Background: an optimization exercise with open tools, aiming at small area. Do not read the settings as production practice.
Function was checked by simulation only, so behaviour that the tests miss may differ from the original.
Some runs may be left out. An edit can pass the tests and still lose a function that they never use.

## flow/design.v in outline (module list and top-level ports)
// module cpx_multiply: 1394 lines
// module dot_prod_pip: 619 lines
// module arg_max: 55 lines
// module arg_max_gt: 242 lines
// module x_corr: 71 lines
module x_corr #(parameter xi_bits = 12,
                parameter xq_bits = 12,
                parameter yi_bits = 12,
                parameter yq_bits = 12,
                parameter i_bits = 31,
                parameter q_bits = 31,
                parameter length = 102,
                parameter length_counter_bits = 7,
                parameter out_max_bits = 62
                )
   (input clk,
    input                              rst,
    output                             s_axis_tready,
    input [xi_bits - 1:0]              xi,
    input [xq_bits - 1:0]              xq,
    input [yi_bits - 1:0]              yi,
    input [yq_bits - 1:0]              yq,
    input                              m_axis_tvalid,
    input                              m_axis_tready,
    output [out_max_bits - 1:0]        out_max,
    output [length_counter_bits - 1:0] index,
    output                             s_axis_tvalid
    );
  // ...
==> flow/flow/run.sh <==
#!/bin/bash
# Layout flow: the standard synthesis, then a polarity clean-up of the
# mapped netlist (flow/polarity.py: full adders built on complemented
# signals, and XOR/XNOR swapped, where that saves inverters; registers and
# ports untouched), then the standard ORFS layout with one-drive port
# buffers and a clock tree of small buffers without dummy loads.
# Each tool's output goes to a log file in this folder.
set -euo pipefail
W=$(pwd)
R=$W/orfs/results/$FLOW_PLATFORM/x_corr/base

bash standard.sh synth > synth.log 2>&1

cp "$R/1_2_yosys.v" "$W/netlist_standard.v"
python3 flow/polarity.py "$W/netlist_standard.v" "$W/netlist_polarity.v" > polarity.log 2>&1
cp "$W/netlist_polarity.v" "$R/1_2_yosys.v"
rm -f "$R/1_synth.odb" "$R/1_synth.sdc"

bash standard.sh \
  BUFFER_PORTS_ARGS="-buffer_cell sky130_fd_sc_hd__buf_1" \
  CTS_ARGS="-sink_clustering_enable -repair_clock_nets -dont_use_dummy_load -buf_list {sky130_fd_sc_hd__clkbuf_2 sky130_fd_sc_hd__clkbuf_4}" \
  finish > layout.log 2>&1
==> flow/flow/polarity.py <==
#!/usr/bin/env python3
"""Polarity clean-up of a mapped sky130 netlist (Yosys write_verilog output).

Full adders are self-dual: FA(~a,~b,~c) = (~sum, ~cout). Yosys's full-adder
extraction leaves many inverters between adders. This script chooses, per
full adder, whether to build it on complemented signals, and per XOR/XNOR
gate which of the two to use, so that as few inverters as possible remain.
Registers, ports and all other cells are left as they are. The result is
logically identical to the input netlist.

usage: polarity.py IN.v OUT.v
"""
import re, sys, random
from collections import defaultdict

P = "sky130_fd_sc_hd__"
OUTPINS = {"X", "Y", "Q", "Q_N", "SUM", "COUT", "HI", "LO"}

def esc(n):
    # escaped identifiers end at white space
    return n + " " if n.startswith("\\") else n

def main(src, dst):
    text = open(src).read()
    m = re.search(r"^\s*module\s", text, re.M)
    head_end = None
    cell_re = re.compile(r"^  (\S+) (\\\S+ |\S+) ?\((.*?)\n  \);\n", re.S | re.M)
    pin_re = re.compile(r"\.(\w+)\(([^()]*)\)")
    cells = []
    spans = []
    for mm in cell_re.finditer(text):
        typ, name, body = mm.group(1), mm.group(2).strip(), mm.group(3)
        pins = [(p, n.strip()) for p, n in pin_re.findall(body)]
        cells.append([typ, name, pins])
        spans.append((mm.start(), mm.end()))
    ncell_lines = len(re.findall(r"^  sky130_fd_sc_hd__", text, re.M))
    if not cells or ncell_lines != len(cells):
        # not the netlist format this script knows: leave it unchanged
        print(f"parsed {len(cells)} of {ncell_lines} cells; netlist left unchanged")
        open(dst, "w").write(text)
        return
    # the cells must form one contiguous block
    for (a, b), (c, d) in zip(spans, spans[1:]):
        if text[b:c].strip():
            print("text between cells; netlist left unchanged")
            open(dst, "w").write(text)
            return
    # ports
    ports = set()
    for mm in re.finditer(r"^\s*(input|output)\s+(\[(\d+):(\d+)\]\s*)?(\S+);", text, re.M):
        if mm.group(1) != "output":
            continue
        nm = mm.group(5)
        if mm.group(2):
            hi, lo = int(mm.group(3)), int(mm.group(4))
            for i in range(min(hi, lo), max(hi, lo) + 1):
                ports.add(f"{nm}[{i}]")
        else:
            ports.add(nm)
    isinv = lambda t: t.startswith(P + "inv_") or t.startswith(P + "clkinv_")
    isfa = lambda t: t.startswith(P + "fa_")
    isxor = lambda t: t.startswith(P + "xor2_") or t.startswith(P + "xnor2_")
    driver = {}
    loads = defaultdict(list)
    for ci, (typ, name, pins) in enumerate(cells):
        for p, n in pins:
            if p in OUTPINS:
                driver[n] = (ci, p)
            else:
                loads[n].append((ci, p))
    # root resolution through inverters
    memo = {}
    def root(n):
        if n in memo:
            return memo[n]
        d = driver.get(n)
        if d is not None and isinv(cells[d[0]][0]):
            inp = dict(cells[d[0]][2])["A"]
            r, q = root(inp)
            res = (r, q ^ 1)
        else:
            res = (n, 0)
        memo[n] = res
        return res
    # inverters that drive ports stay; everything else is rebuilt
    keep_inv = set()
    for ci, (typ, name, pins) in enumerate(cells):
        if isinv(typ):
            out = dict(pins)["Y"]
            if out in ports:
                keep_inv.add(ci)
    # flippable cells: FA (not driving ports), XOR/XNOR (free)
    flip = {}
    fa_cells = []
    for ci, (typ, name, pins) in enumerate(cells):
        if isfa(typ):
            outs = [n for p, n in pins if p in OUTPINS]
            if not any(o in ports for o in outs):
                flip[ci] = 0
                fa_cells.append(ci)
        elif isxor(typ):
            outs = [n for p, n in pins if p in OUTPINS]
            if not any(o in ports for o in outs):
                flip[ci] = 0
    # load requirements: list of (ci, pin, root, parity) for non-inverter loads
    # and kept inverters (which need parity on their input)
    reqs = defaultdict(list)     # root -> list of (ci, pin, q)
    cell_in_roots = defaultdict(list)
    for ci, (typ, name, pins) in enumerate(cells):
        if isinv(typ) and ci not in keep_inv:
            continue
        for p, n in pins:
            if p in OUTPINS:
                continue
            if n.startswith("1'") or n.startswith("0'"):
                continue
            r, q = root(n)
            reqs[r].append((ci, p, q))
            cell_in_roots[ci].append(r)
    for n in ports:
        r, q = root(n)
        d = driver.get(n)
        if d is not None and isinv(cells[d[0]][0]):
            continue  # handled by kept inverter
        if n != r:
            print("port through buffer?", n, r)
    def phys(r):
        d = driver.get(r)
        if d is not None and d[0] in flip and isfa(cells[d[0]][0]):
            return flip[d[0]]
        if d is not None and d[0] in flip and isxor(cells[d[0]][0]):
            return flip[d[0]]
        return 0
    def need_inv(r):
        pr = phys(r)
        for ci, p, q in reqs[r]:
            t = cells[ci][0]
            if ci in flip and isxor(t):
                continue  # absorbed
            f = flip.get(ci, 0) if isfa(t) else 0
            if (q ^ f) != pr:
                return 1
        return 0
    def cost_roots(rs):
        return sum(need_inv(r) for r in rs)
    def touched(ci):
        rs = set(cell_in_roots[ci])
        for p, n in cells[ci][2]:
            if p in OUTPINS:
                rs.add(n)
        return rs
    allroots = set(reqs.keys())
    before = cost_roots(allroots)
    flippable = list(flip.keys())
    tt = {ci: touched(ci) for ci in flippable}
    # greedy passes, then simulated annealing, keeping the best assignment
    random.seed(1)
    cur = before
    best = cur
    best_flip = dict(flip)
    it = 0
    T = 0.6
    steps = 400 * len(flippable)
    for step in range(steps):
        ci = flippable[random.randrange(len(flippable))]
        rs = tt[ci]
        c0 = cost_roots(rs)
        flip[ci] ^= 1
        c1 = cost_roots(rs)
        d = c1 - c0
        if d <= 0 or random.random() < pow(2.718, -d / T):
            cur += d
            if cur < best:
                best = cur
                best_flip = dict(flip)
        else:
            flip[ci] ^= 1
        T = max(0.05, 0.6 * (1 - step / steps))
    flip.update(best_flip)
    improved = True
    while improved:
        improved = False
        it += 1
        for ci in flippable:
            rs = tt[ci]
            c0 = cost_roots(rs)
            flip[ci] ^= 1
            if cost_roots(rs) < c0:
                improved = True
            else:
                flip[ci] ^= 1
    after = cost_roots(allroots)
    # rebuild: for each root needing an inverter, one new inverter
    invnet = {}
    newcells = []
    k = 0
    for r in sorted(allroots):
        if need_inv(r):
            k += 1
            nn = f"_pol{k}_"
            invnet[r] = nn
            newcells.append((P + "inv_1", f"_polinv{k}_", [("A", r), ("Y", nn)]))
    def conn(ci, p, n):
        r, q = root(n)
        t = cells[ci][0]
        if ci in flip and isxor(t):
            return r
        f = flip.get(ci, 0) if isfa(t) else 0
        if (q ^ f) != phys(r):
            return invnet[r]
        return r
    out_cells = []
    for ci, (typ, name, pins) in enumerate(cells):
        if isinv(typ) and ci not in keep_inv:
            continue
        newpins = []
        if ci in flip and isxor(typ):
            # parity absorbed: xor of physical inputs vs wanted
            par = flip[ci]
            for p, n in pins:
                if p in OUTPINS:
                    newpins.append((p, n))
                    continue
                r, q = root(n)
                par ^= q ^ phys(r)
                newpins.append((p, r))
            base = "xor2_" if typ.startswith(P + "xor2_") else "xnor2_"
            # cell value = base(phys inputs); wanted output physical = true ^ flip
            # true = base(true inputs) = base(phys) ^ (q^phys parity sum)
            isx = (base == "xor2_")
            want_x = isx ^ bool(par)
            drive = typ.split("_")[-1]
            typ2 = P + ("xor2_" if want_x else "xnor2_") + drive
            opin = "X" if want_x else "Y"
            newpins = [((opin if p in OUTPINS else p), n) for p, n in newpins]
            out_cells.append((typ2, name, newpins))
            continue
        for p, n in pins:
            if p in OUTPINS or n.startswith("1'") or n.startswith("0'"):
                newpins.append((p, n))
            else:
                newpins.append((p, conn(ci, p, n)))
        out_cells.append((typ, name, newpins))
    out_cells.extend(newcells)
    # write: header (everything before first cell), declare new wires, cells, endmodule
    first = spans[0][0]
    last = spans[-1][1]
    head = text[:first]
    tail = text[last:]
    decl = "".join(f"  wire _pol{i}_;\n" for i in range(1, k + 1))
    body = []
    for typ, name, pins in out_cells:
        body.append(f"  {typ} {esc(name)} (\n" + ",\n".join(f"    .{p}({esc(n)})" for p, n in pins) + "\n  );\n")
    open(dst, "w").write(head + decl + "".join(body) + tail)
    ninv0 = sum(1 for c in cells if isinv(c[0]))
    print(f"cells {len(cells)}; inverters {ninv0} -> {len(keep_inv) + k}; roots needing inverter {before} -> {after}; passes {it}")
    nfl = sum(1 for ci in fa_cells if flip[ci])
    print(f"full adders flipped: {nfl} of {len(fa_cells)}")

if __name__ == "__main__":
    main(sys.argv[1], sys.argv[2])
==> flow/standard.sh <==
#!/bin/bash
# synth_recipe.tcl (not shown) runs the flow's synth.tcl, then flattens the netlist and writes it again
# the make line also repeats each setting of config.mk as NAME=value (left out here)
make -C /OpenROAD-flow-scripts/flow DESIGN_CONFIG=/design/flow/config.mk WORK_HOME=/design/flow/orfs CLKGATE_MAP_FILE= SYNTH_SCRIPT=/design/flow/synth_recipe.tcl "${@:-finish}"
==> flow/config.mk <==
export PLATFORM = sky130hd
export DESIGN_NAME = x_corr
export DESIGN_NICKNAME = x_corr
export VERILOG_FILES = /design/flow/design.v
export SDC_FILE = /design/flow/constraint.sdc
export NUM_CORES = 4
export LEC_CHECK = 0
export ABC_AREA = 1
export CAP_MARGIN = 20
export CORE_MARGIN = 2
export CORE_UTILIZATION = 40
export SLEW_MARGIN = 20
==> flow/constraint.sdc <==
create_clock -name core_clock -period 10.0 [get_ports {clk}]
set_input_delay 2.0000 -clock core_clock [delete_from_list [all_inputs] [get_ports {clk}]]
set_output_delay 2.0000 -clock core_clock [all_outputs]
set_load 0.01 [all_outputs]
==> run_1/detail.png <==
Window x 51 to 91, y 51 to 91 um. Cells in grey, sequential cells in the stronger grey; small squares are vias.
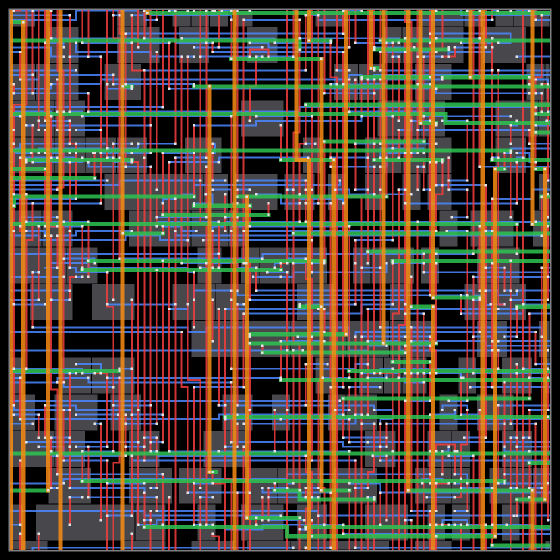
Key: metal 1 = blue; metal 4 = orange; metal 2 = red; metal 3 = green
Most frequent: o22ai_1 (34), xor2_1 (20), nand2_1 (16). Sequential cells in the window: 0. 118 logic cells have their middle in the window.

==> run_1/cell_density.png <==
The die is cut into 29 by 29 equal tiles; dark purple is low, yellow is high, 0 to 100% covered.
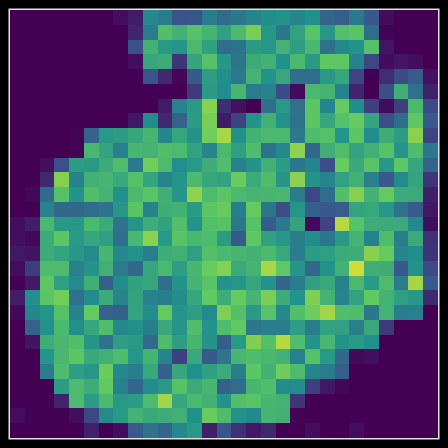
21% of the tiles are nearly empty. The fullest tile reaches 93%. The emptiest ninth of the die: top left. 5.6% of the tiles are over 75% full. The mean over all tiles is 40%. The densest ninth of the die: middle.

==> run_1/ir_drop.png <==
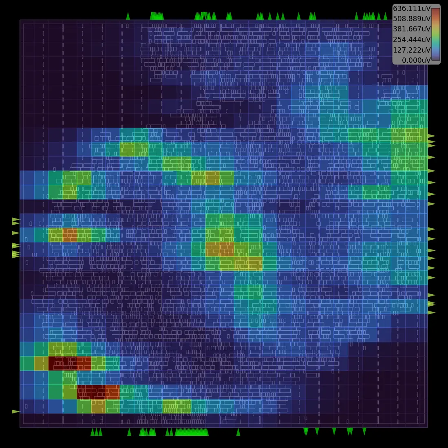

==> summary.txt, run 1 <==
Status
  – Status: timing/DRC/antenna clean

Critical path
  – CP max stage delay: 0.69 ns
  – Crit path depth: 44
  – Worst reg2reg path depth: 44
  – Worst path required time: 10.71 ns
  – Max stage delay cell, worst path: a21oi_2
  – Arrival @ worst endpoint: 9.44 ns
  – Critical path capture point type: flop
  – CP Max Fanout: 30
  – CP most frequent cell: nand2_1
  – Critical path launch point type: flop
  – Reg2Reg Setup Slack: 1.27 ns
  – Crit Path Category: reg -> reg
  – Top delay family on crit path: simple AND/OR/NAND/NOR gates
  – Worst path bufs/invs: 5

Finish
  – Final Cell Area: 0.0341 mm2
  – Final net count: 4377
  – Multi-input gate area: 0.0229 mm2
  – Register area: 0.00619 mm2
  – Max reg flops: 60
  – Layout cells sized above 1: 6.62%
  – Post-Layout Cell Count: 4753
  – Fillcell total: 7833
  – Syn-to-layout area delta: 7.37%

Clocking
  – Clock transition at the registers of the reported paths: 0.07 ns
  – Skew-Pair Late Insertion Delay: 0.86 ns
  – Num Clock Sinks: 278
  – CTS tree: built
  – H-tree Lvls: 3
  – CTS Buf Count: 81
  – Worst-case clock buffer depth: 3
  – # Post-CTS Setup Buffers: 0
  – CTS Root Cell: clkbuf_4
  – CTS resizes: 0
  – Hold buffer count at CTS: 0

Synthesis
  – Average size of a mapped cell: 8.80 um2
  – Cell Area, Synth: 0.0317 mm2
  – Yosys warns: 3
  – Mapped Cells: 3603

Timing
  – Worst-Margin Slew: 1.00 ns
  – Setup violators final: 0
  – Final Hold Vio Count: 0
  – Max-slew headroom: 33.1%
  – Max-slew violation count: 0
  – Final Cycle Share: 87.3%
  – Final Skew: 0.0883 ns
  – Min Tclk post-route: 8.73 ns
  – Setup tns final: 0 ns
  – RSZ-0062 raised after global routing: no
  – Hold_ws: 0.473 ns

Worst hold path
  – Worst hold-check path type: reg -> reg
  – Hold depth: 2

Global route
  – Total track usage: 24.4%
  – Pin count of the biggest net entering global routing: 94
  – Global route overflow: 0
  – Vias in the first global route: 26300
  – Global-route wire length before repair: 154 mm

Placed design
  – Placed Area: 0.0334 mm2
  – Final Wtd Congestion: 1.03
  – HPWL after detailed placement: 77.0 mm
  – Port Buf Inserts: 120
  – Placed cells: 4671

Drt
  – Remaining DRCs: 0
  – Via density: 5.47
  – Post-Route WL: 98.7 mm
  – DR WL/cell: 20.8 um
  – DRT iter0 DRCs: 2373
  – First drt pass iteration count: 6
  – Final antenna-violating net count: 0
  – Via count: 26000

Floorplanning
  – Starting density of the core: 40.3%
  – Die Wd: 286 um
  – IO Pins: 123
  – Full die area: 0.0816 mm2
  – Die Y: 286 um
  – Core area: 0.0787 mm2
  – Rows: 103

Run
  – MaxCap Viol Count: 0
[run 1: tightest hold or removal path, stage by stage, from the launching register on]
cell and delay [ns]:
dfxtp_1 0.31, inv_1 0.06, a21oi_1 0.05
[run 1: layout make-up]
cell class | instances | area share [%]
Multi-Input combinational cell | 2632 | 67.2
Sequential cell | 278 | 18.2
Clock buffer | 81 | 1.79
Tap cell | 1050 | 3.86
Timing Repair Buffer | 224 | 3.66
Inverter | 487 | 5.37
Antenna cell | 1 | 0.00735
[run 1: stage by stage]
step / setup WS [ns] / util (%)
floorplan: 1.46 / -
global placement: 0.659 / 42.5
detailed placement: 0.690 / 42.5
CTS: 1.23 / 43.2
global route: 0.422 / 43.2
finish: 1.27 / 43.2
[run 1: layer usage]
| metal | global-route usage, % | part of all wire [%] | up-vias |
|---|---|---|---|
| li1 | - | - | 12100 |
| met1 | 32.4 | 42 | 12400 |
| met2 | 37.4 | 44 | 1189 |
| met3 | 4.98 | 8.8 | 302 |
| met4 | 12.9 | 5.3 | 4 |
| met5 | 0 | 0.026 | - |
[run 1: placed cells by master, fill, tap and decap left out, drive strengths merged, types with 2 or more instances in the layout]
cell    count
xor2      246
a31oi      10
a21boi      4
and2        7
nand3      85
o22ai     398
o21ai     163
o21bai      6
ha        208
o211ai      7
fa        413
a221oi      2
clkbuf     82
nor2      226
nand4      34
o31ai       4
o21a        2
or2         3
a211oi      3
o41ai       6
a21o       11
nand2     384
conb        2
edfxtp     62
xnor2     206
dfxtp     216
nor3       22
inv       487
a21oi     162
buf       223
nor4       12
==> run_1/logic_types.png <==
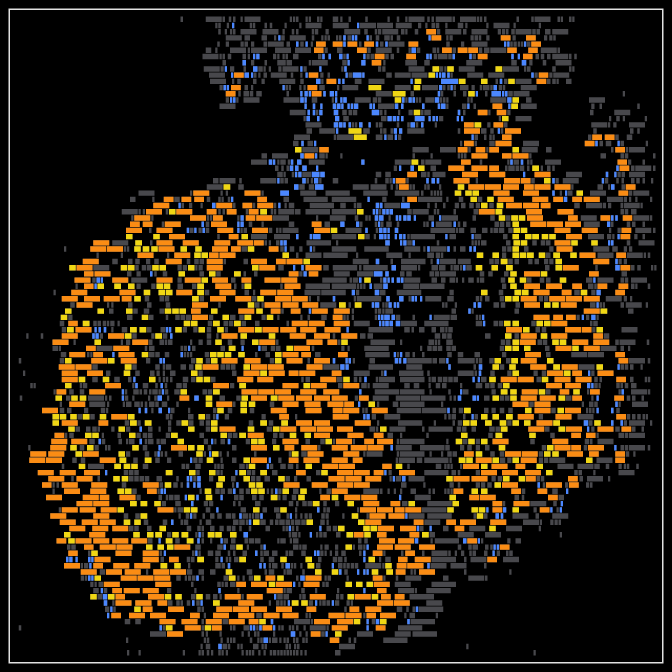

## Run 2: what changed since run 1
--- a/flow/flow/run.sh
+++ b/flow/flow/run.sh
@@ -19,4 +19,4 @@
 bash standard.sh \
   BUFFER_PORTS_ARGS="-buffer_cell sky130_fd_sc_hd__buf_1" \
-  CTS_ARGS="-sink_clustering_enable -repair_clock_nets -dont_use_dummy_load -buf_list {sky130_fd_sc_hd__clkbuf_2 sky130_fd_sc_hd__clkbuf_4}" \
+  CTS_ARGS="-sink_clustering_enable -repair_clock_nets -dont_use_dummy_load -buf_list {sky130_fd_sc_hd__clkbuf_4 sky130_fd_sc_hd__clkbuf_8}" \
   finish > layout.log 2>&1
==> run_2/logic_types.png <==
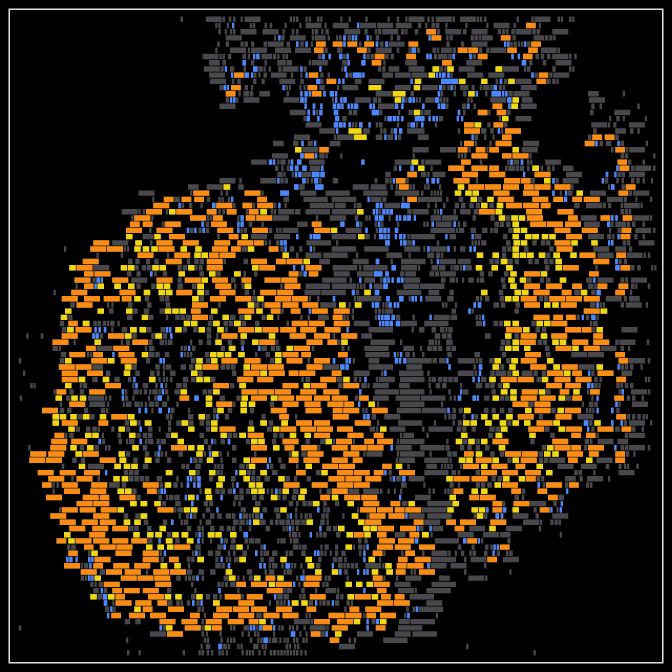
Key: fa/ha/maj cells = orange [cells 621, where spread over the die]; nand cells = blue [cells 504]; xor and xnor cells = yellow [cells 452]

==> run_2/cell_density.png <==
The die is cut into 29 by 29 equal tiles; dark purple is low, yellow is high, 0 to 100% covered.
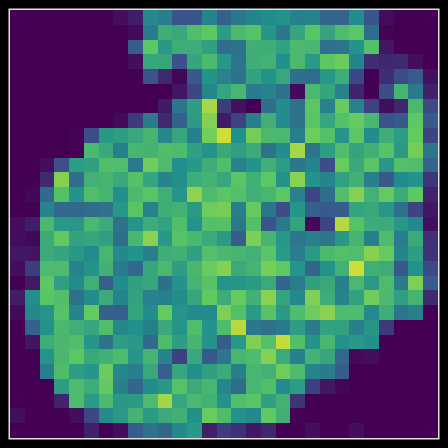
The emptiest ninth of the die: top left. The fullest tile reaches 93%. The densest ninth of the die: middle. 6.3% of the tiles are over 75% full.

==> run 2 against run 1 <==
  * Still clean
  * Synthesized area is the same
  * Global-route usage shrank 0.16 points
  * Hold slack lost 0.00075 ns
  * Clock skew shrank 0.012 ns
  * Via count shrank 0.40%
  * Register-to-register slack gained 0.02 ns
  * Critical path depth shrank 18
  * Maximum frequency shrank 0.71%
  * Critical path type is now in -> reg
  * Largest cell class unchanged
==> summary.txt, run 2 <==
Status
  – Status: timing/DRC/antenna clean (unchanged)

Drt
  – Final antenna-violating net count: 0 (unchanged)
  – Remaining DRCs: 0 (unchanged)
  – Via density: 5.48 (was 5.47)
  – DR WL/cell: 20.8 um (about the same)

Timing
  – Max-slew headroom: 33.0% (was 33.1%)
  – Final Cycle Share: 88.0% (was 87.3%)
  – Worst-Margin Slew: 1.00 ns (about the same)
  – Min Tclk post-route: 8.80 ns (was 8.73 ns)
  – Final Hold Vio Count: 0 (unchanged)
  – RSZ-0062 raised after global routing: no (unchanged)
  – Final Skew: 0.0759 ns (was 0.0883 ns)

Floorplanning
  – Starting density of the core: 40.3% (unchanged)
  – Core area: 0.0787 mm2 (unchanged)
  – Die Wd: 286 um (unchanged)
  – Die Y: 286 um (unchanged)
  – IO Pins: 123 (unchanged)
  – Rows: 103 (unchanged)

Finish
  – Max reg flops: 60 (unchanged)
  – Most frequent cells in the layout: inv_1, fa_1, o22ai_1 (unchanged)
  – Syn-to-layout area delta: 7.74% (was 7.37%)
  – Layout cells sized above 1: 5.88% (was 6.62%)
  – Final net count: 4348 (was 4377)
  – Fillcell total: 7795 (was 7833)
  – Most common cell after layout, fill and taps aside: inv_1 (unchanged)
  – Register area: 0.00619 mm2 (unchanged)

Global route
  – Global route overflow: 0 (unchanged)
  – Vias in the first global route: 26000 (was 26300)
  – Total track usage: 24.2% (was 24.4%)
  – Pin count of the biggest net entering global routing: 94 (unchanged)

Critical path
  – Critical path launch point type: primary input (was flop)
  – Worst path required time: 10.33 ns (was 10.71 ns)
  – Top delay family on crit path: adder cells (was simple AND/OR/NAND/NOR gates)
  – Worst reg2reg path depth: 45 (was 44)
  – CP Max Fanout: 12 (was 30)
  – Reg2Reg Setup Slack: 1.29 ns (was 1.27 ns)

Clocking
  – CTS Buf Count: 52 (was 81)
  – CTS resizes: 0 (unchanged)
  – CTS tree: built (unchanged)
  – Skew-Pair Late Insertion Delay: 0.65 ns (was 0.86 ns)
  – Worst-case clock buffer depth: 3 (unchanged)
  – # Post-CTS Setup Buffers: 0 (unchanged)

Placed design
  – Placed Area: 0.0334 mm2 (unchanged)
  – HPWL after detailed placement: 77.0 mm (unchanged)

Synthesis
  – Mapped Cells: 3603 (unchanged)
  – Average size of a mapped cell: 8.80 um2 (unchanged)
  – Yosys warns: 3 (unchanged)
  – Cell Area, Synth: 0.0317 mm2 (unchanged)

Worst hold path
  – Worst hold-check path type: reg -> reg (unchanged)
==> run 2: layer usage <==
metal / part of all wire, % / vias up / track usage, %
met5: 0.036 / - / 0
li1: - / 12000 / -
met2: 44 / 1155 / 37.5
met4: 5.4 / 6 / 12.2
met3: 8.5 / 300 / 4.56
met1: 42 / 12400 / 32.5
==> run 2: layout make-up <==
class                      count  share of cell area, %
multi-input combinational   2632                   66.9
clock buffer                  52                   2.09
inverter                     487                   5.35
sequential                   278                   18.1
antenna                        4                 0.0293
timing repair buffer         224                   3.64
tap                         1050                   3.84
==> run 2: worst register-to-register path, delay by kind of cell, from the launching register on <==
family,cells,cell delay [ns]
compound gates,8,1.71
xor+xnor,1,0.23
fa+ha+maj,6,2.47
buf+inv,6,0.92
flops,1,0.31
simple gates,24,2.96
==> run 2: metrics by stage <==
stage / utilization, % / instances / hold WS (ns) / setup WS (ns)
2_1_floorplan: - / 3604 / 0.459 / 1.46
3_3_place_gp: 42.5 / 4671 / 0.462 / 0.659
3_5_place_dp: 42.5 / 4671 / 0.467 / 0.690
4_1_cts: 43.4 / 4723 / 0.475 / 1.30
5_1_grt: 43.4 / 4724 / 0.496 / 0.438
6_report: 43.4 / 4727 / 0.472 / 1.20
==> run_2/sizes.png <==
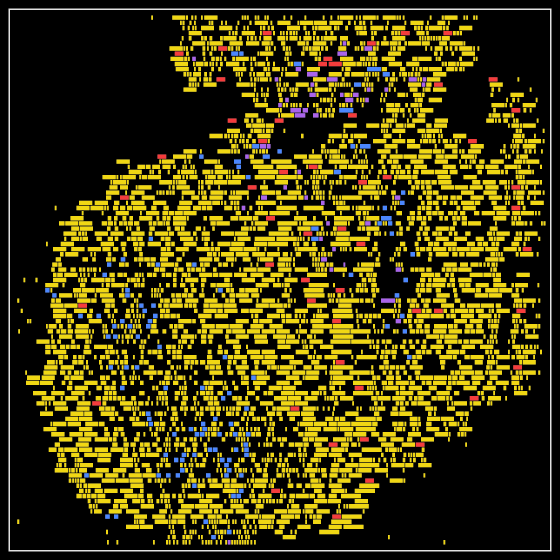

## Run 3: what changed since run 2
==> flow/flow/run.sh (replaced) <==
#!/bin/bash
# Layout flow:
#  1. the standard synthesis (standard.sh synth), unchanged;
#  2. the combinational logic of that netlist re-mapped for area by ABC
#     (flow/remap.ys, flow/remap.abc); registers, full/half adders and tie
#     cells keep their instances and names;
#  3. a polarity clean-up (flow/polarity.py): full adders built on
#     complemented signals, and XOR/XNOR swapped, where that saves inverters;
#  4. the standard ORFS layout from that netlist, with one-drive port
#     buffers and a clock tree of small buffers without dummy loads.
# Each tool's output goes to a log file in this folder.
set -euo pipefail
W=$(pwd)
R=$W/orfs/results/$FLOW_PLATFORM/x_corr/base
LIB=$FLOW_HOME/platforms/$FLOW_PLATFORM/lib/sky130_fd_sc_hd__tt_025C_1v80.lib
YOSYS=$(command -v yosys || echo "$FLOW_HOME/../tools/install/yosys/bin/yosys")
PERIOD_PS=$(python3 -c "print(int(round(float('$FLOW_PERIOD_NS') * 1000)))")

bash standard.sh synth > synth.log 2>&1
cp "$R/1_2_yosys.v" "$W/netlist_standard.v"

sed -e "s|LIBFILE|$LIB|g" -e "s|IN_NETLIST|$W/netlist_standard.v|" \
    -e "s|OUT_NETLIST|$W/netlist_remap.v|" -e "s|TOPNAME|$FLOW_TOP|" \
    -e "s|ABCSCRIPT|$W/flow/remap.abc|" -e "s|PERIOD_PS|$PERIOD_PS|" \
    flow/remap.ys > remap_run.ys
"$YOSYS" -s remap_run.ys > remap.log 2>&1

python3 flow/polarity.py "$W/netlist_remap.v" "$W/netlist_polarity.v" > polarity.log 2>&1
cp "$W/netlist_polarity.v" "$R/1_2_yosys.v"
rm -f "$R/1_synth.odb" "$R/1_synth.sdc"

bash standard.sh \
  BUFFER_PORTS_ARGS="-buffer_cell sky130_fd_sc_hd__buf_1" \
  CTS_ARGS="-sink_clustering_enable -repair_clock_nets -dont_use_dummy_load -sink_clustering_size 12 -sink_clustering_max_diameter 40 -buf_list {sky130_fd_sc_hd__clkbuf_4}" \
  finish > layout.log 2>&1
==> flow/flow/remap.abc (new file) <==
strash
dch
map -a
topo
stime -c
buffer -c
upsize -c
dnsize -c
==> flow/flow/remap.ys (new file) <==
# Re-map the combinational logic of the standard synthesis netlist for area.
# Registers, full and half adders and tie cells are kept as they are (same
# instances and names); everything else is flattened to gates and mapped
# again by ABC with an area-first script (flow/remap.abc).
read_liberty -ignore_miss_func LIBFILE
read_verilog IN_NETLIST
hierarchy -top TOPNAME
blackbox sky130_fd_sc_hd__fa_1 sky130_fd_sc_hd__ha_1 sky130_fd_sc_hd__dfxtp_1 sky130_fd_sc_hd__edfxtp_1 sky130_fd_sc_hd__conb_1
flatten
rename -hide w:_*
opt_clean -purge
stat
abc -liberty LIBFILE -script ABCSCRIPT -D PERIOD_PS -dont_use sky130_fd_sc_hd__probe_p_8 -dont_use sky130_fd_sc_hd__probec_p_8 -dont_use sky130_fd_sc_hd__lpflow_*
rename -hide w:_*
opt_clean -purge
insbuf -buf sky130_fd_sc_hd__buf_4 A X
stat -liberty LIBFILE
write_verilog -noattr OUT_NETLIST
==> run_3/sizes.png <==
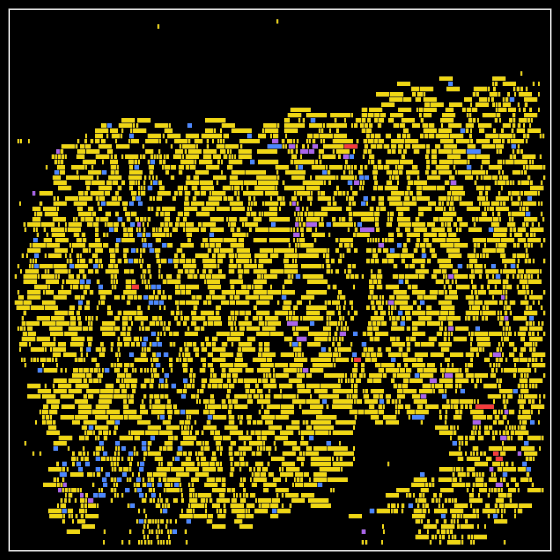
Key: _6 and larger = red [cells 6]; _3 and _4 cells = blue [cells 173]; _2 cells = purple [cells 42]; _0 and _1 cells = yellow [cells 3286]

==> run_3/ir_drop.png <==
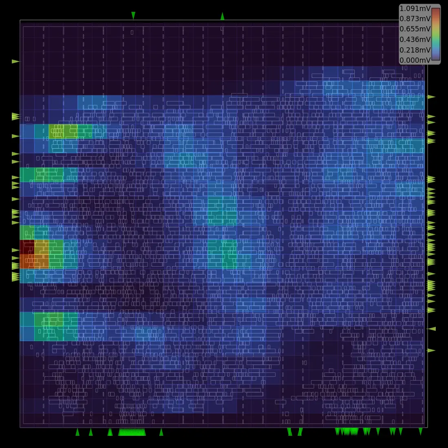

==> run 3 against run 2 <==
  * Largest cell class unchanged
  * First-iteration DRC count fell by 26%
  * Clock skew rose by 0.025 ns
  * Utilization rose by 0.44 points
  * Highest routed layer is now met4
  * Maximum frequency fell by 3.1%
  * Still clean
==> summary.txt, run 3 <==
Critical path
  – CP Max Fanout: 53 (was 12)
  – Arrival @ worst endpoint: 9.86 ns (was 9.13 ns)
  – CP max stage delay: 0.53 ns (was 0.54 ns)
  – Reg2Reg Setup Slack: 0.92 ns (was 1.29 ns)
  – Max stage delay cell, worst path: fa_1 (unchanged)
  – Critical path capture point type: flop (unchanged)
  – Worst path required time: 10.77 ns (was 10.33 ns)
  – Critical path launch point type: flop (was primary input)
  – Crit Path Category: reg -> reg (was in -> reg)
  – Worst reg2reg path depth: 47 (was 45)
  – CP most frequent cell: inv_1

Floorplanning
  – Rows: 101 (was 103)
  – IO Pins: 123 (unchanged)
  – Starting density of the core: 40.6% (was 40.3%)
  – Core area: 0.0762 mm2 (was 0.0787 mm2)
  – Full die area: 0.0795 mm2 (was 0.0816 mm2)
  – Die Y: 282 um (was 286 um)
  – Die Wd: 282 um (was 286 um)

Global route
  – Initial antenna violation count: 2 (was 6)
  – Pin count of the biggest net entering global routing: 70 (was 94)
  – Global route overflow: 0 (unchanged)
  – Vias in the first global route: 25700 (was 26000)
  – Total track usage: 24.6% (was 24.2%)
  – Global-route wire length before repair: 150 mm (was 153 mm)

Timing
  – Setup tns final: 0 ns (unchanged)
  – Min Tclk post-route: 9.08 ns (was 8.80 ns)
  – Final Cycle Share: 90.8% (was 88.0%)
  – Final Hold Vio Count: 0 (unchanged)
  – Fmax: 0.110 GHz (was 0.114 GHz)
  – RSZ-0062 raised after global routing: no (unchanged)
  – Final Skew: 0.101 ns (was 0.0759 ns)
  – Worst-Margin Slew: 0.905 ns (was 1.00 ns)
  – Setup violators final: 0 (unchanged)
  – Max-slew headroom: 39.1% (was 33.0%)
  – Max-slew violation count: 0 (unchanged)

Drt
  – Final antenna-violating net count: 0 (unchanged)
  – Via count: 25100 (was 25900)
  – Post-Route WL: 96.2 mm (was 98.5 mm)
  – Remaining DRCs: 0 (unchanged)
  – DRT iter0 DRCs: 1683 (was 2261)
  – First drt pass iteration count: 5 (was 6)
  – Via density: 5.52 (was 5.48)
  – DR WL/cell: 21.2 um (was 20.8 um)

Finish
  – Most frequent cells in the layout: inv_1, fa_1, o22ai_1 (unchanged)
  – Final net count: 4182 (was 4348)
  – Final Cell Area: 0.0334 mm2 (was 0.0342 mm2)
  – Max reg flops: 60 (unchanged)
  – Layout cells sized above 1: 6.30% (was 5.88%)
  – Most common cell after layout, fill and taps aside: inv_1 (unchanged)
  – Syn-to-layout area delta: 8.04% (was 7.74%)

Synthesis
  – Mapped Cells: 3384 (was 3603)
  – Yosys warns: 3 (unchanged)
  – Average size of a mapped cell: 9.14 um2 (was 8.80 um2)
  – Cell Area, Synth: 0.0309 mm2 (was 0.0317 mm2)

Clocking
  – Hold buffer count at CTS: 0 (unchanged)
  – CTS tree: built (unchanged)
  – Num Clock Sinks: 278 (unchanged)
  – Skew-Pair Late Insertion Delay: 0.87 ns (was 0.65 ns)
  – CTS Root Cell: clkbuf_4 (was clkbuf_8)
  – CTS Buf Count: 53 (was 52)
  – Worst-case clock buffer depth: 3 (unchanged)
  – Clock transition at the registers of the reported paths: 0.10 ns (was 0.05 ns)
  – H-tree Lvls: 2 (unchanged)

Status
  – Status: timing/DRC/antenna clean (unchanged)

Worst hold path
  – Hold depth: 2 (unchanged)
  – Worst hold-check path type: reg -> reg (unchanged)

Run
  – MaxCap Viol Count: 0 (unchanged)

Placed design
  – Placed Area: 0.0330 mm2 (was 0.0334 mm2)
  – Final Wtd Congestion: 1.01 (was 1.03)
  – HPWL after detailed placement: 75.8 mm (was 77.0 mm)
  – Port Buf Inserts: 120 (unchanged)
-- run 3: routing by layer --
metal	vias to the layer above	part of all wire, %	global-route usage (%)	routed length [um]
met3	261	7.6	4.62	7340
met4	0	4.8	11.2	4590
met2	996	46	40.1	44200
li1	11600	-	-	-
met1	12200	42	31.8	40100
met5	-	0	0	0
-- run 3: repair_timing --
action	in CTS	in global routing
endpoints found under the setup margin	0	58
setup buffers	0	0
gates resized for setup	0	9
-- run 3: cell type report --
class / instances / area, um2
multi-input combinational: 2452 / 22300
antenna: 7 / 17.5
inverter: 485 / 1830
timing repair buffer: 239 / 1390
tap: 1030 / 1290
fill: 7606 / 42800
sequential: 278 / 6190
clock buffer: 53 / 398
-- run 3: critical path, delay by kind of cell (launching register included) --
family | cells | cell delay [ns]
buffers and inverters | 8 | 1.05
AND/OR/NAND/NOR | 20 | 3.22
AO/OA/AOI/OAI | 11 | 1.61
flip-flops | 1 | 0.36
XOR/XNOR | 2 | 0.39
adder cells (fa/ha/maj) | 6 | 2.32
-- run 3: per-stage QoR --
stage                     utilization [%]  hold WS (ns)  worst slack, ns  std cells
after global placement               43.2         0.465            0.500       4483
after global routing                 43.8         0.483           0.0290       4541
after floorplan                         -         0.457             1.11       3385
after CTS                            43.8         0.436            0.549       4537
after detailed placement             43.2         0.468            0.328       4484
final                                43.8         0.434            0.917       4544
==> run_3/logic_types.png <==
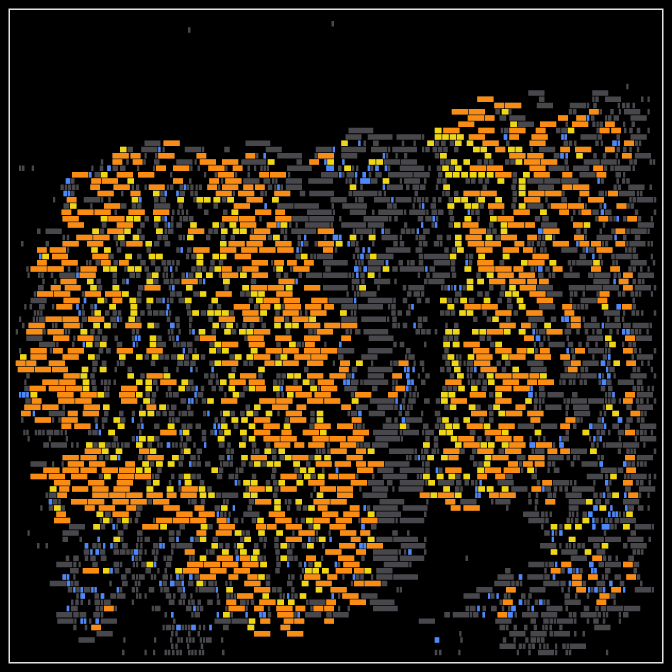

## Run 4: what changed since run 3
--- a/flow/flow/run.sh
+++ b/flow/flow/run.sh
@@ -32,4 +32,4 @@
 bash standard.sh \
   BUFFER_PORTS_ARGS="-buffer_cell sky130_fd_sc_hd__buf_1" \
-  CTS_ARGS="-sink_clustering_enable -repair_clock_nets -dont_use_dummy_load -sink_clustering_size 12 -sink_clustering_max_diameter 40 -buf_list {sky130_fd_sc_hd__clkbuf_4}" \
+  CTS_ARGS="-sink_clustering_enable -repair_clock_nets -dont_use_dummy_load -sink_clustering_size 10 -sink_clustering_max_diameter 35 -buf_list {sky130_fd_sc_hd__clkbuf_4}" \
   finish > layout.log 2>&1
==> run_4/logic_types.png <==
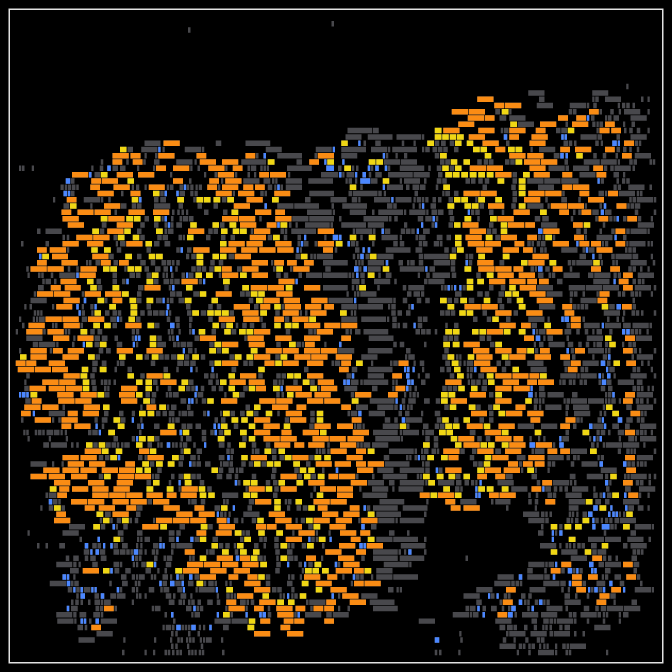
Key: nand cells = blue [cells 288, where spread over the die]; xor and xnor cells = yellow [cells 461]; fa/ha/maj cells = orange [cells 621]

==> run_4/cell_density.png <==
The die is cut into 28 by 28 equal tiles; dark purple is low, yellow is high, 0 to 100% covered.
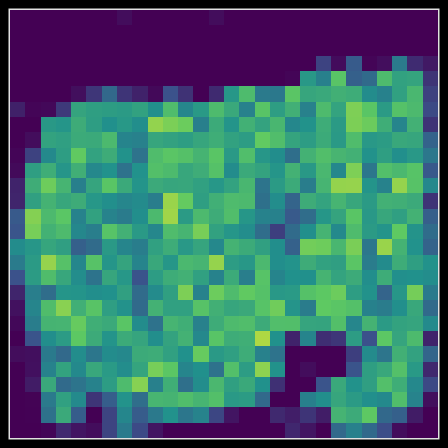
21% of the tiles are nearly empty. The emptiest ninth of the die: top left. The fullest tile reaches 88%. The mean over all tiles is 40%.

==> run 4 against run 3 <==
  * Design area about the same
  * Sequential share of layout area about the same
  * Largest cell class unchanged
  * Highest routed layer is now met5
  * Global-route usage about the same
  * Non-clock buffer count unchanged
==> summary.txt, run 4 <==
Status
  – Status: timing/DRC/antenna clean (unchanged)

Clocking
  – Hold buffer count at CTS: 0 (unchanged)
  – Worst-case clock buffer depth: 3 (unchanged)
  – Num Clock Sinks: 278 (unchanged)
  – CTS Root Cell: clkbuf_4 (unchanged)
  – CTS resizes: 0 (unchanged)
  – CTS tree: built (unchanged)
  – H-tree Lvls: 2 (unchanged)
  – # Post-CTS Setup Buffers: 0 (unchanged)
  – CTS Buf Count: 60 (was 53)
  – Skew-Pair Late Insertion Delay: 0.87 ns (about the same)
  – Clock transition at the registers of the reported paths: 0.10 ns (about the same)

Timing
  – Hold_ws: 0.472 ns (was 0.434 ns)
  – Final Hold Vio Count: 0 (unchanged)
  – Max-slew violation count: 0 (unchanged)
  – Fmax: 0.110 GHz (about the same)
  – PnR worst setup slack: 0.910 ns (was 0.917 ns)
  – Setup tns final: 0 ns (unchanged)
  – RSZ-0062 raised after global routing: no (unchanged)
  – Max-slew headroom: 37.8% (was 39.1%)
  – Final Cycle Share: 90.9% (was 90.8%)
  – Worst-Margin Slew: 0.925 ns (was 0.905 ns)
  – Min Tclk post-route: 9.09 ns (was 9.08 ns)

Placed design
  – Placed cells: 4484 (unchanged)
  – Port Buf Inserts: 120 (unchanged)
  – HPWL after detailed placement: 75.8 mm (unchanged)
  – Setup WS pre-CTS: 0.328 ns (unchanged)

Critical path
  – Critical path launch point type: flop (unchanged)
  – Arrival @ worst endpoint: 9.84 ns (was 9.86 ns)
  – CP most frequent cell: inv_1 (unchanged)
  – Worst path required time: 10.75 ns (was 10.77 ns)
  – Worst path bufs/invs: 8 (unchanged)
  – Reg2Reg Setup Slack: 0.91 ns (was 0.92 ns)
  – Crit path depth: 47 (unchanged)
  – Worst reg2reg path depth: 47 (unchanged)
  – CP Max Fanout: 53 (unchanged)
  – Top delay family on crit path: simple AND/OR/NAND/NOR gates (unchanged)
  – Crit Path Category: reg -> reg (unchanged)
  – Critical path capture point type: flop (unchanged)

Finish
  – Final net count: 4189 (was 4182)
  – Layout cells sized above 1: 6.49% (was 6.30%)
  – Max reg flops: 60 (unchanged)
  – Syn-to-layout area delta: 8.14% (was 8.04%)
  – Most common cell after layout, fill and taps aside: inv_1 (unchanged)

Floorplanning
  – Die Wd: 282 um (unchanged)
  – Die Y: 282 um (unchanged)
  – Full die area: 0.0795 mm2 (unchanged)
  – Rows: 101 (unchanged)
  – Starting density of the core: 40.6% (unchanged)

Synthesis
  – Mapped Cells: 3384 (unchanged)
  – Cell Area, Synth: 0.0309 mm2 (unchanged)
  – Yosys warns: 3 (unchanged)
  – Average size of a mapped cell: 9.14 um2 (unchanged)

Drt
  – Via density: 5.53 (was 5.52)
  – First drt pass iteration count: 5 (unchanged)
  – Final antenna-violating net count: 0 (unchanged)
  – DR WL/cell: 21.2 um (about the same)
  – Post-Route WL: 96.6 mm (was 96.2 mm)
  – Remaining DRCs: 0 (unchanged)
  – Via count: 25200 (was 25100)

Global route
  – Global route overflow: 0 (unchanged)
  – Initial antenna violation count: 3 (was 2)
  – Pin count of the biggest net entering global routing: 70 (unchanged)
  – Vias in the first global route: 25800 (was 25700)
  – Global-route wire length before repair: 150 mm (about the same)

Run
  – MaxCap Viol Count: 0 (unchanged)

Worst hold path
  – Worst hold-check path type: reg -> reg (unchanged)
[run 4: worst min-delay path, stage by stage, from the launching register on]
cell	delay, ns
dfxtp_1	0.30
inv_1	0.07
a21oi_1	0.06
[run 4: layer usage]
metal	share of wire, %	GRT usage, %	wire, um	up-vias
met1	42	31.8	40300	12200
met4	4.8	11.4	4680	2
met5	0.013	0	13	-
li1	-	-	-	11600
met2	46	40.0	44400	1042
met3	7.5	4.60	7210	283
[run 4: area by class of cell]
cell class,instances,area (um2),share of cell area (%)
repair buffers,239,1380,4.13
multi-input cells,2452,22300,66.7
clock buffers,60,450,1.35
diodes,3,7.51,0.0225
flip-flops and latches,278,6190,18.5
well taps,1030,1290,3.85
inverters,485,1820,5.45
[run 4: per-stage QoR]
| step | util [%] | instance area, um2 |
|---|---|---|
| 4_1_cts | 43.8 | 33400 |
| 6_report | 43.9 | 33400 |
| 2_1_floorplan | - | 30900 |
| 3_5_place_dp | 43.2 | 33000 |
| 5_1_grt | 43.9 | 33400 |
| 3_3_place_gp | 43.2 | 32900 |
==> run_4/sizes.png <==
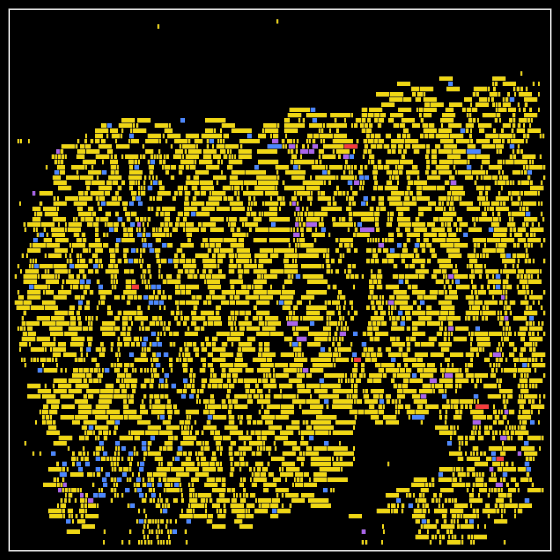

## Run 5: what changed since run 4
--- a/flow/flow/run.sh
+++ b/flow/flow/run.sh
@@ -32,4 +32,4 @@
 bash standard.sh \
   BUFFER_PORTS_ARGS="-buffer_cell sky130_fd_sc_hd__buf_1" \
-  CTS_ARGS="-sink_clustering_enable -repair_clock_nets -dont_use_dummy_load -sink_clustering_size 10 -sink_clustering_max_diameter 35 -buf_list {sky130_fd_sc_hd__clkbuf_4}" \
+  CTS_ARGS="-sink_clustering_enable -repair_clock_nets -dont_use_dummy_load -sink_clustering_size 16 -sink_clustering_max_diameter 50 -buf_list {sky130_fd_sc_hd__clkbuf_8}" \
   finish > layout.log 2>&1
==> flow/flow/remap.abc (replaced) <==
strash
dch
amap
topo
stime -c
buffer -c
upsize -c
dnsize -c
==> run_5/sizes.png <==
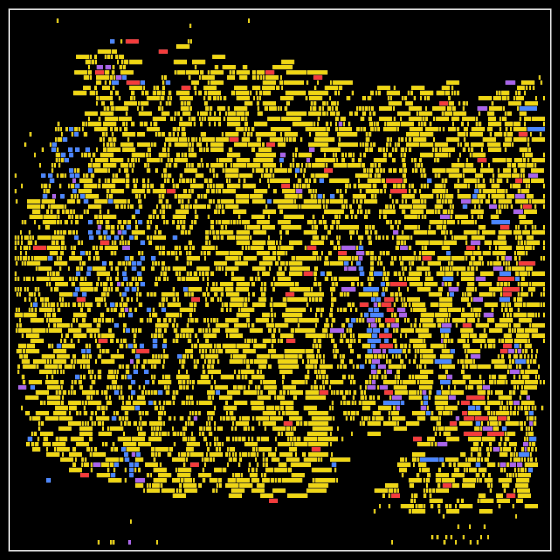
Key: _2 cells = purple [cells 87]; _3 and _4 cells = blue [cells 183]; _0 and _1 cells = yellow [cells 3619]; _6 and larger = red [cells 68]

==> run_5/ir_drop.png <==
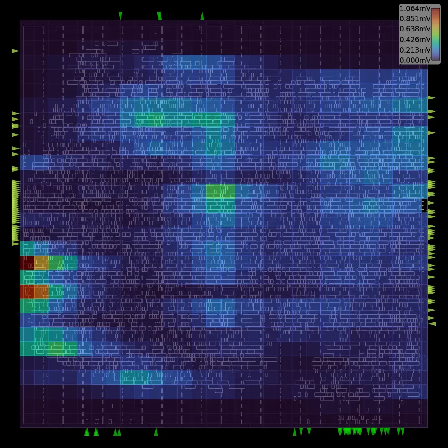

==> run 5 against run 4 <==
  * Sequential cell count did not move
  * Synthesized cell count rose by 13%
  * Critical path type unchanged
  * Critical path depth rose by 1
  * Setup slack got worse by 0.50 ns
==> summary.txt, run 5 <==
Status
  – Status: timing/DRC/antenna clean (unchanged)

Timing
  – Final Hold Vio Count: 0 (unchanged)
  – Max-slew violation count: 0 (unchanged)
  – Fmax: 0.104 GHz (was 0.110 GHz)
  – Min Tclk post-route: 9.59 ns (was 9.09 ns)
  – Setup violators final: 0 (unchanged)
  – RSZ-0062 raised after global routing: yes (was no)
  – Max-slew headroom: 17.1% (was 37.8%)
  – Final Skew: 0.102 ns (was 0.0807 ns)
  – Worst-Margin Slew: 1.24 ns (was 0.925 ns)
  – Hold_ws: 0.480 ns (was 0.472 ns)
  – Final Cycle Share: 95.9% (was 90.9%)

Global route
  – Initial antenna violation count: 2 (was 3)
  – Pin count of the biggest net entering global routing: 59 (was 70)
  – Global route overflow: 0 (unchanged)
  – Vias in the first global route: 27500 (was 25800)

Finish
  – Fillcell total: 7758 (was 7598)
  – Syn-to-layout area delta: 11.5% (was 8.14%)
  – Max reg flops: 60 (unchanged)

Floorplanning
  – IO Pins: 123 (unchanged)
  – Full die area: 0.0809 mm2 (was 0.0795 mm2)
  – Rows: 102 (was 101)
  – Core area: 0.0776 mm2 (was 0.0762 mm2)

Critical path
  – Reg2Reg Setup Slack: 0.41 ns (was 0.91 ns)
  – CP max stage delay: 0.58 ns (was 0.53 ns)
  – Worst reg2reg path depth: 48 (was 47)
  – Arrival @ worst endpoint: 10.14 ns (was 9.84 ns)
  – Crit Path Category: reg -> reg (unchanged)

Clocking
  – CTS Buf Count: 43 (was 60)
  – CTS Root Cell: clkbuf_8 (was clkbuf_4)
  – Num Clock Sinks: 278 (unchanged)
  – Hold buffer count at CTS: 0 (unchanged)

Drt
  – Remaining DRCs: 0 (unchanged)
  – First drt pass iteration count: 9 (was 5)
  – Post-Route WL: 106 mm (was 96.6 mm)
  – Via count: 28400 (was 25200)
  – DRT iter0 DRCs: 2822 (was 1850)

Placed design
  – Final Wtd Congestion: 1.01 (about the same)
  – Port Buf Inserts: 120 (unchanged)
  – HPWL after detailed placement: 80.9 mm (was 75.8 mm)

Synthesis
  – Average size of a mapped cell: 8.24 um2 (was 9.14 um2)
  – Yosys warns: 3 (unchanged)

Worst hold path
  – Hold depth: 2 (unchanged)
## run 5: through the flow
step | util (%) | cell area, um2 | worst slack (ns) | instances | setup TNS (ns)
2_1_floorplan | - | 31500 | 0.471 | 3819 | 0
3_3_place_gp | 43.3 | 33600 | 0.0656 | 4921 | 0
5_1_grt | 45.2 | 35100 | -0.204 | 4998 | -9.43
4_1_cts | 44.2 | 34300 | 0.0488 | 4967 | 0
6_report | 45.2 | 35100 | 0.408 | 4999 | 0
3_5_place_dp | 43.3 | 33600 | -0.114 | 4921 | -2.71
## run 5: timing repair
action | CTS | global route
pin swaps | 3 | 57
cloned | 1 | 10
setup buffers | 2 | 20
resized for setup | 6 | 99
setup endpoints to repair | 42 | 67
## run 5: area by class of cell
| cell class | instances | area, um2 | area share [%] |
|---|---|---|---|
| Timing Repair Buffer | 298 | 2080 | 5.92 |
| Antenna cell | 2 | 5.00 | 0.0143 |
| Multi-Input combinational cell | 2766 | 22700 | 64.8 |
| Tap cell | 1040 | 1300 | 3.71 |
| Inverter | 571 | 2160 | 6.17 |
| Clock buffer | 43 | 592 | 1.69 |
| Timing Repair inverter | 1 | 8.76 | 0.0250 |
| Sequential cell | 278 | 6190 | 17.7 |
## run 5: layer usage
layer	wire length, um	global-route usage (%)	up-vias
met2	48200	41.7	1348
met1	43300	34.1	13200
met4	5380	10.4	0
met3	8750	4.02	326
li1	-	-	13500
met5	0	0	-
## run 5: critical path: cells and delay by family (launching register included)
kind / cells / cell delay, ns
buffers and inverters: 8 / 0.92
AND/OR/NAND/NOR: 22 / 3.44
flip-flops: 1 / 0.37
AO/OA/AOI/OAI: 12 / 2.42
adder cells (fa/ha/maj): 6 / 2.36
==> run_5/cell_density.png <==
The die is cut into 28 by 28 equal tiles; dark purple is low, yellow is high, 0 to 100% covered.
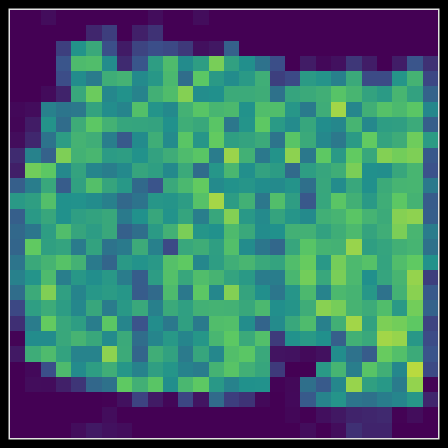

## Run 6: what changed since run 5
==> flow/flow/remap.abc (replaced) <==
strash
dch
map -a
topo
stime -c
buffer -c
upsize -c
dnsize -c
==> run_6/cell_density.png <==
The die is cut into 28 by 28 equal tiles; dark purple is low, yellow is high, 0 to 100% covered.
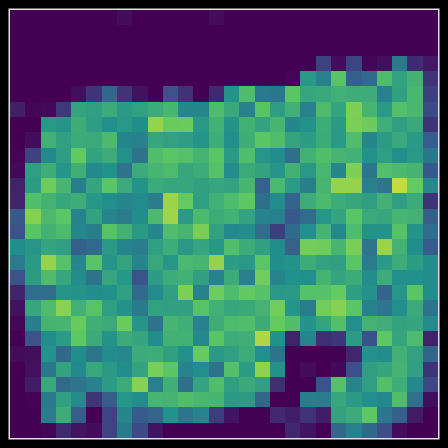
post-layout util: 44.0%
starting density of the core: 40.6%
core area: 0.0762 mm2

==> run_6/sizes.png <==
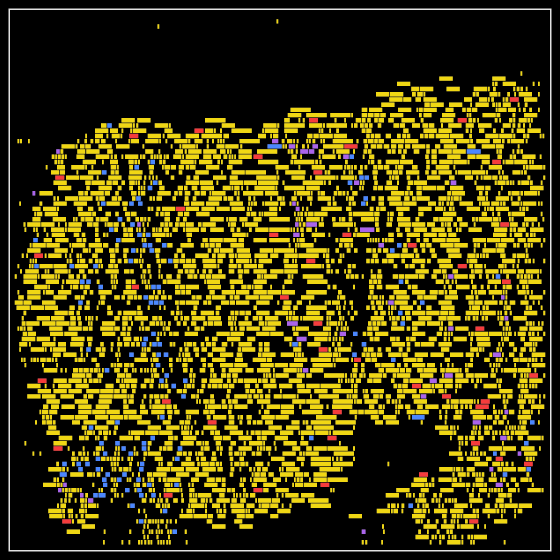
Key: _6 and larger = red [cells 45]; _3 and _4 cells = blue [cells 121]; _0 and _1 cells = yellow [cells 3286]; _2 cells = purple [cells 42]

==> run 6 against run 5 <==
  * Still clean
  * Sequential cell count unchanged
  * Cell count down 9.4%
  * Design area shrank 4.4%
  * Count of clock-buffer cells in the layout is 3 lower
  * Clock skew shrank 0.015 ns
  * Maximum frequency is 5.7% higher
  * Sequential share of layout area increased by 0.79 points
  * Critical path type unchanged
  * Largest cell class unchanged
==> summary.txt, run 6 <==
Status
  – Status: timing/DRC/antenna clean (unchanged)

Floorplanning
  – Die Wd: 282 um (was 284 um)
  – IO Pins: 123 (unchanged)
  – Rows: 101 (was 102)
  – Die Y: 282 um (was 284 um)
  – Full die area: 0.0795 mm2 (was 0.0809 mm2)

Worst hold path
  – Hold depth: 2 (unchanged)

Timing
  – Max-slew headroom: 39.3% (was 17.1%)
  – Max-slew violation count: 0 (unchanged)
  – Fmax: 0.110 GHz (was 0.104 GHz)
  – Worst-Margin Slew: 0.902 ns (was 1.24 ns)
  – RSZ-0062 raised after global routing: no (was yes)
  – Final Hold Vio Count: 0 (unchanged)
  – PnR worst setup slack: 0.924 ns (was 0.408 ns)
  – Final Cycle Share: 90.8% (was 95.9%)

Global route
  – M2 GR Usage: 40.2% (was 41.7%)
  – Met3 usage: 4.36% (was 4.02%)
  – Initial antenna violation count: 3 (was 2)
  – Total track usage: 24.6% (was 25.6%)
  – Most crowded layer after global routing: met2 (unchanged)
  – Global-route wire length before repair: 149 mm (was 162 mm)

Placed design
  – Final Wtd Congestion: 1.01 (about the same)
  – Port Buf Inserts: 120 (unchanged)

Synthesis
  – Average size of a mapped cell: 9.14 um2 (was 8.24 um2)

Critical path
  – Worst path required time: 10.55 ns (about the same)
  – Reg2Reg Setup Slack: 0.92 ns (was 0.41 ns)
  – CP Max Fanout: 53 (was 30)
  – Critical path launch point type: flop (unchanged)
  – CP most frequent cell: inv_1
  – Critical path capture point type: flop (unchanged)
  – Crit Path Category: reg -> reg (unchanged)

Clocking
  – CTS Root Cell: clkbuf_8 (unchanged)
  – Skew-Pair Late Insertion Delay: 0.67 ns (about the same)
  – Worst-case clock buffer depth: 3 (unchanged)
  – CTS Buf Count: 40 (was 43)
  – # Post-CTS Setup Buffers: 0 (was 2)
  – Num Clock Sinks: 278 (unchanged)
  – CTS tree: built (unchanged)

Drt
  – Final antenna-violating net count: 0 (unchanged)
  – Via density: 5.52 (was 5.68)
  – First drt pass iteration count: 6 (was 9)

Finish
  – Most common cell after layout, fill and taps aside: inv_1
  – Max reg flops: 60 (unchanged)
==> run 6: per-layer routing <==
metal  up-vias  wire, um
met5         -         0
met4         0      4600
met3       261      6920
met2      1016     44400
met1     12100     40300
li1      11600         -
==> run 6: through the flow <==
step	cell area [um2]	util [%]	instances	hold slack [ns]
floorplan	30900	-	3385	0.457
global placement	32900	43.2	4483	0.465
detailed placement	33000	43.2	4484	0.468
CTS	33500	44.0	4524	0.478
global route	33500	44.0	4528	0.505
finish	33500	44.0	4529	0.475
==> run 6: worst max-delay path: cells and delay by family, from the launching register on <==
family	cells	cell delay (ns)
flip-flops	1	0.36
XOR/XNOR	2	0.39
AO/OA/AOI/OAI	11	1.59
buffers and inverters	8	1.04
adder cells (fa/ha/maj)	6	2.32
AND/OR/NAND/NOR	20	3.22
==> run 6: repair_timing <==
action / 4_1_cts / 5_1_grt
endpoints found under the setup margin: 0 / 58
gates resized for setup: 0 / 7
hold buffers: 0 / 0
==> run 6: layout make-up <==
type / instances / area [um2] / share of cell area (%)
Antenna cell: 5 / 12.5 / 0.0373
Clock buffer: 40 / 551 / 1.64
Inverter: 485 / 1820 / 5.44
Multi-Input combinational cell: 2452 / 22300 / 66.5
Sequential cell: 278 / 6190 / 18.4
Tap cell: 1030 / 1290 / 3.84
Timing Repair Buffer: 239 / 1380 / 4.12
==> run_6/logic_types.png <==
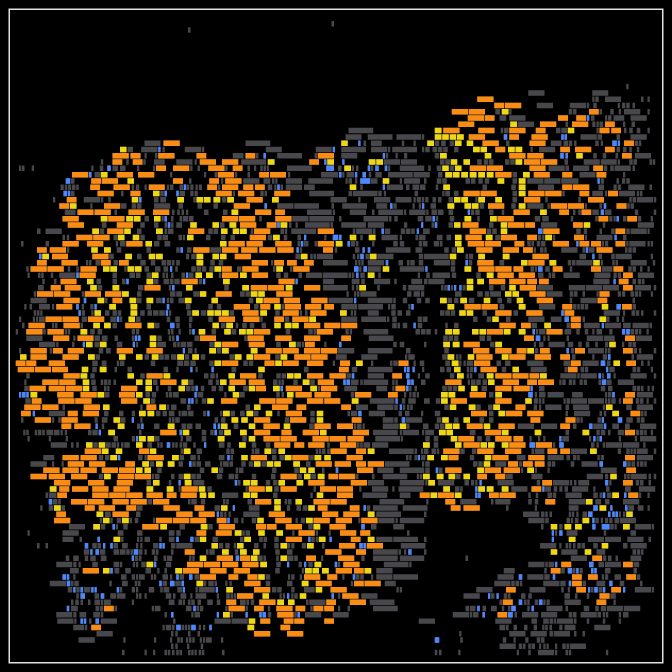

## Run 7: what changed since run 6
--- a/flow/flow/run.sh
+++ b/flow/flow/run.sh
@@ -2,5 +2,7 @@
 # Layout flow:
 #  1. the standard synthesis (standard.sh synth), unchanged;
-#  2. the combinational logic of that netlist re-mapped for area by ABC
+#  2. full adders of that netlist given the polarity that needs the fewest
+#     inverters between adders, registers and ports (flow/polarity.py --pre),
+#     then the combinational logic re-mapped for area by ABC
 #     (flow/remap.ys, flow/remap.abc); registers, full/half adders and tie
 #     cells keep their instances and names;
@@ -19,6 +21,7 @@
 bash standard.sh synth > synth.log 2>&1
 cp "$R/1_2_yosys.v" "$W/netlist_standard.v"
+python3 flow/polarity.py --pre "$W/netlist_standard.v" "$W/netlist_prepol.v" > prepolarity.log 2>&1
 
-sed -e "s|LIBFILE|$LIB|g" -e "s|IN_NETLIST|$W/netlist_standard.v|" \
+sed -e "s|LIBFILE|$LIB|g" -e "s|IN_NETLIST|$W/netlist_prepol.v|" \
     -e "s|OUT_NETLIST|$W/netlist_remap.v|" -e "s|TOPNAME|$FLOW_TOP|" \
     -e "s|ABCSCRIPT|$W/flow/remap.abc|" -e "s|PERIOD_PS|$PERIOD_PS|" \
@@ -32,4 +35,4 @@
 bash standard.sh \
   BUFFER_PORTS_ARGS="-buffer_cell sky130_fd_sc_hd__buf_1" \
-  CTS_ARGS="-sink_clustering_enable -repair_clock_nets -dont_use_dummy_load -sink_clustering_size 16 -sink_clustering_max_diameter 50 -buf_list {sky130_fd_sc_hd__clkbuf_8}" \
+  CTS_ARGS="-sink_clustering_enable -repair_clock_nets -dont_use_dummy_load -sink_clustering_size 10 -sink_clustering_max_diameter 35 -buf_list {sky130_fd_sc_hd__clkbuf_4}" \
   finish > layout.log 2>&1
--- a/flow/flow/polarity.py
+++ b/flow/flow/polarity.py
@@ -20,4 +20,6 @@
     # escaped identifiers end at white space
     return n + " " if n.startswith("\\") else n
+
+PRE = False
 
 def main(src, dst):
@@ -61,4 +63,6 @@
     isfa = lambda t: t.startswith(P + "fa_")
     isxor = lambda t: t.startswith(P + "xor2_") or t.startswith(P + "xnor2_")
+    isfixed = lambda t: (t.startswith(P + "fa_") or t.startswith(P + "ha_") or
+                         "dfxtp" in t or "conb" in t)
     driver = {}
     loads = defaultdict(list)
@@ -99,5 +103,5 @@
                 flip[ci] = 0
                 fa_cells.append(ci)
-        elif isxor(typ):
+        elif isxor(typ) and not PRE:
             outs = [n for p, n in pins if p in OUTPINS]
             if not any(o in ports for o in outs):
@@ -132,6 +136,19 @@
             return flip[d[0]]
         return 0
-    def need_inv(r):
+    def need_inv(r, cost=True):
         pr = phys(r)
+        if PRE and cost:
+            d = driver.get(r)
+            free_drv = d is not None and not isfixed(cells[d[0]][0])
+            seen = set()
+            for ci, p, q in reqs[r]:
+                t = cells[ci][0]
+                if not isfixed(t) and not (ci in keep_inv):
+                    continue  # plain logic: absorbs an inversion when mapped again
+                f = flip.get(ci, 0) if isfa(t) else 0
+                seen.add((q ^ f) != pr)
+            if free_drv:
+                return 1 if len(seen) == 2 else 0
+            return 1 if True in seen else 0
         for ci, p, q in reqs[r]:
             t = cells[ci][0]
@@ -196,5 +213,5 @@
     k = 0
     for r in sorted(allroots):
-        if need_inv(r):
+        if need_inv(r, cost=False):
             k += 1
             nn = f"_pol{k}_"
@@ -204,5 +221,5 @@
         r, q = root(n)
         t = cells[ci][0]
-        if ci in flip and isxor(t):
+        if ci in flip and isxor(t) and not PRE:
             return r
         f = flip.get(ci, 0) if isfa(t) else 0
@@ -259,3 +276,5 @@
 
 if __name__ == "__main__":
-    main(sys.argv[1], sys.argv[2])
+    args = [a for a in sys.argv[1:] if not a.startswith("--")]
+    PRE = "--pre" in sys.argv
+    main(args[0], args[1])
==> run_7/logic_types.png <==
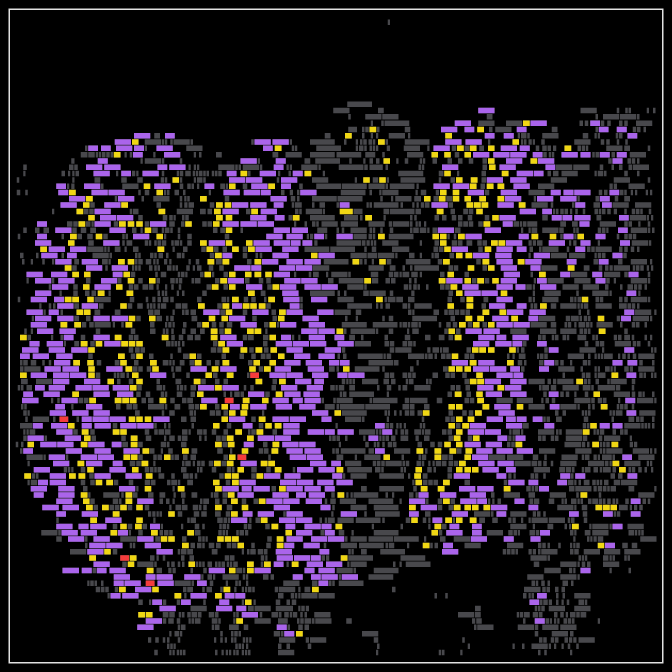
Post-Layout Cell Count: 4487
fraction of area in multi-input gates: 67.4%
most common cell after layout, fill and taps aside: fa_1

==> run_7/detail.png <==
Window x 50 to 90, y 50 to 90 um. Cells in grey, sequential cells in the stronger grey; small squares are vias.
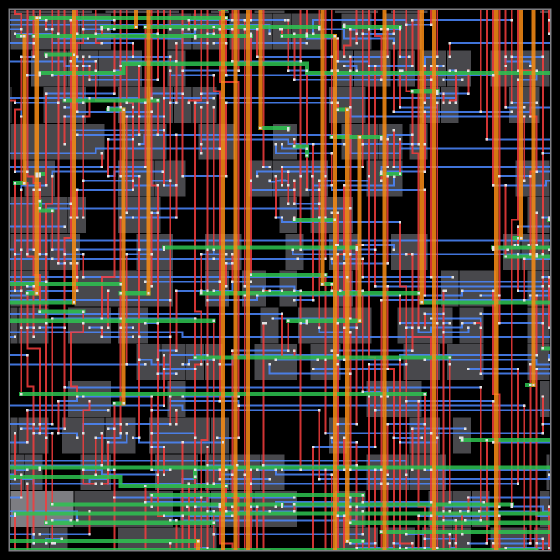
Key: metal 3 = green; metal 4 = orange; metal 2 = red; metal 1 = blue
Sequential cells in the window: 1. Most frequent: o22ai_1 (27), xor2_1 (21), buf_4 (17). 126 logic cells have their middle in the window.

==> run 7 against run 6 <==
  * Sequential cell count unchanged
  * Design area down 0.60%
  * Hold slack got worse by 0.0013 ns
  * Die area down 0.43%
==> summary.txt, run 7 <==
Status
  – Status: timing/DRC/antenna clean (unchanged)

Clocking
  – CTS Buf Count: 70 (was 40)
  – CTS tree: built (unchanged)
  – Clock transition at the registers of the reported paths: 0.07 ns (was 0.09 ns)

Finish
  – Layout cells sized above 1: 7.30% (was 5.95%)
  – Multi-input gate area: 0.0225 mm2 (was 0.0223 mm2)
  – Fillcell total: 7510 (was 7588)
  – Syn-to-layout area delta: 8.31% (was 8.48%)
  – Post-layout util: 43.8% (was 44.0%)
  – Most frequent cells in the layout: fa_1, inv_1, o22ai_1 (was inv_1, fa_1, o22ai_1)

Worst hold path
  – Worst hold-check path type: reg -> reg (unchanged)

Placed design
  – Setup WS pre-CTS: 0.244 ns (was 0.328 ns)
  – HPWL after detailed placement: 74.0 mm (was 75.8 mm)
  – Final Wtd Congestion: 0.981 (was 1.01)
  – Port Buf Inserts: 120 (unchanged)

Floorplanning
  – Die Y: 281 um (was 282 um)
  – Core area: 0.0761 mm2 (was 0.0762 mm2)
  – Full die area: 0.0792 mm2 (was 0.0795 mm2)

Timing
  – RSZ-0062 raised after global routing: no (unchanged)
  – Max-slew violation count: 0 (unchanged)
  – Fmax: 0.110 GHz (about the same)
  – Final Skew: 0.0910 ns (was 0.0870 ns)
  – PnR worst setup slack: 0.919 ns (was 0.924 ns)
  – Setup violators final: 0 (unchanged)
  – Worst-Margin Slew: 0.976 ns (was 0.902 ns)
  – Setup tns final: 0 ns (unchanged)
  – Min Tclk post-route: 9.08 ns (about the same)

Critical path
  – Critical path launch point type: flop (unchanged)
  – Crit Path Category: reg -> reg (unchanged)
  – CP max stage delay: 0.54 ns (was 0.53 ns)
  – Worst path bufs/invs: 10 (was 8)
  – Top delay family on crit path: compound AO/OA/AOI/OAI gates (was simple AND/OR/NAND/NOR gates)
  – Arrival @ worst endpoint: 9.79 ns (was 9.63 ns)
  – CP Max Fanout: 32 (was 53)
  – CP most frequent cell: inv_1 (unchanged)
  – Reg2Reg Setup Slack: 0.92 ns (about the same)
  – Critical path capture point type: flop (unchanged)
  – Max stage delay cell, worst path: fa_1 (unchanged)
  – Worst path required time: 10.71 ns (was 10.55 ns)

Drt
  – Via density: 5.53 (was 5.52)
  – Remaining DRCs: 0 (unchanged)
  – Final antenna-violating net count: 0 (unchanged)

Global route
  – Global-route wire length before repair: 146 mm (was 149 mm)
  – Initial antenna violation count: 8 (was 3)

Synthesis
  – Mapped Cells: 3309 (was 3384)
[run 7: cell types whose count changed in the layout (fill, tap and decap cells not counted), sizes merged, moves of 15 or more]
| cell | delta |
|---|---|
| buf | -15 |
| clkbuf | +38 |
| inv | -74 |
| xnor2 | -143 |
| xor2 | +140 |
[run 7: final cells by class]
class	count	area share, %
multi-input combinational	2462	67.4
sequential	278	18.6
tap	1030	3.87
clock buffer	70	1.58
antenna	4	0.0300
inverter	411	4.63
timing repair buffer	232	3.98
[run 7: tightest hold or removal path: cells and delay by family (launching register included)]
family	cells	cell delay, ns
AOI/OAI and AO/OA	1	0.06
DFF	1	0.31
buffers and inverters	1	0.06
[run 7: layer usage]
| metal | share of wire [%] | GRT usage [%] |
|---|---|---|
| met1 | 42 | 30.9 |
| met5 | 0 | 0 |
| met3 | 7.2 | 4.32 |
| met4 | 4.5 | 10.0 |
| met2 | 47 | 39.4 |
==> run_7/cell_density.png <==
The die is cut into 28 by 28 equal tiles; dark purple is low, yellow is high, 0 to 100% covered.
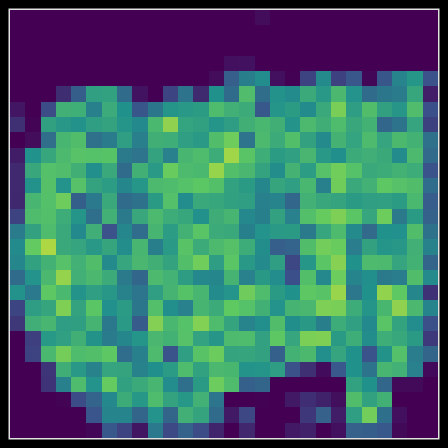

## Run 8: what changed since run 7
==> flow/flow/remap.abc (replaced) <==
strash
dch -f
map -a
strash
dch -f
map -a
topo
stime -c
buffer -c
upsize -c
dnsize -c
==> run_8/cell_density.png <==
The die is cut into 28 by 28 equal tiles; dark purple is low, yellow is high, 0 to 100% covered.
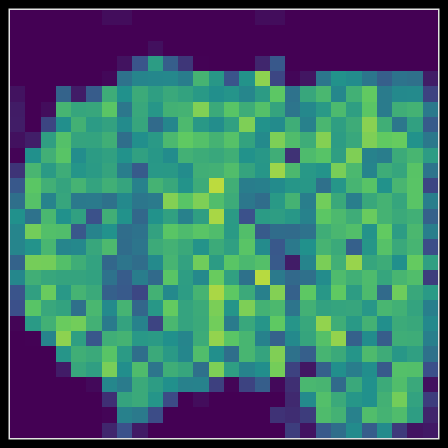
core area: 0.0747 mm2
post-layout util: 44.2%
starting density of the core: 40.5%

==> run 8 against run 7 <==
  * Wire length is 1.4% higher
  * Synthesized cell count is 0.76% lower
  * Highest routed layer unchanged
  * Register-to-register slack hardly changed
==> summary.txt, run 8 <==
Critical path
  – Critical path launch point type: primary input (was flop)
  – Critical path capture point type: flop (unchanged)
  – CP most frequent cell: fa_1 (was inv_1)
  – CP Max Fanout: 17 (was 32)
  – Arrival @ worst endpoint: 9.85 ns (was 9.79 ns)
  – Worst path required time: 10.64 ns (was 10.71 ns)

Finish
  – Syn-to-layout area delta: 9.04% (was 8.31%)
  – Fillcell total: 7323 (was 7510)
  – Final Cell Area: 0.0330 mm2 (was 0.0333 mm2)
  – Most common cell after layout, fill and taps aside: inv_1 (was fa_1)

Synthesis
  – Average size of a mapped cell: 9.22 um2 (was 9.30 um2)
  – Cell Area, Synth: 0.0303 mm2 (was 0.0308 mm2)

Clocking
  – # Post-CTS Setup Buffers: 0 (unchanged)
  – Worst-case clock buffer depth: 3 (unchanged)
  – Hold buffer count at CTS: 0 (unchanged)
  – CTS tree: built (unchanged)
  – Skew-Pair Late Insertion Delay: 0.84 ns (was 0.85 ns)
  – Num Clock Sinks: 278 (unchanged)

Floorplanning
  – Die Wd: 279 um (was 281 um)
  – Full die area: 0.0779 mm2 (was 0.0792 mm2)
  – Die Y: 279 um (was 281 um)

Timing
  – PnR worst setup slack: 0.785 ns (was 0.919 ns)
  – Final Skew: 0.117 ns (was 0.0910 ns)
  – Setup violators final: 0 (unchanged)
  – Min Tclk post-route: 9.21 ns (was 9.08 ns)
  – Max-slew headroom: 40.4% (was 34.1%)

Placed design
  – HPWL after detailed placement: 75.5 mm (was 74.0 mm)
  – Final Wtd Congestion: 0.959 (was 0.981)
  – Port Buf Inserts: 120 (unchanged)
  – Placed Area: 0.0325 mm2 (was 0.0328 mm2)
  – Setup WS pre-CTS: 0.0548 ns (was 0.244 ns)

Drt
  – Remaining DRCs: 0 (unchanged)
  – DR WL/cell: 21.4 um (was 20.8 um)
  – Via density: 5.56 (was 5.53)
  – Via count: 24600 (was 24800)
  – First drt pass iteration count: 7 (was 6)
  – Post-Route WL: 94.8 mm (was 93.5 mm)

Status
  – Status: timing/DRC/antenna clean (unchanged)

Run
  – MaxCap Viol Count: 0 (unchanged)

Global route
  – Total track usage: 24.5% (was 23.9%)
==> run_8/sizes.png <==
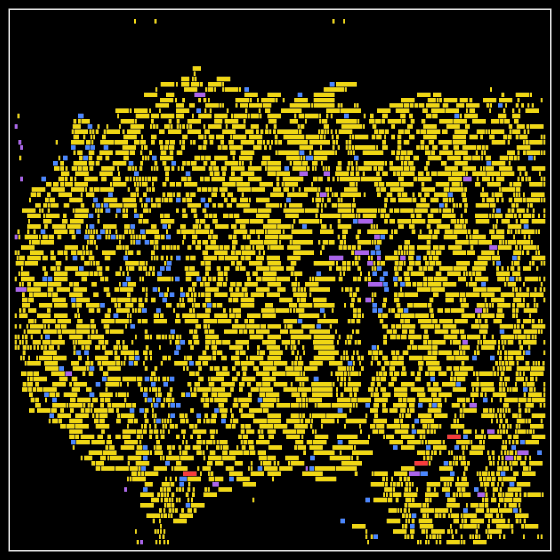
Key: _3 and _4 cells = blue [cells 200]; _6 and larger = red [cells 3]; _2 cells = purple [cells 34]; _0 and _1 cells = yellow [cells 3221]

==> run 8: final cells by class <==
type                       instances  area (um2)  share of cell area [%]
inverter                         423        1590                    4.81
tap                              969        1210                    3.67
sequential                       278        6190                    18.7
timing repair buffer             258        1530                    4.64
antenna                            3        7.51                  0.0227
multi-input combinational       2438       22000                    66.7
clock buffer                      61         458                    1.39
==> run 8: layer usage <==
layer / up-vias / share of wire (%) / global-route usage, % / wire [um]
met2: 993 / 47 / 40.1 / 44400
met5: - / 0 / 0 / 0
met4: 0 / 4.0 / 9.58 / 3780
li1: 11400 / - / - / -
met1: 12000 / 42 / 32.5 / 39900
met3: 206 / 7.1 / 3.90 / 6690
==> run 8: through the flow <==
step                      cells    TNS, ns
final                      4430          0
after global routing       4430  -0.000690
after CTS                  4427          0
after detailed placement   4366          0
after global placement     4366          0
after floorplan            3285          0
==> run 8: critical path, delay by kind of cell <==
kind | cells | cell delay, ns
and+or+nand+nor | 13 | 1.74
adders and majority gates | 8 | 3.69
buffers and inverters | 4 | 0.57
xor gates and xnor gates | 2 | 0.61
AOI/OAI and AO/OA | 7 | 1.21
==> run_8/ir_drop.png <==
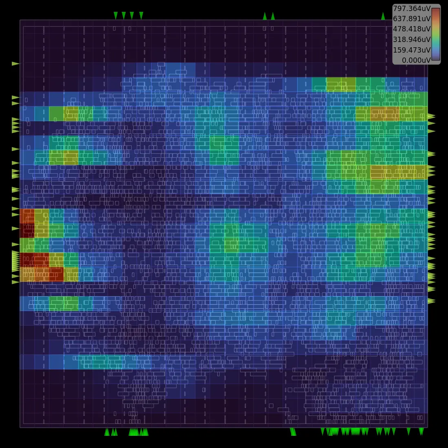

## Run 9: what changed since run 8
==> flow/flow/remap.abc (replaced) <==
strash
dch -f
map -a
topo
stime -c
buffer -c
upsize -c
dnsize -c
==> run_9/ir_drop.png <==
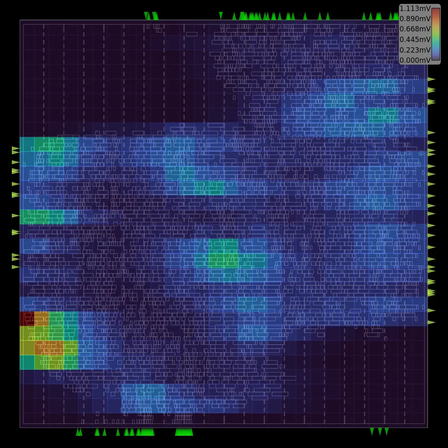

==> run 9 against run 8 <==
  * Still clean
  * Wire length fell by 2.7%
  * Maximum frequency rose by 1.8%
  * Setup slack improved by 0.16 ns
  * Synthesized area rose by 0.97%
  * Synthesized cell count rose by 0.18%
  * Critical path depth rose by 11
  * Via count barely moved
  * Non-clock buffer count fell by 30
  * Largest cell class unchanged
  * Highest routed layer is now met5
==> summary.txt, run 9 <==
Clocking
  – # Post-CTS Setup Buffers: 0 (unchanged)
  – Clock transition at the registers of the reported paths: 0.07 ns (was 0.05 ns)
  – Skew-Pair Late Insertion Delay: 0.88 ns (was 0.84 ns)
  – CTS Buf Count: 61 (unchanged)
  – Worst-case clock buffer depth: 3 (unchanged)
  – CTS tree: built (unchanged)
  – H-tree Lvls: 2 (unchanged)

Timing
  – Worst-Margin Slew: 1.08 ns (was 0.887 ns)
  – Final Skew: 0.157 ns (was 0.117 ns)
  – Setup violators final: 0 (unchanged)
  – Min Tclk post-route: 9.05 ns (was 9.21 ns)
  – Fmax: 0.110 GHz (was 0.109 GHz)
  – PnR worst setup slack: 0.948 ns (was 0.785 ns)
  – Hold_ws: 0.425 ns (was 0.471 ns)
  – Setup tns final: 0 ns (unchanged)
  – RSZ-0062 raised after global routing: no

Placed design
  – Placed cells: 4341 (was 4366)
  – Setup WS pre-CTS: 0.313 ns (was 0.0548 ns)
  – Placed Area: 0.0325 mm2 (about the same)
  – Port Buf Inserts: 120 (unchanged)
  – HPWL after detailed placement: 73.4 mm (was 75.5 mm)

Floorplanning
  – Full die area: 0.0787 mm2 (was 0.0779 mm2)
  – Die Wd: 280 um (was 279 um)
  – Core area: 0.0758 mm2 (was 0.0747 mm2)
  – Die Y: 280 um (was 279 um)

Critical path
  – Reg2Reg Setup Slack: 0.95 ns (was 0.93 ns)
  – Critical path launch point type: flop (was primary input)
  – CP most frequent cell: nand2_1 (was fa_1)
  – Critical path capture point type: flop (unchanged)
  – Worst reg2reg path depth: 45 (was 52)
  – Crit Path Category: reg -> reg (was in -> reg)
  – Arrival @ worst endpoint: 9.71 ns (was 9.85 ns)

Global route
  – Initial antenna violation count: 8 (was 4)
  – Vias in the first global route: 25000 (was 24900)
  – Total track usage: 23.7% (was 24.5%)
  – Global-route wire length before repair: 145 mm (was 147 mm)

Drt
  – Met2 wire len: 41.2 mm (was 44.4 mm)
  – Remaining DRCs: 0 (unchanged)
  – Via count: 24600 (about the same)
  – DR WL/cell: 20.9 um (was 21.4 um)
  – WL met3: 6.83 mm (was 6.69 mm)
  – M1 wire length: 40.2 mm (was 39.9 mm)

Status
  – Status: timing/DRC/antenna clean (unchanged)

Finish
  – Final Cell Area: 0.0329 mm2 (was 0.0330 mm2)
  – Most common cell after layout, fill and taps aside: fa_1 (was inv_1)
  – Layout cells sized above 1: 6.13% (was 6.85%)

Synthesis
  – Yosys warns: 3 (unchanged)
  – Mapped Cells: 3290 (was 3284)
==> run_9/cell_density.png <==
The die is cut into 28 by 28 equal tiles; dark purple is low, yellow is high, 0 to 100% covered.
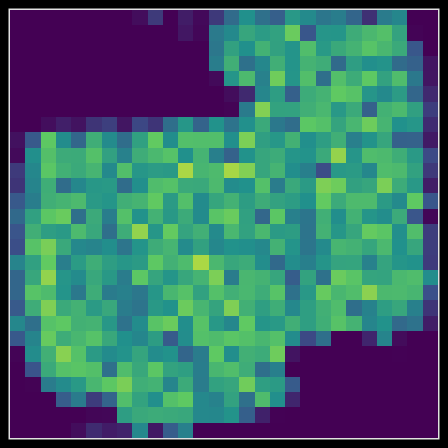
5.1% of the tiles are over 75% full. The mean over all tiles is 40%. The emptiest ninth of the die: top left. The densest ninth of the die: middle. The fullest tile reaches 87%. 23% of the tiles are nearly empty.

==> run 9: changes by cell type in the layout (fill, tap and decap cells not counted), sizes merged, moves of 8 or more <==
cell and change:
nor3 -12, buf -30, inv -22, nand2 -51, nor2 +8, xor2 +20
a21oi +56, o22ai -13, xnor2 -10, o21ai -10
==> run 9: per-layer routing <==
metal,global-route usage (%),up-vias
met5,0,-
li1,-,11400
met1,32.4,11800
met3,4.00,251
met2,37.3,1073
met4,9.74,6
==> run 9: what timing repair did <==
| item | 4_1_cts | 5_1_grt |
|---|---|---|
| gates resized for setup | 0 | 4 |
| endpoints found under the setup margin | 0 | 52 |
| hold buffers | 0 | 0 |
| endpoints found under the hold margin | 0 | 0 |
==> run 9: area by class of cell <==
| type | instances | area (um2) |
|---|---|---|
| fill | 7545 | 42900 |
| multi-input combinational | 2456 | 22300 |
| sequential | 278 | 6190 |
| antenna | 2 | 5.00 |
| inverter | 401 | 1510 |
| tap | 978 | 1220 |
| timing repair buffer | 228 | 1280 |
| clock buffer | 61 | 458 |
==> run 9: critical path: cells and delay by family (launching register included) <==
family,cells,cell delay (ns)
and+or+nand+nor,22,3.12
adders and majority gates,6,2.24
AOI/OAI and AO/OA,10,1.92
buffers and inverters,5,0.75
xor gates and xnor gates,2,0.43
DFF,1,0.41
==> run_9/detail.png <==
Window x 50 to 90, y 50 to 90 um. Cells in grey, sequential cells in the stronger grey; small squares are vias.
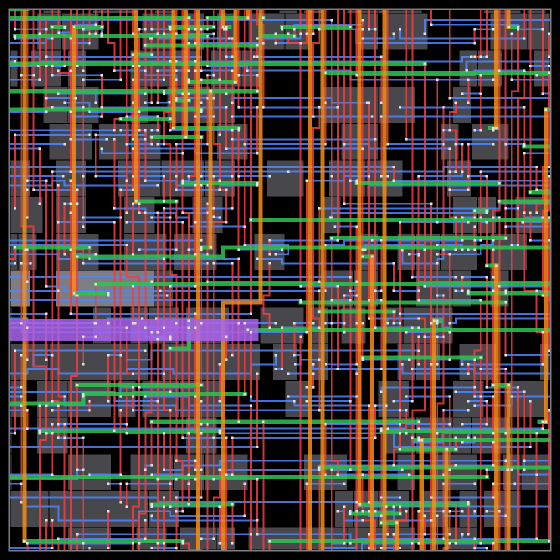

## Run 10: what changed since run 9
==> flow/flow/remap.abc (replaced) <==
strash
dch -f
map -a
topo
stime -c
upsize -c
dnsize -c
--- a/flow/config.mk
+++ b/flow/config.mk
@@ -10,3 +10,4 @@
 export CORE_MARGIN = 2
 export CORE_UTILIZATION = 40
+export GPL_TIMING_DRIVEN = 0
 export SLEW_MARGIN = 20
==> run_10/detail.png <==
Window x 50 to 90, y 50 to 90 um. Cells in grey, sequential cells in the stronger grey; small squares are vias.
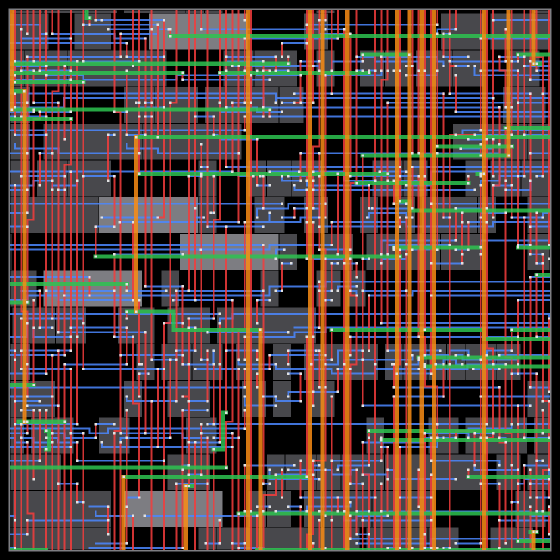
Key: metal 4 = orange; metal 1 = blue; metal 3 = green; metal 2 = red
Most frequent: o22ai_1 (25), a21oi_1 (13), xor2_1 (13). 119 logic cells have their middle in the window. Sequential cells in the window: 5.

==> run_10/ir_drop.png <==
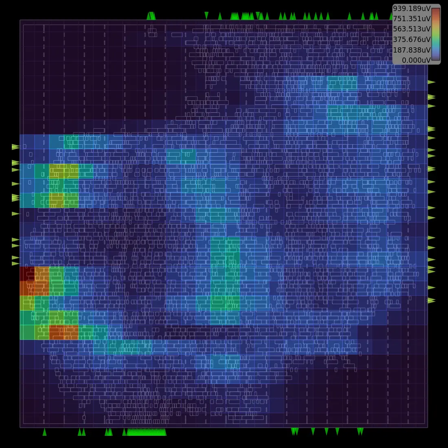

==> run 10 against run 9 <==
  * Critical path depth down 18
  * Largest cell class unchanged
  * Design area up 0.92%
  * Hold slack better by 0.042 ns
  * Synthesized cell count down 4.7%
  * Sequential cell count unchanged
  * Via count about the same
  * Critical endpoint is now mg.oim_w[0]$_DFF_P_
  * Die area down 1.8%
==> summary.txt, run 10 <==
Synthesis
  – Average size of a mapped cell: 9.58 um2 (was 9.29 um2)
  – Yosys warns: 3 (unchanged)
  – Cell Area, Synth: 0.0300 mm2 (was 0.0306 mm2)
  – Mapped Cells: 3135 (was 3290)

Floorplanning
  – Rows: 100 (was 101)
  – Die Y: 278 um (was 280 um)
  – Die Wd: 278 um (was 280 um)
  – Full die area: 0.0773 mm2 (was 0.0787 mm2)
  – Starting density of the core: 40.3% (about the same)
  – IO Pins: 123 (unchanged)
  – Core area: 0.0744 mm2 (was 0.0758 mm2)

Global route
  – Total track usage: 23.8% (was 23.7%)
  – Pin count of the biggest net entering global routing: 54 (was 104)
  – Initial antenna violation count: 3 (was 8)
  – Vias in the first global route: 25400 (was 25000)
  – Global route overflow: 0 (unchanged)
  – Global-route wire length before repair: 144 mm (was 145 mm)

Run
  – MaxCap Viol Count: 0 (unchanged)

Placed design
  – Final Wtd Congestion: 0.919 (was 0.992)
  – Placed cells: 4245 (was 4341)
  – Port Buf Inserts: 120 (unchanged)
  – HPWL after detailed placement: 67.6 mm (was 73.4 mm)

Critical path
  – CP max stage delay: 0.80 ns (was 0.52 ns)
  – Arrival @ worst endpoint: 10.40 ns (was 9.71 ns)
  – Reg2Reg Setup Slack: 0.64 ns (was 0.95 ns)
  – Crit Path Category: in -> reg (was reg -> reg)
  – Critical path capture point type: flop (unchanged)
  – Worst path required time: 10.75 ns (was 10.66 ns)
  – Worst reg2reg path depth: 45 (unchanged)
  – CP Max Fanout: 24 (was 103)
  – CP most frequent cell: fa_1 (was nand2_1)
  – Critical path launch point type: primary input (was flop)
  – Max stage delay cell, worst path: clkinvlp_4 (was fa_1)

Drt
  – Remaining DRCs: 0 (unchanged)
  – Via count: 24600 (about the same)
  – Via density: 5.68 (was 5.59)
  – DRT iter0 DRCs: 1855 (was 1880)
  – Final antenna-violating net count: 0 (unchanged)
  – First drt pass iteration count: 6 (unchanged)
  – DR WL/cell: 21.1 um (was 20.9 um)
  – Post-Route WL: 91.5 mm (was 92.2 mm)

Finish
  – Final net count: 4046 (was 4099)
  – Post-Layout Cell Count: 4341 (was 4404)
  – Most frequent cells in the layout: fa_1, inv_1, o22ai_1 (was fa_1, xor2_1, inv_1)
  – Syn-to-layout area delta: 10.7% (was 7.76%)
  – Fillcell total: 7264 (was 7545)
  – Most common cell after layout, fill and taps aside: fa_1 (unchanged)
  – Layout cells sized above 1: 6.17% (was 6.13%)
  – Max reg flops: 60 (unchanged)

Timing
  – Fmax: 0.104 GHz (was 0.110 GHz)
  – Worst-Margin Slew: 1.23 ns (was 1.08 ns)
  – Setup tns final: 0 ns (unchanged)
  – Final Cycle Share: 96.4% (was 90.5%)
  – Final Skew: 0.144 ns (was 0.157 ns)
  – Max-slew violation count: 0 (unchanged)
  – Max-slew headroom: 18.1% (was 27.3%)
  – Setup violators final: 0 (unchanged)
  – Final Hold Vio Count: 0 (unchanged)
  – Min Tclk post-route: 9.64 ns (was 9.05 ns)
  – Hold_ws: 0.467 ns (was 0.425 ns)

Clocking
  – Skew-Pair Late Insertion Delay: 0.88 ns (about the same)
  – CTS Root Cell: clkbuf_4 (unchanged)
  – CTS tree: built (unchanged)
  – Worst-case clock buffer depth: 3 (unchanged)
  – CTS Buf Count: 61 (unchanged)
  – Num Clock Sinks: 278 (unchanged)
  – Clock transition at the registers of the reported paths: 0.08 ns (was 0.07 ns)
  – H-tree Lvls: 2 (unchanged)

Worst hold path
  – Hold depth: 2 (unchanged)
  – Worst hold-check path type: reg -> reg (unchanged)

Status
  – Status: timing/DRC/antenna clean (unchanged)
-- run 10: per-stage QoR --
step | setup WS [ns] | instance area (um2) | util [%]
2_1_floorplan | 0.0442 | 30000 | -
3_3_place_gp | -3.51 | 31700 | 42.6
3_5_place_dp | -1.60 | 32300 | 43.3
4_1_cts | 0.00277 | 32900 | 44.1
5_1_grt | -0.0174 | 33300 | 44.7
6_report | 0.358 | 33300 | 44.7
-- run 10: area by class of cell --
cell class | count | area, um2 | share of cell area (%)
repair inverters | 1 | 5.00 | 0.0151
inverters | 401 | 1520 | 4.58
multi-input cells | 2461 | 22600 | 68.0
well taps | 969 | 1210 | 3.65
plain buffers | 1 | 7.51 | 0.0226
repair buffers | 168 | 1230 | 3.69
diodes | 1 | 2.50 | 0.00753
flip-flops and latches | 278 | 6200 | 18.6
clock buffers | 61 | 458 | 1.38
-- run 10: layer usage --
layer	track usage (%)	vias up	routed length, um
li1	-	11400	-
met1	31.1	12000	38000
met2	38.2	998	42200
met3	4.43	256	7060
met4	11.1	2	4290
met5	0	-	12
-- run 10: critical path: cells and delay by family --
family                   cells  cell delay, ns
AND/OR/NAND/NOR              7            1.54
adder cells (fa/ha/maj)      7            3.33
buffers and inverters        3            1.60
XOR/XNOR                     3            0.69
AO/OA/AOI/OAI                7            1.24
-- run 10: timing repair --
item	in CTS	in global routing
cloned	3	3
buffers inserted	4	20
pin swaps	4	9
resized for setup	13	30
endpoints found under the setup margin	67	81
hold buffers	0	0
==> run_10/logic_types.png <==
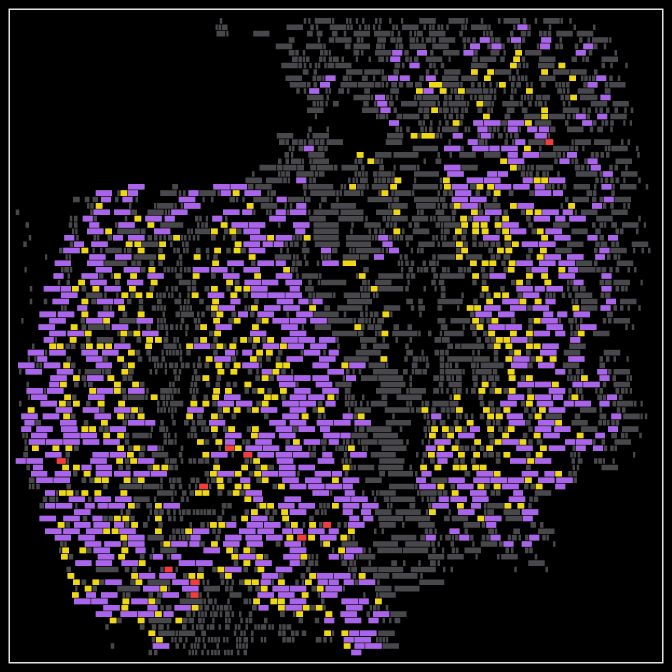

## Run 11: what changed since run 10
--- a/flow/flow/run.sh
+++ b/flow/flow/run.sh
@@ -5,5 +5,5 @@
 #     inverters between adders, registers and ports (flow/polarity.py --pre),
 #     then the combinational logic re-mapped for area by ABC
-#     (flow/remap.ys, flow/remap.abc); registers, full/half adders and tie
+#     (flow/remap.ys, flow/remap.abc); registers, full adders and tie
 #     cells keep their instances and names;
 #  3. a polarity clean-up (flow/polarity.py): full adders built on
==> flow/flow/remap.abc (replaced) <==
strash
dch -f
map -a
strash
dch -f
map -a
topo
stime -c
buffer -c
upsize -c
dnsize -c
--- a/flow/flow/remap.ys
+++ b/flow/flow/remap.ys
@@ -1,4 +1,4 @@
 # Re-map the combinational logic of the standard synthesis netlist for area.
-# Registers, full and half adders and tie cells are kept as they are (same
+# Registers, full adders and tie cells are kept as they are (same
 # instances and names); everything else is flattened to gates and mapped
 # again by ABC with an area-first script (flow/remap.abc).
@@ -6,5 +6,5 @@
 read_verilog IN_NETLIST
 hierarchy -top TOPNAME
-blackbox sky130_fd_sc_hd__fa_1 sky130_fd_sc_hd__ha_1 sky130_fd_sc_hd__dfxtp_1 sky130_fd_sc_hd__edfxtp_1 sky130_fd_sc_hd__conb_1
+blackbox sky130_fd_sc_hd__fa_1 sky130_fd_sc_hd__dfxtp_1 sky130_fd_sc_hd__edfxtp_1 sky130_fd_sc_hd__conb_1
 flatten
 rename -hide w:_*
--- a/flow/config.mk
+++ b/flow/config.mk
@@ -10,4 +10,3 @@
 export CORE_MARGIN = 2
 export CORE_UTILIZATION = 40
-export GPL_TIMING_DRIVEN = 0
 export SLEW_MARGIN = 20
==> run_11/logic_types.png <==
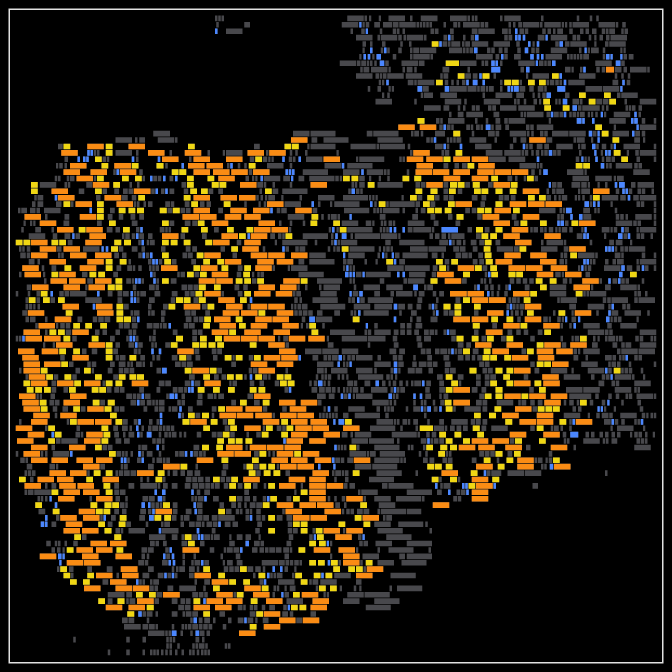
fraction of area in multi-input gates: 65.5%
most common cell after layout, fill and taps aside: xor2_1
Post-Layout Cell Count: 4618

==> run 11 against run 10 <==
  * Global-route usage is 1.5 points higher
  * Still clean on timing, DRC and antenna
  * Sequential share of layout area rose by 0.25 points
  * Highest routed layer unchanged
  * First-iteration DRC count increased by 39%
  * Cell count up 6.4%
  * Hold slack better by 0.013 ns
  * Largest cell class unchanged
  * Critical path type unchanged
  * Register-to-register slack gained 0.11 ns
  * Synthesized area is 0.79% lower
  * Setup slack improved by 0.28 ns
==> summary.txt, run 11 <==
Timing
  – Final Skew: 0.101 ns (was 0.144 ns)
  – Max-slew violation count: 0 (unchanged)
  – Setup tns final: 0 ns (unchanged)
  – Final Hold Vio Count: 0 (unchanged)
  – Max-slew headroom: 29.4% (was 18.1%)
  – Final Cycle Share: 93.6% (was 96.4%)
  – Setup violators final: 0 (unchanged)
  – RSZ-0062 raised after global routing: no
  – Fmax: 0.107 GHz (was 0.104 GHz)
  – Worst-Margin Slew: 1.05 ns (was 1.23 ns)
  – Min Tclk post-route: 9.36 ns (was 9.64 ns)

Drt
  – First drt pass iteration count: 6 (unchanged)
  – DR WL/cell: 21.0 um (was 21.1 um)
  – Via density: 5.62 (was 5.68)
  – Via count: 26000 (was 24600)
  – Final antenna-violating net count: 0 (unchanged)
  – Remaining DRCs: 0 (unchanged)
  – Post-Route WL: 97.0 mm (was 91.5 mm)
  – DRT iter0 DRCs: 2575 (was 1855)

Finish
  – Register area: 0.00619 mm2 (was 0.00620 mm2)
  – Final Cell Area: 0.0328 mm2 (was 0.0333 mm2)
  – Final net count: 4110 (was 4046)
  – Fillcell total: 7425 (was 7264)
  – Max reg flops: 60 (unchanged)
  – Most frequent cells in the layout: xor2_1, o22ai_1, fa_1 (was fa_1, inv_1, o22ai_1)
  – Multi-input gate area: 0.0215 mm2 (was 0.0226 mm2)
  – Syn-to-layout area delta: 10.0% (was 10.7%)
  – Post-layout util: 44.3% (was 44.7%)
  – Layout cells sized above 1: 8.81% (was 6.17%)

Floorplanning
  – IO Pins: 123 (unchanged)
  – Rows: 100 (unchanged)
  – Die Wd: 277 um (was 278 um)
  – Die Y: 277 um (was 278 um)
  – Starting density of the core: 40.2% (was 40.3%)
  – Core area: 0.0741 mm2 (was 0.0744 mm2)
  – Full die area: 0.0767 mm2 (was 0.0773 mm2)

Critical path
  – Critical path capture point type: flop (unchanged)
  – Crit Path Category: in -> reg (unchanged)
  – Worst path required time: 10.66 ns (was 10.75 ns)
  – CP max stage delay: 0.54 ns (was 0.80 ns)
  – Critical path launch point type: primary input (unchanged)
  – Reg2Reg Setup Slack: 0.75 ns (was 0.64 ns)
  – Arrival @ worst endpoint: 10.02 ns (was 10.40 ns)
  – Max stage delay cell, worst path: fa_1 (was clkinvlp_4)
  – Worst reg2reg path depth: 49 (was 45)
  – CP most frequent cell: fa_1 (unchanged)
  – CP Max Fanout: 15 (was 24)

Clocking
  – Hold buffer count at CTS: 0 (unchanged)
  – Clock transition at the registers of the reported paths: 0.08 ns (about the same)
  – Worst-case clock buffer depth: 3 (unchanged)
  – CTS Buf Count: 58 (was 61)
  – H-tree Lvls: 2 (unchanged)
  – Skew-Pair Late Insertion Delay: 0.86 ns (was 0.88 ns)
  – CTS Root Cell: clkbuf_4 (unchanged)
  – CTS tree: built (unchanged)
  – Num Clock Sinks: 278 (unchanged)

Global route
  – Pin count of the biggest net entering global routing: 65 (was 54)
  – Total track usage: 25.3% (was 23.8%)
  – Vias in the first global route: 25800 (was 25400)
  – Initial antenna violation count: 11 (was 3)
  – Global route overflow: 0 (unchanged)
  – Global-route wire length before repair: 150 mm (was 144 mm)

Placed design
  – Placed cells: 4548 (was 4245)
  – HPWL after detailed placement: 75.6 mm (was 67.6 mm)
  – Placed Area: 0.0322 mm2 (was 0.0323 mm2)
  – Port Buf Inserts: 120 (unchanged)
  – Final Wtd Congestion: 1.00 (was 0.919)

Synthesis
  – Cell Area, Synth: 0.0298 mm2 (was 0.0300 mm2)
  – Mapped Cells: 3429 (was 3135)
  – Yosys warns: 3 (unchanged)
  – Average size of a mapped cell: 8.69 um2 (was 9.58 um2)

Worst hold path
  – Worst hold-check path type: reg -> reg (unchanged)
  – Hold depth: 2 (unchanged)

Status
  – Status: timing/DRC/antenna clean (unchanged)

Run
  – MaxCap Viol Count: 0 (unchanged)
==> run_11/cell_density.png <==
The die is cut into 28 by 28 equal tiles; dark purple is low, yellow is high, 0 to 100% covered.
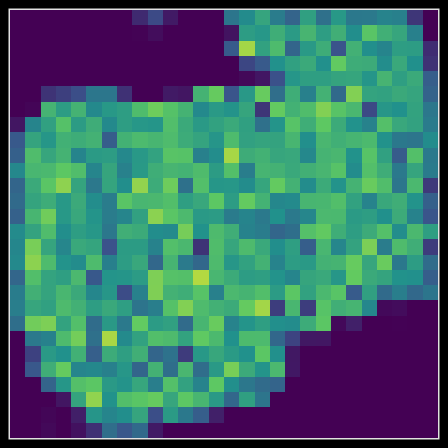
5.4% of the tiles are over 75% full. The fullest tile reaches 88%. The emptiest ninth of the die: bottom right. The mean over all tiles is 41%.

==> run 11: metal layers <==
metal | GRT usage (%) | share of wire (%)
met5 | 0 | 0.040
met4 | 13.2 | 6.0
met3 | 3.66 | 7.6
met2 | 39.7 | 44
met1 | 33.9 | 42
==> run 11: stage by stage <==
step                      hold WS (ns)  setup slack [ns]
after floorplan                  0.436             0.405
after global placement           0.455           -0.0746
after detailed placement         0.462            -0.212
after CTS                        0.477             0.396
after global routing             0.499            0.0254
final                            0.480             0.639
==> run 11: critical path, delay by kind of cell <==
family / cells / cell delay (ns)
AOI/OAI and AO/OA: 10 / 1.48
and+or+nand+nor: 14 / 1.64
xor gates and xnor gates: 3 / 0.58
buffers and inverters: 9 / 1.06
adders and majority gates: 7 / 3.27
==> run 11: final cells by class <==
| type | count | share of cell area [%] |
|---|---|---|
| diodes | 6 | 0.0458 |
| inverters | 380 | 4.40 |
| multi-input cells | 2609 | 65.5 |
| flip-flops and latches | 278 | 18.9 |
| repair buffers | 317 | 6.15 |
| repair inverters | 1 | 0.0153 |
| well taps | 969 | 3.70 |
| clock buffers | 58 | 1.33 |
==> run 11: timing repair <==
item / CTS / global route
endpoints found under the setup margin: 0 / 69
gates resized for setup: 0 / 10
setup buffers: 0 / 5
==> run_11/sizes.png <==
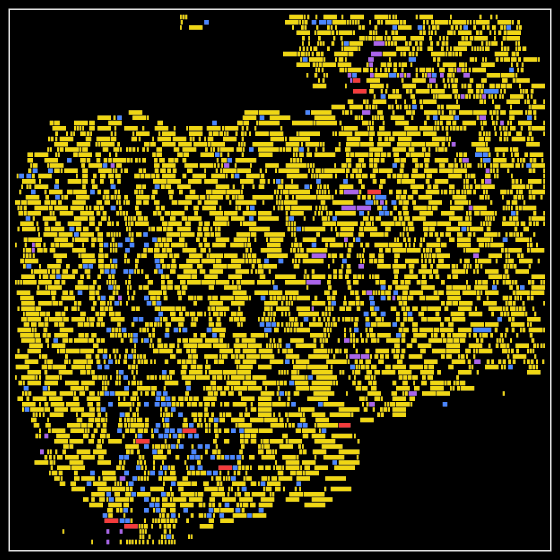

## Run 12: what changed since run 11
==> flow/flow/remap.abc (replaced) <==
strash
dch -f
map -a
topo
stime -c
buffer -c
upsize -c
dnsize -c
==> run_12/sizes.png <==
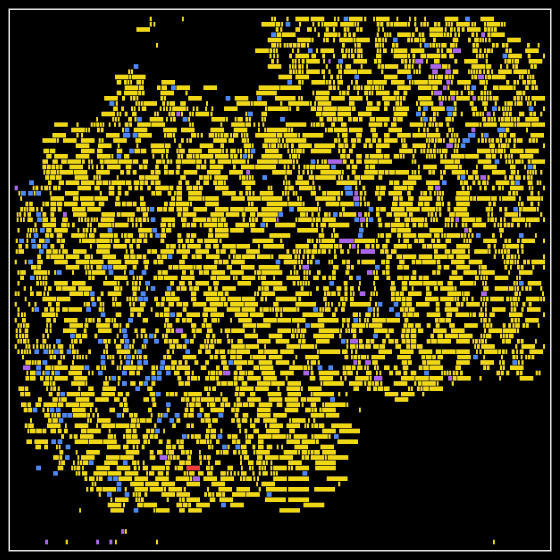
Non-clk bufs: 258
Final Cell Area: 0.0326 mm2
PnR worst setup slack: 0.948 ns
Syn-to-layout area delta: 8.56%

==> run_12/detail.png <==
Window x 49 to 89, y 49 to 89 um. Cells in grey, sequential cells in the stronger grey; small squares are vias.
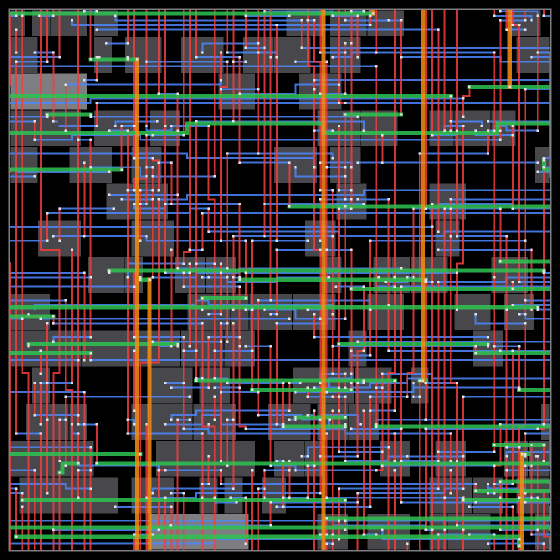
Key: metal 2 = red; metal 3 = green; metal 1 = blue; metal 4 = orange
Sequential cells in the window: 2. Most frequent: o22ai_1 (25), xor2_1 (21), buf_4 (15). 97 logic cells have their middle in the window.

==> run 12 against run 11 <==
  * Still clean
  * Register-to-register slack improved by 0.20 ns
  * Synthesized area rose by 0.76%
  * Critical path depth rose by 3
  * Sequential share of layout area rose by 0.10 points
  * Via count fell by 1.3%
  * Sequential cell count did not move
  * Setup slack improved by 0.31 ns
  * Global-route usage fell by 0.34 points
  * Clock skew rose by 0.019 ns
  * Highest routed layer unchanged
==> summary.txt, run 12 <==
Clocking
  – Num Clock Sinks: 278 (unchanged)
  – CTS Buf Count: 66 (was 58)
  – Worst-case clock buffer depth: 3 (unchanged)
  – CTS tree: built (unchanged)

Floorplanning
  – Die Wd: 278 um (was 277 um)
  – Die Y: 278 um (was 277 um)
  – Core area: 0.0743 mm2 (was 0.0741 mm2)
  – Full die area: 0.0773 mm2 (was 0.0767 mm2)
  – IO Pins: 123 (unchanged)
  – Rows: 100 (unchanged)

Synthesis
  – Mapped Cells: 3510 (was 3429)
  – Yosys warns: 3 (unchanged)

Placed design
  – Placed cells: 4579 (was 4548)
  – Setup WS pre-CTS: 0.211 ns (was -0.212 ns)
  – HPWL after detailed placement: 75.4 mm (was 75.6 mm)

Finish
  – Most frequent cells in the layout: nor2_1, xor2_1, inv_1 (was xor2_1, o22ai_1, fa_1)
  – Post-Layout Cell Count: 4649 (was 4618)
  – Most common cell after layout, fill and taps aside: nor2_1 (was xor2_1)

Status
  – Status: timing/DRC/antenna clean (unchanged)

Timing
  – Worst-Margin Slew: 0.837 ns (was 1.05 ns)
  – Setup violators final: 0 (unchanged)
  – Fmax: 0.110 GHz (was 0.107 GHz)
  – Final Cycle Share: 90.5% (was 93.6%)
  – Final Skew: 0.120 ns (was 0.101 ns)
  – Hold_ws: 0.463 ns (was 0.480 ns)
  – Max-slew violation count: 0 (unchanged)

Global route
  – Global route overflow: 0 (unchanged)
  – Pin count of the biggest net entering global routing: 62 (was 65)
  – Initial antenna violation count: 6 (was 11)
  – Global-route wire length before repair: 149 mm (was 150 mm)
  – Total track usage: 24.9% (was 25.3%)

Run
  – MaxCap Viol Count: 0 (unchanged)

Critical path
  – CP Max Fanout: 24 (was 15)
  – CP most frequent cell: inv_1 (was fa_1)
  – Top delay family on crit path: compound AO/OA/AOI/OAI gates (was adder cells)
  – CP max stage delay: 0.59 ns (was 0.54 ns)
  – Worst path bufs/invs: 11 (was 9)

Drt
  – Post-Route WL: 96.1 mm (was 97.0 mm)
  – Final antenna-violating net count: 0 (unchanged)
  – DRT iter0 DRCs: 2041 (was 2575)
  – First drt pass iteration count: 8 (was 6)

Worst hold path
  – Hold depth: 2 (unchanged)
-- run 12: layer usage --
layer	share of wire (%)	GRT usage, %	vias to the layer above
met2	45	39.8	1061
met4	4.1	9.94	4
li1	-	-	12000
met1	43	33.5	12300
met5	0.033	0	-
met3	7.6	4.53	244
-- run 12: per-stage QoR --
| step | cell area (um2) | util [%] |
|---|---|---|
| after floorplan | 30000 | - |
| after global placement | 32100 | 43.2 |
| after detailed placement | 32100 | 43.2 |
| after CTS | 32600 | 43.8 |
| after global routing | 32600 | 43.8 |
| final | 32600 | 43.9 |
-- run 12: worst reg2reg max path, delay by kind of cell (launching register included) --
kind | cells | cell delay, ns
compound gates | 15 | 2.80
xor+xnor | 2 | 0.50
simple gates | 15 | 1.89
flops | 1 | 0.51
buf+inv | 11 | 1.84
fa+ha+maj | 3 | 1.45
-- run 12: layout make-up --
cell class              instances  area [um2]
fillers                      7405       41700
multi-input cells            2652       21600
flip-flops and latches        278        6190
inverters                     422        1580
repair buffers                258        1510
well taps                     969        1210
clock buffers                  66         495
diodes                          4        10.0
==> run_12/cell_density.png <==
The die is cut into 28 by 28 equal tiles; dark purple is low, yellow is high, 0 to 100% covered.
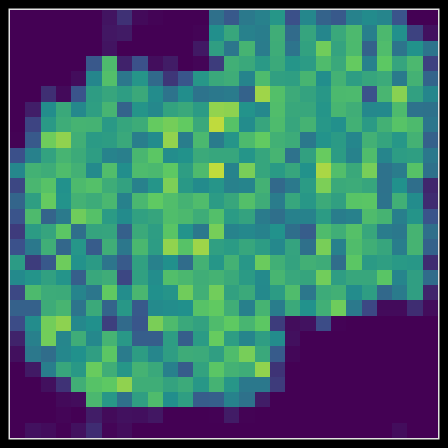

## Run 13: what changed since run 12
--- a/flow/flow/run.sh
+++ b/flow/flow/run.sh
@@ -5,5 +5,5 @@
 #     inverters between adders, registers and ports (flow/polarity.py --pre),
 #     then the combinational logic re-mapped for area by ABC
-#     (flow/remap.ys, flow/remap.abc); registers, full adders and tie
+#     (flow/remap.ys, flow/remap.abc); registers, full/half adders and tie
 #     cells keep their instances and names;
 #  3. a polarity clean-up (flow/polarity.py): full adders built on
@@ -33,5 +33,10 @@
 rm -f "$R/1_synth.odb" "$R/1_synth.sdc"
 
+# the platform's don't-use cells, plus the larger plain buffers, so that the
+# resizer buffers with one- and two-drive cells
+DONT_USE="sky130_fd_sc_hd__probe_p_8 sky130_fd_sc_hd__probec_p_8 sky130_fd_sc_hd__lpflow_bleeder_1 sky130_fd_sc_hd__lpflow_clkbufkapwr_1 sky130_fd_sc_hd__lpflow_clkbufkapwr_16 sky130_fd_sc_hd__lpflow_clkbufkapwr_2 sky130_fd_sc_hd__lpflow_clkbufkapwr_4 sky130_fd_sc_hd__lpflow_clkbufkapwr_8 sky130_fd_sc_hd__lpflow_clkinvkapwr_1 sky130_fd_sc_hd__lpflow_clkinvkapwr_16 sky130_fd_sc_hd__lpflow_clkinvkapwr_2 sky130_fd_sc_hd__lpflow_clkinvkapwr_4 sky130_fd_sc_hd__lpflow_clkinvkapwr_8 sky130_fd_sc_hd__lpflow_decapkapwr_12 sky130_fd_sc_hd__lpflow_decapkapwr_3 sky130_fd_sc_hd__lpflow_decapkapwr_4 sky130_fd_sc_hd__lpflow_decapkapwr_6 sky130_fd_sc_hd__lpflow_decapkapwr_8 sky130_fd_sc_hd__lpflow_inputiso0n_1 sky130_fd_sc_hd__lpflow_inputiso0p_1 sky130_fd_sc_hd__lpflow_inputiso1n_1 sky130_fd_sc_hd__lpflow_inputiso1p_1 sky130_fd_sc_hd__lpflow_inputisolatch_1 sky130_fd_sc_hd__lpflow_isobufsrc_1 sky130_fd_sc_hd__lpflow_isobufsrc_16 sky130_fd_sc_hd__lpflow_isobufsrc_2 sky130_fd_sc_hd__lpflow_isobufsrc_4 sky130_fd_sc_hd__lpflow_isobufsrc_8 sky130_fd_sc_hd__lpflow_isobufsrckapwr_16 sky130_fd_sc_hd__lpflow_lsbuf_lh_hl_isowell_tap_1 sky130_fd_sc_hd__lpflow_lsbuf_lh_hl_isowell_tap_2 sky130_fd_sc_hd__lpflow_lsbuf_lh_hl_isowell_tap_4 sky130_fd_sc_hd__lpflow_lsbuf_lh_isowell_4 sky130_fd_sc_hd__lpflow_lsbuf_lh_isowell_tap_1 sky130_fd_sc_hd__lpflow_lsbuf_lh_isowell_tap_2 sky130_fd_sc_hd__lpflow_lsbuf_lh_isowell_tap_4 sky130_fd_sc_hd__buf_4 sky130_fd_sc_hd__buf_6 sky130_fd_sc_hd__buf_8 sky130_fd_sc_hd__buf_12 sky130_fd_sc_hd__buf_16"
+
 bash standard.sh \
+  DONT_USE_CELLS="$DONT_USE" \
   BUFFER_PORTS_ARGS="-buffer_cell sky130_fd_sc_hd__buf_1" \
   CTS_ARGS="-sink_clustering_enable -repair_clock_nets -dont_use_dummy_load -sink_clustering_size 10 -sink_clustering_max_diameter 35 -buf_list {sky130_fd_sc_hd__clkbuf_4}" \
--- a/flow/flow/remap.ys
+++ b/flow/flow/remap.ys
@@ -1,4 +1,4 @@
 # Re-map the combinational logic of the standard synthesis netlist for area.
-# Registers, full adders and tie cells are kept as they are (same
+# Registers, full and half adders and tie cells are kept as they are (same
 # instances and names); everything else is flattened to gates and mapped
 # again by ABC with an area-first script (flow/remap.abc).
@@ -6,5 +6,5 @@
 read_verilog IN_NETLIST
 hierarchy -top TOPNAME
-blackbox sky130_fd_sc_hd__fa_1 sky130_fd_sc_hd__dfxtp_1 sky130_fd_sc_hd__edfxtp_1 sky130_fd_sc_hd__conb_1
+blackbox sky130_fd_sc_hd__fa_1 sky130_fd_sc_hd__ha_1 sky130_fd_sc_hd__dfxtp_1 sky130_fd_sc_hd__edfxtp_1 sky130_fd_sc_hd__conb_1
 flatten
 rename -hide w:_*
==> run_13/cell_density.png <==
The die is cut into 28 by 28 equal tiles; dark purple is low, yellow is high, 0 to 100% covered.
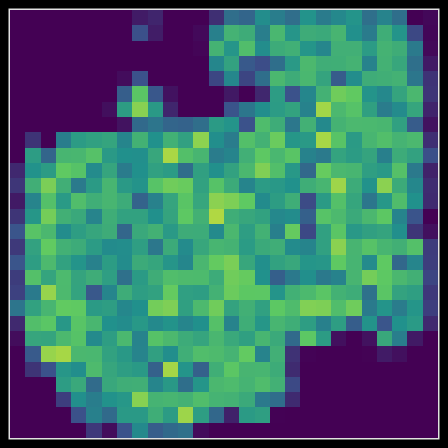
The fullest tile reaches 88%. 5.9% of the tiles are over 75% full. The densest ninth of the die: middle.

==> run 13 against run 12 <==
  * Still clean on timing, DRC and antenna
  * Clock skew up 0.024 ns
  * Critical path depth is 16 lower
  * Design area increased by 3.0%
  * Setup slack worse by 0.31 ns
  * Die area rose by 1.8%
  * First-iteration DRC count is 4.0% higher
  * Maximum frequency fell by 3.3%
  * Non-clock buffer count is 6 lower
  * Via count shrank 3.4%
  * Cell count down 4.7%
  * Critical path type is now in -> reg
==> summary.txt, run 13 <==
Drt
  – WL met3: 7.38 mm (was 7.35 mm)
  – Remaining DRCs: 0 (unchanged)

Placed design
  – Port Buf Inserts: 120 (unchanged)

Global route
  – Total track usage: 24.1% (was 24.9%)
  – Global-route wire length before repair: 146 mm (was 149 mm)

Critical path
  – Worst reg2reg path depth: 45 (was 46)

Status
  – Status: timing/DRC/antenna clean (unchanged)

Clocking
  – CTS tree: built (unchanged)
  – Hold buffer count at CTS: 0 (unchanged)

Timing
  – Max-slew violation count: 0 (unchanged)
==> run_13/logic_types.png <==
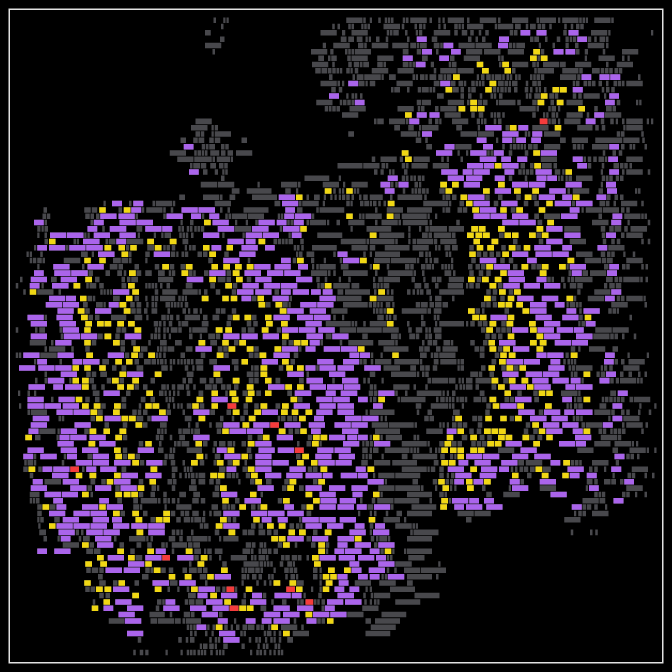
Key: mux cells = red [cells 10]; fa/ha/maj cells = purple [cells 621]; xor and xnor cells = yellow [cells 462]

-- run 13: cell count changes in the layout (fill, tap and decap cells not counted), moves of 21 or more --
cell,delta
o21ai_0,+29
nor2_1,-233
nand2_1,-60
clkdlybuf4s18_2,+23
xnor2_1,-29
dlygate4sd1_1,+79
ha_1,+208
o21ai_1,-63
xor2_1,-24
bufbuf_8,+24
buf_4,-137
inv_1,-21
-- run 13: cell type report --
| cell class | count | area, um2 | area share [%] |
|---|---|---|---|
| repair buffers | 252 | 1890 | 5.63 |
| inverters | 401 | 1510 | 4.49 |
| well taps | 978 | 1220 | 3.65 |
| multi-input cells | 2456 | 22300 | 66.4 |
| flip-flops and latches | 278 | 6190 | 18.4 |
| clock buffers | 60 | 450 | 1.34 |
| diodes | 6 | 15.0 | 0.0447 |
-- run 13: stage by stage --
stage / cell area (um2) / hold slack (ns)
floorplan: 30600 / 0.476
global placement: 33100 / 0.461
detailed placement: 33100 / 0.457
CTS: 33600 / 0.470
global route: 33600 / 0.496
finish: 33600 / 0.467
-- run 13: timing repair --
action | in CTS | in global routing
setup buffers | 0 | 0
endpoints found under the setup margin | 0 | 11
resized for setup | 0 | 3
hold endpoints to repair | 0 | 0

==> screenshots <==
Cell sizes after repair.
picture 1
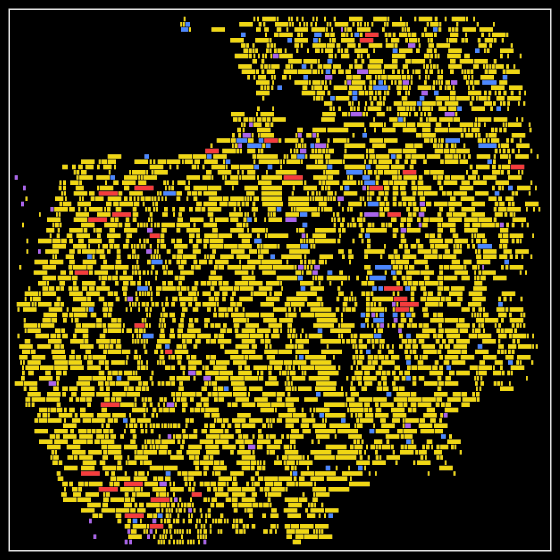
picture 2
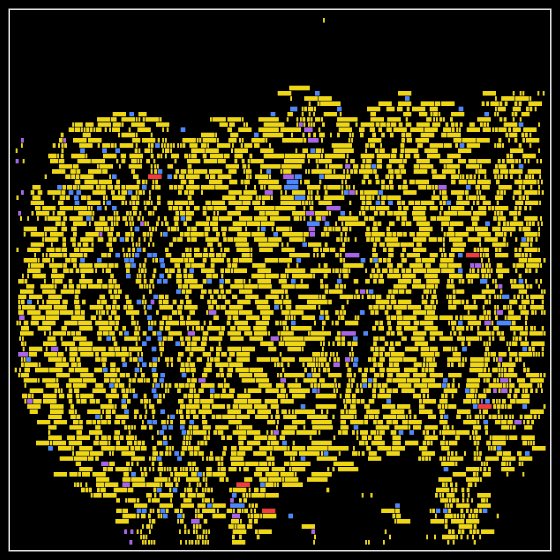
| from | picture |
|---|---|
| run 10 | picture 1 |
| run 7 | picture 2 |

Key to picture 2:
Key: _6 and larger = red [cells 5]; _0 and _1 cells = yellow [cells 3201]; _2 cells = purple [cells 57]; _3 and _4 cells = blue [cells 190]

==> afterwards: timing with drivers on the ports <==
The results above use ideal ports. As a check the final layouts listed here were re-extracted and re-timed, cells and wires unchanged.
Step 1 sets driving cells, clkbuf_16 on the clock port and buf_2 on the other inputs (assumed; they add their load-dependent delay and slew).
Step 2 also shifts input and output timing later by t, the mid clock arrival at the registers, as if the neighbouring blocks saw the same clock.
Three values: no drivers, after step 1, after step 2; two values: the first two.
run	t (ns)	slack for setup (ns)	hold slack, ns	latest minus earliest clock arrival (ns)
run 1	0.874	1.265 / 1.265 / 0.574	0.473 / 0.473 / 0.473	0.089 / 0.088
run 2	0.681	1.203 / 1.244 / 0.563	0.472 / 0.472 / 0.472	0.075 / 0.076
run 3	0.882	0.917 / 0.917 / 0.340	0.434 / 0.434 / 0.434	0.108 / 0.108
run 4	0.883	0.910 / 0.910 / 0.375	0.472 / 0.472 / 0.472	0.086 / 0.086
run 5	0.676	0.408 / 0.408 / 0.273	0.480 / 0.480 / 0.480	0.114 / 0.114
run 6	0.689	0.924 / 0.924 / 0.371	0.475 / 0.475 / 0.475	0.094 / 0.093
run 7	0.860	0.919 / 0.919 / 0.169	0.473 / 0.473 / 0.473	0.099 / 0.099
run 8	0.848	0.785 / 0.828 / -0.019	0.471 / 0.471 / 0.471	0.116 / 0.117
run 9	0.864	0.948 / 0.948 / 0.295	0.425 / 0.425 / 0.425	0.158 / 0.158
run 10	0.866	0.358 / 0.380 / -0.486	0.467 / 0.467 / 0.467	0.143 / 0.144
run 11	0.867	0.639 / 0.677 / -0.190	0.480 / 0.480 / 0.480	0.102 / 0.101
run 12	0.852	0.948 / 0.948 / 0.203	0.463 / 0.463 / 0.463	0.127 / 0.127
run 13	0.891	0.638 / 0.677 / -0.214	0.467 / 0.467 / 0.467	0.144 / 0.144
Met with ideal ports but missed after step 2: setup timing in run 8, run 10, run 11 and run 13. The setup slack of run 13, which loses most, moves by +0.039 ns with the drivers and by -0.852 ns with both steps.
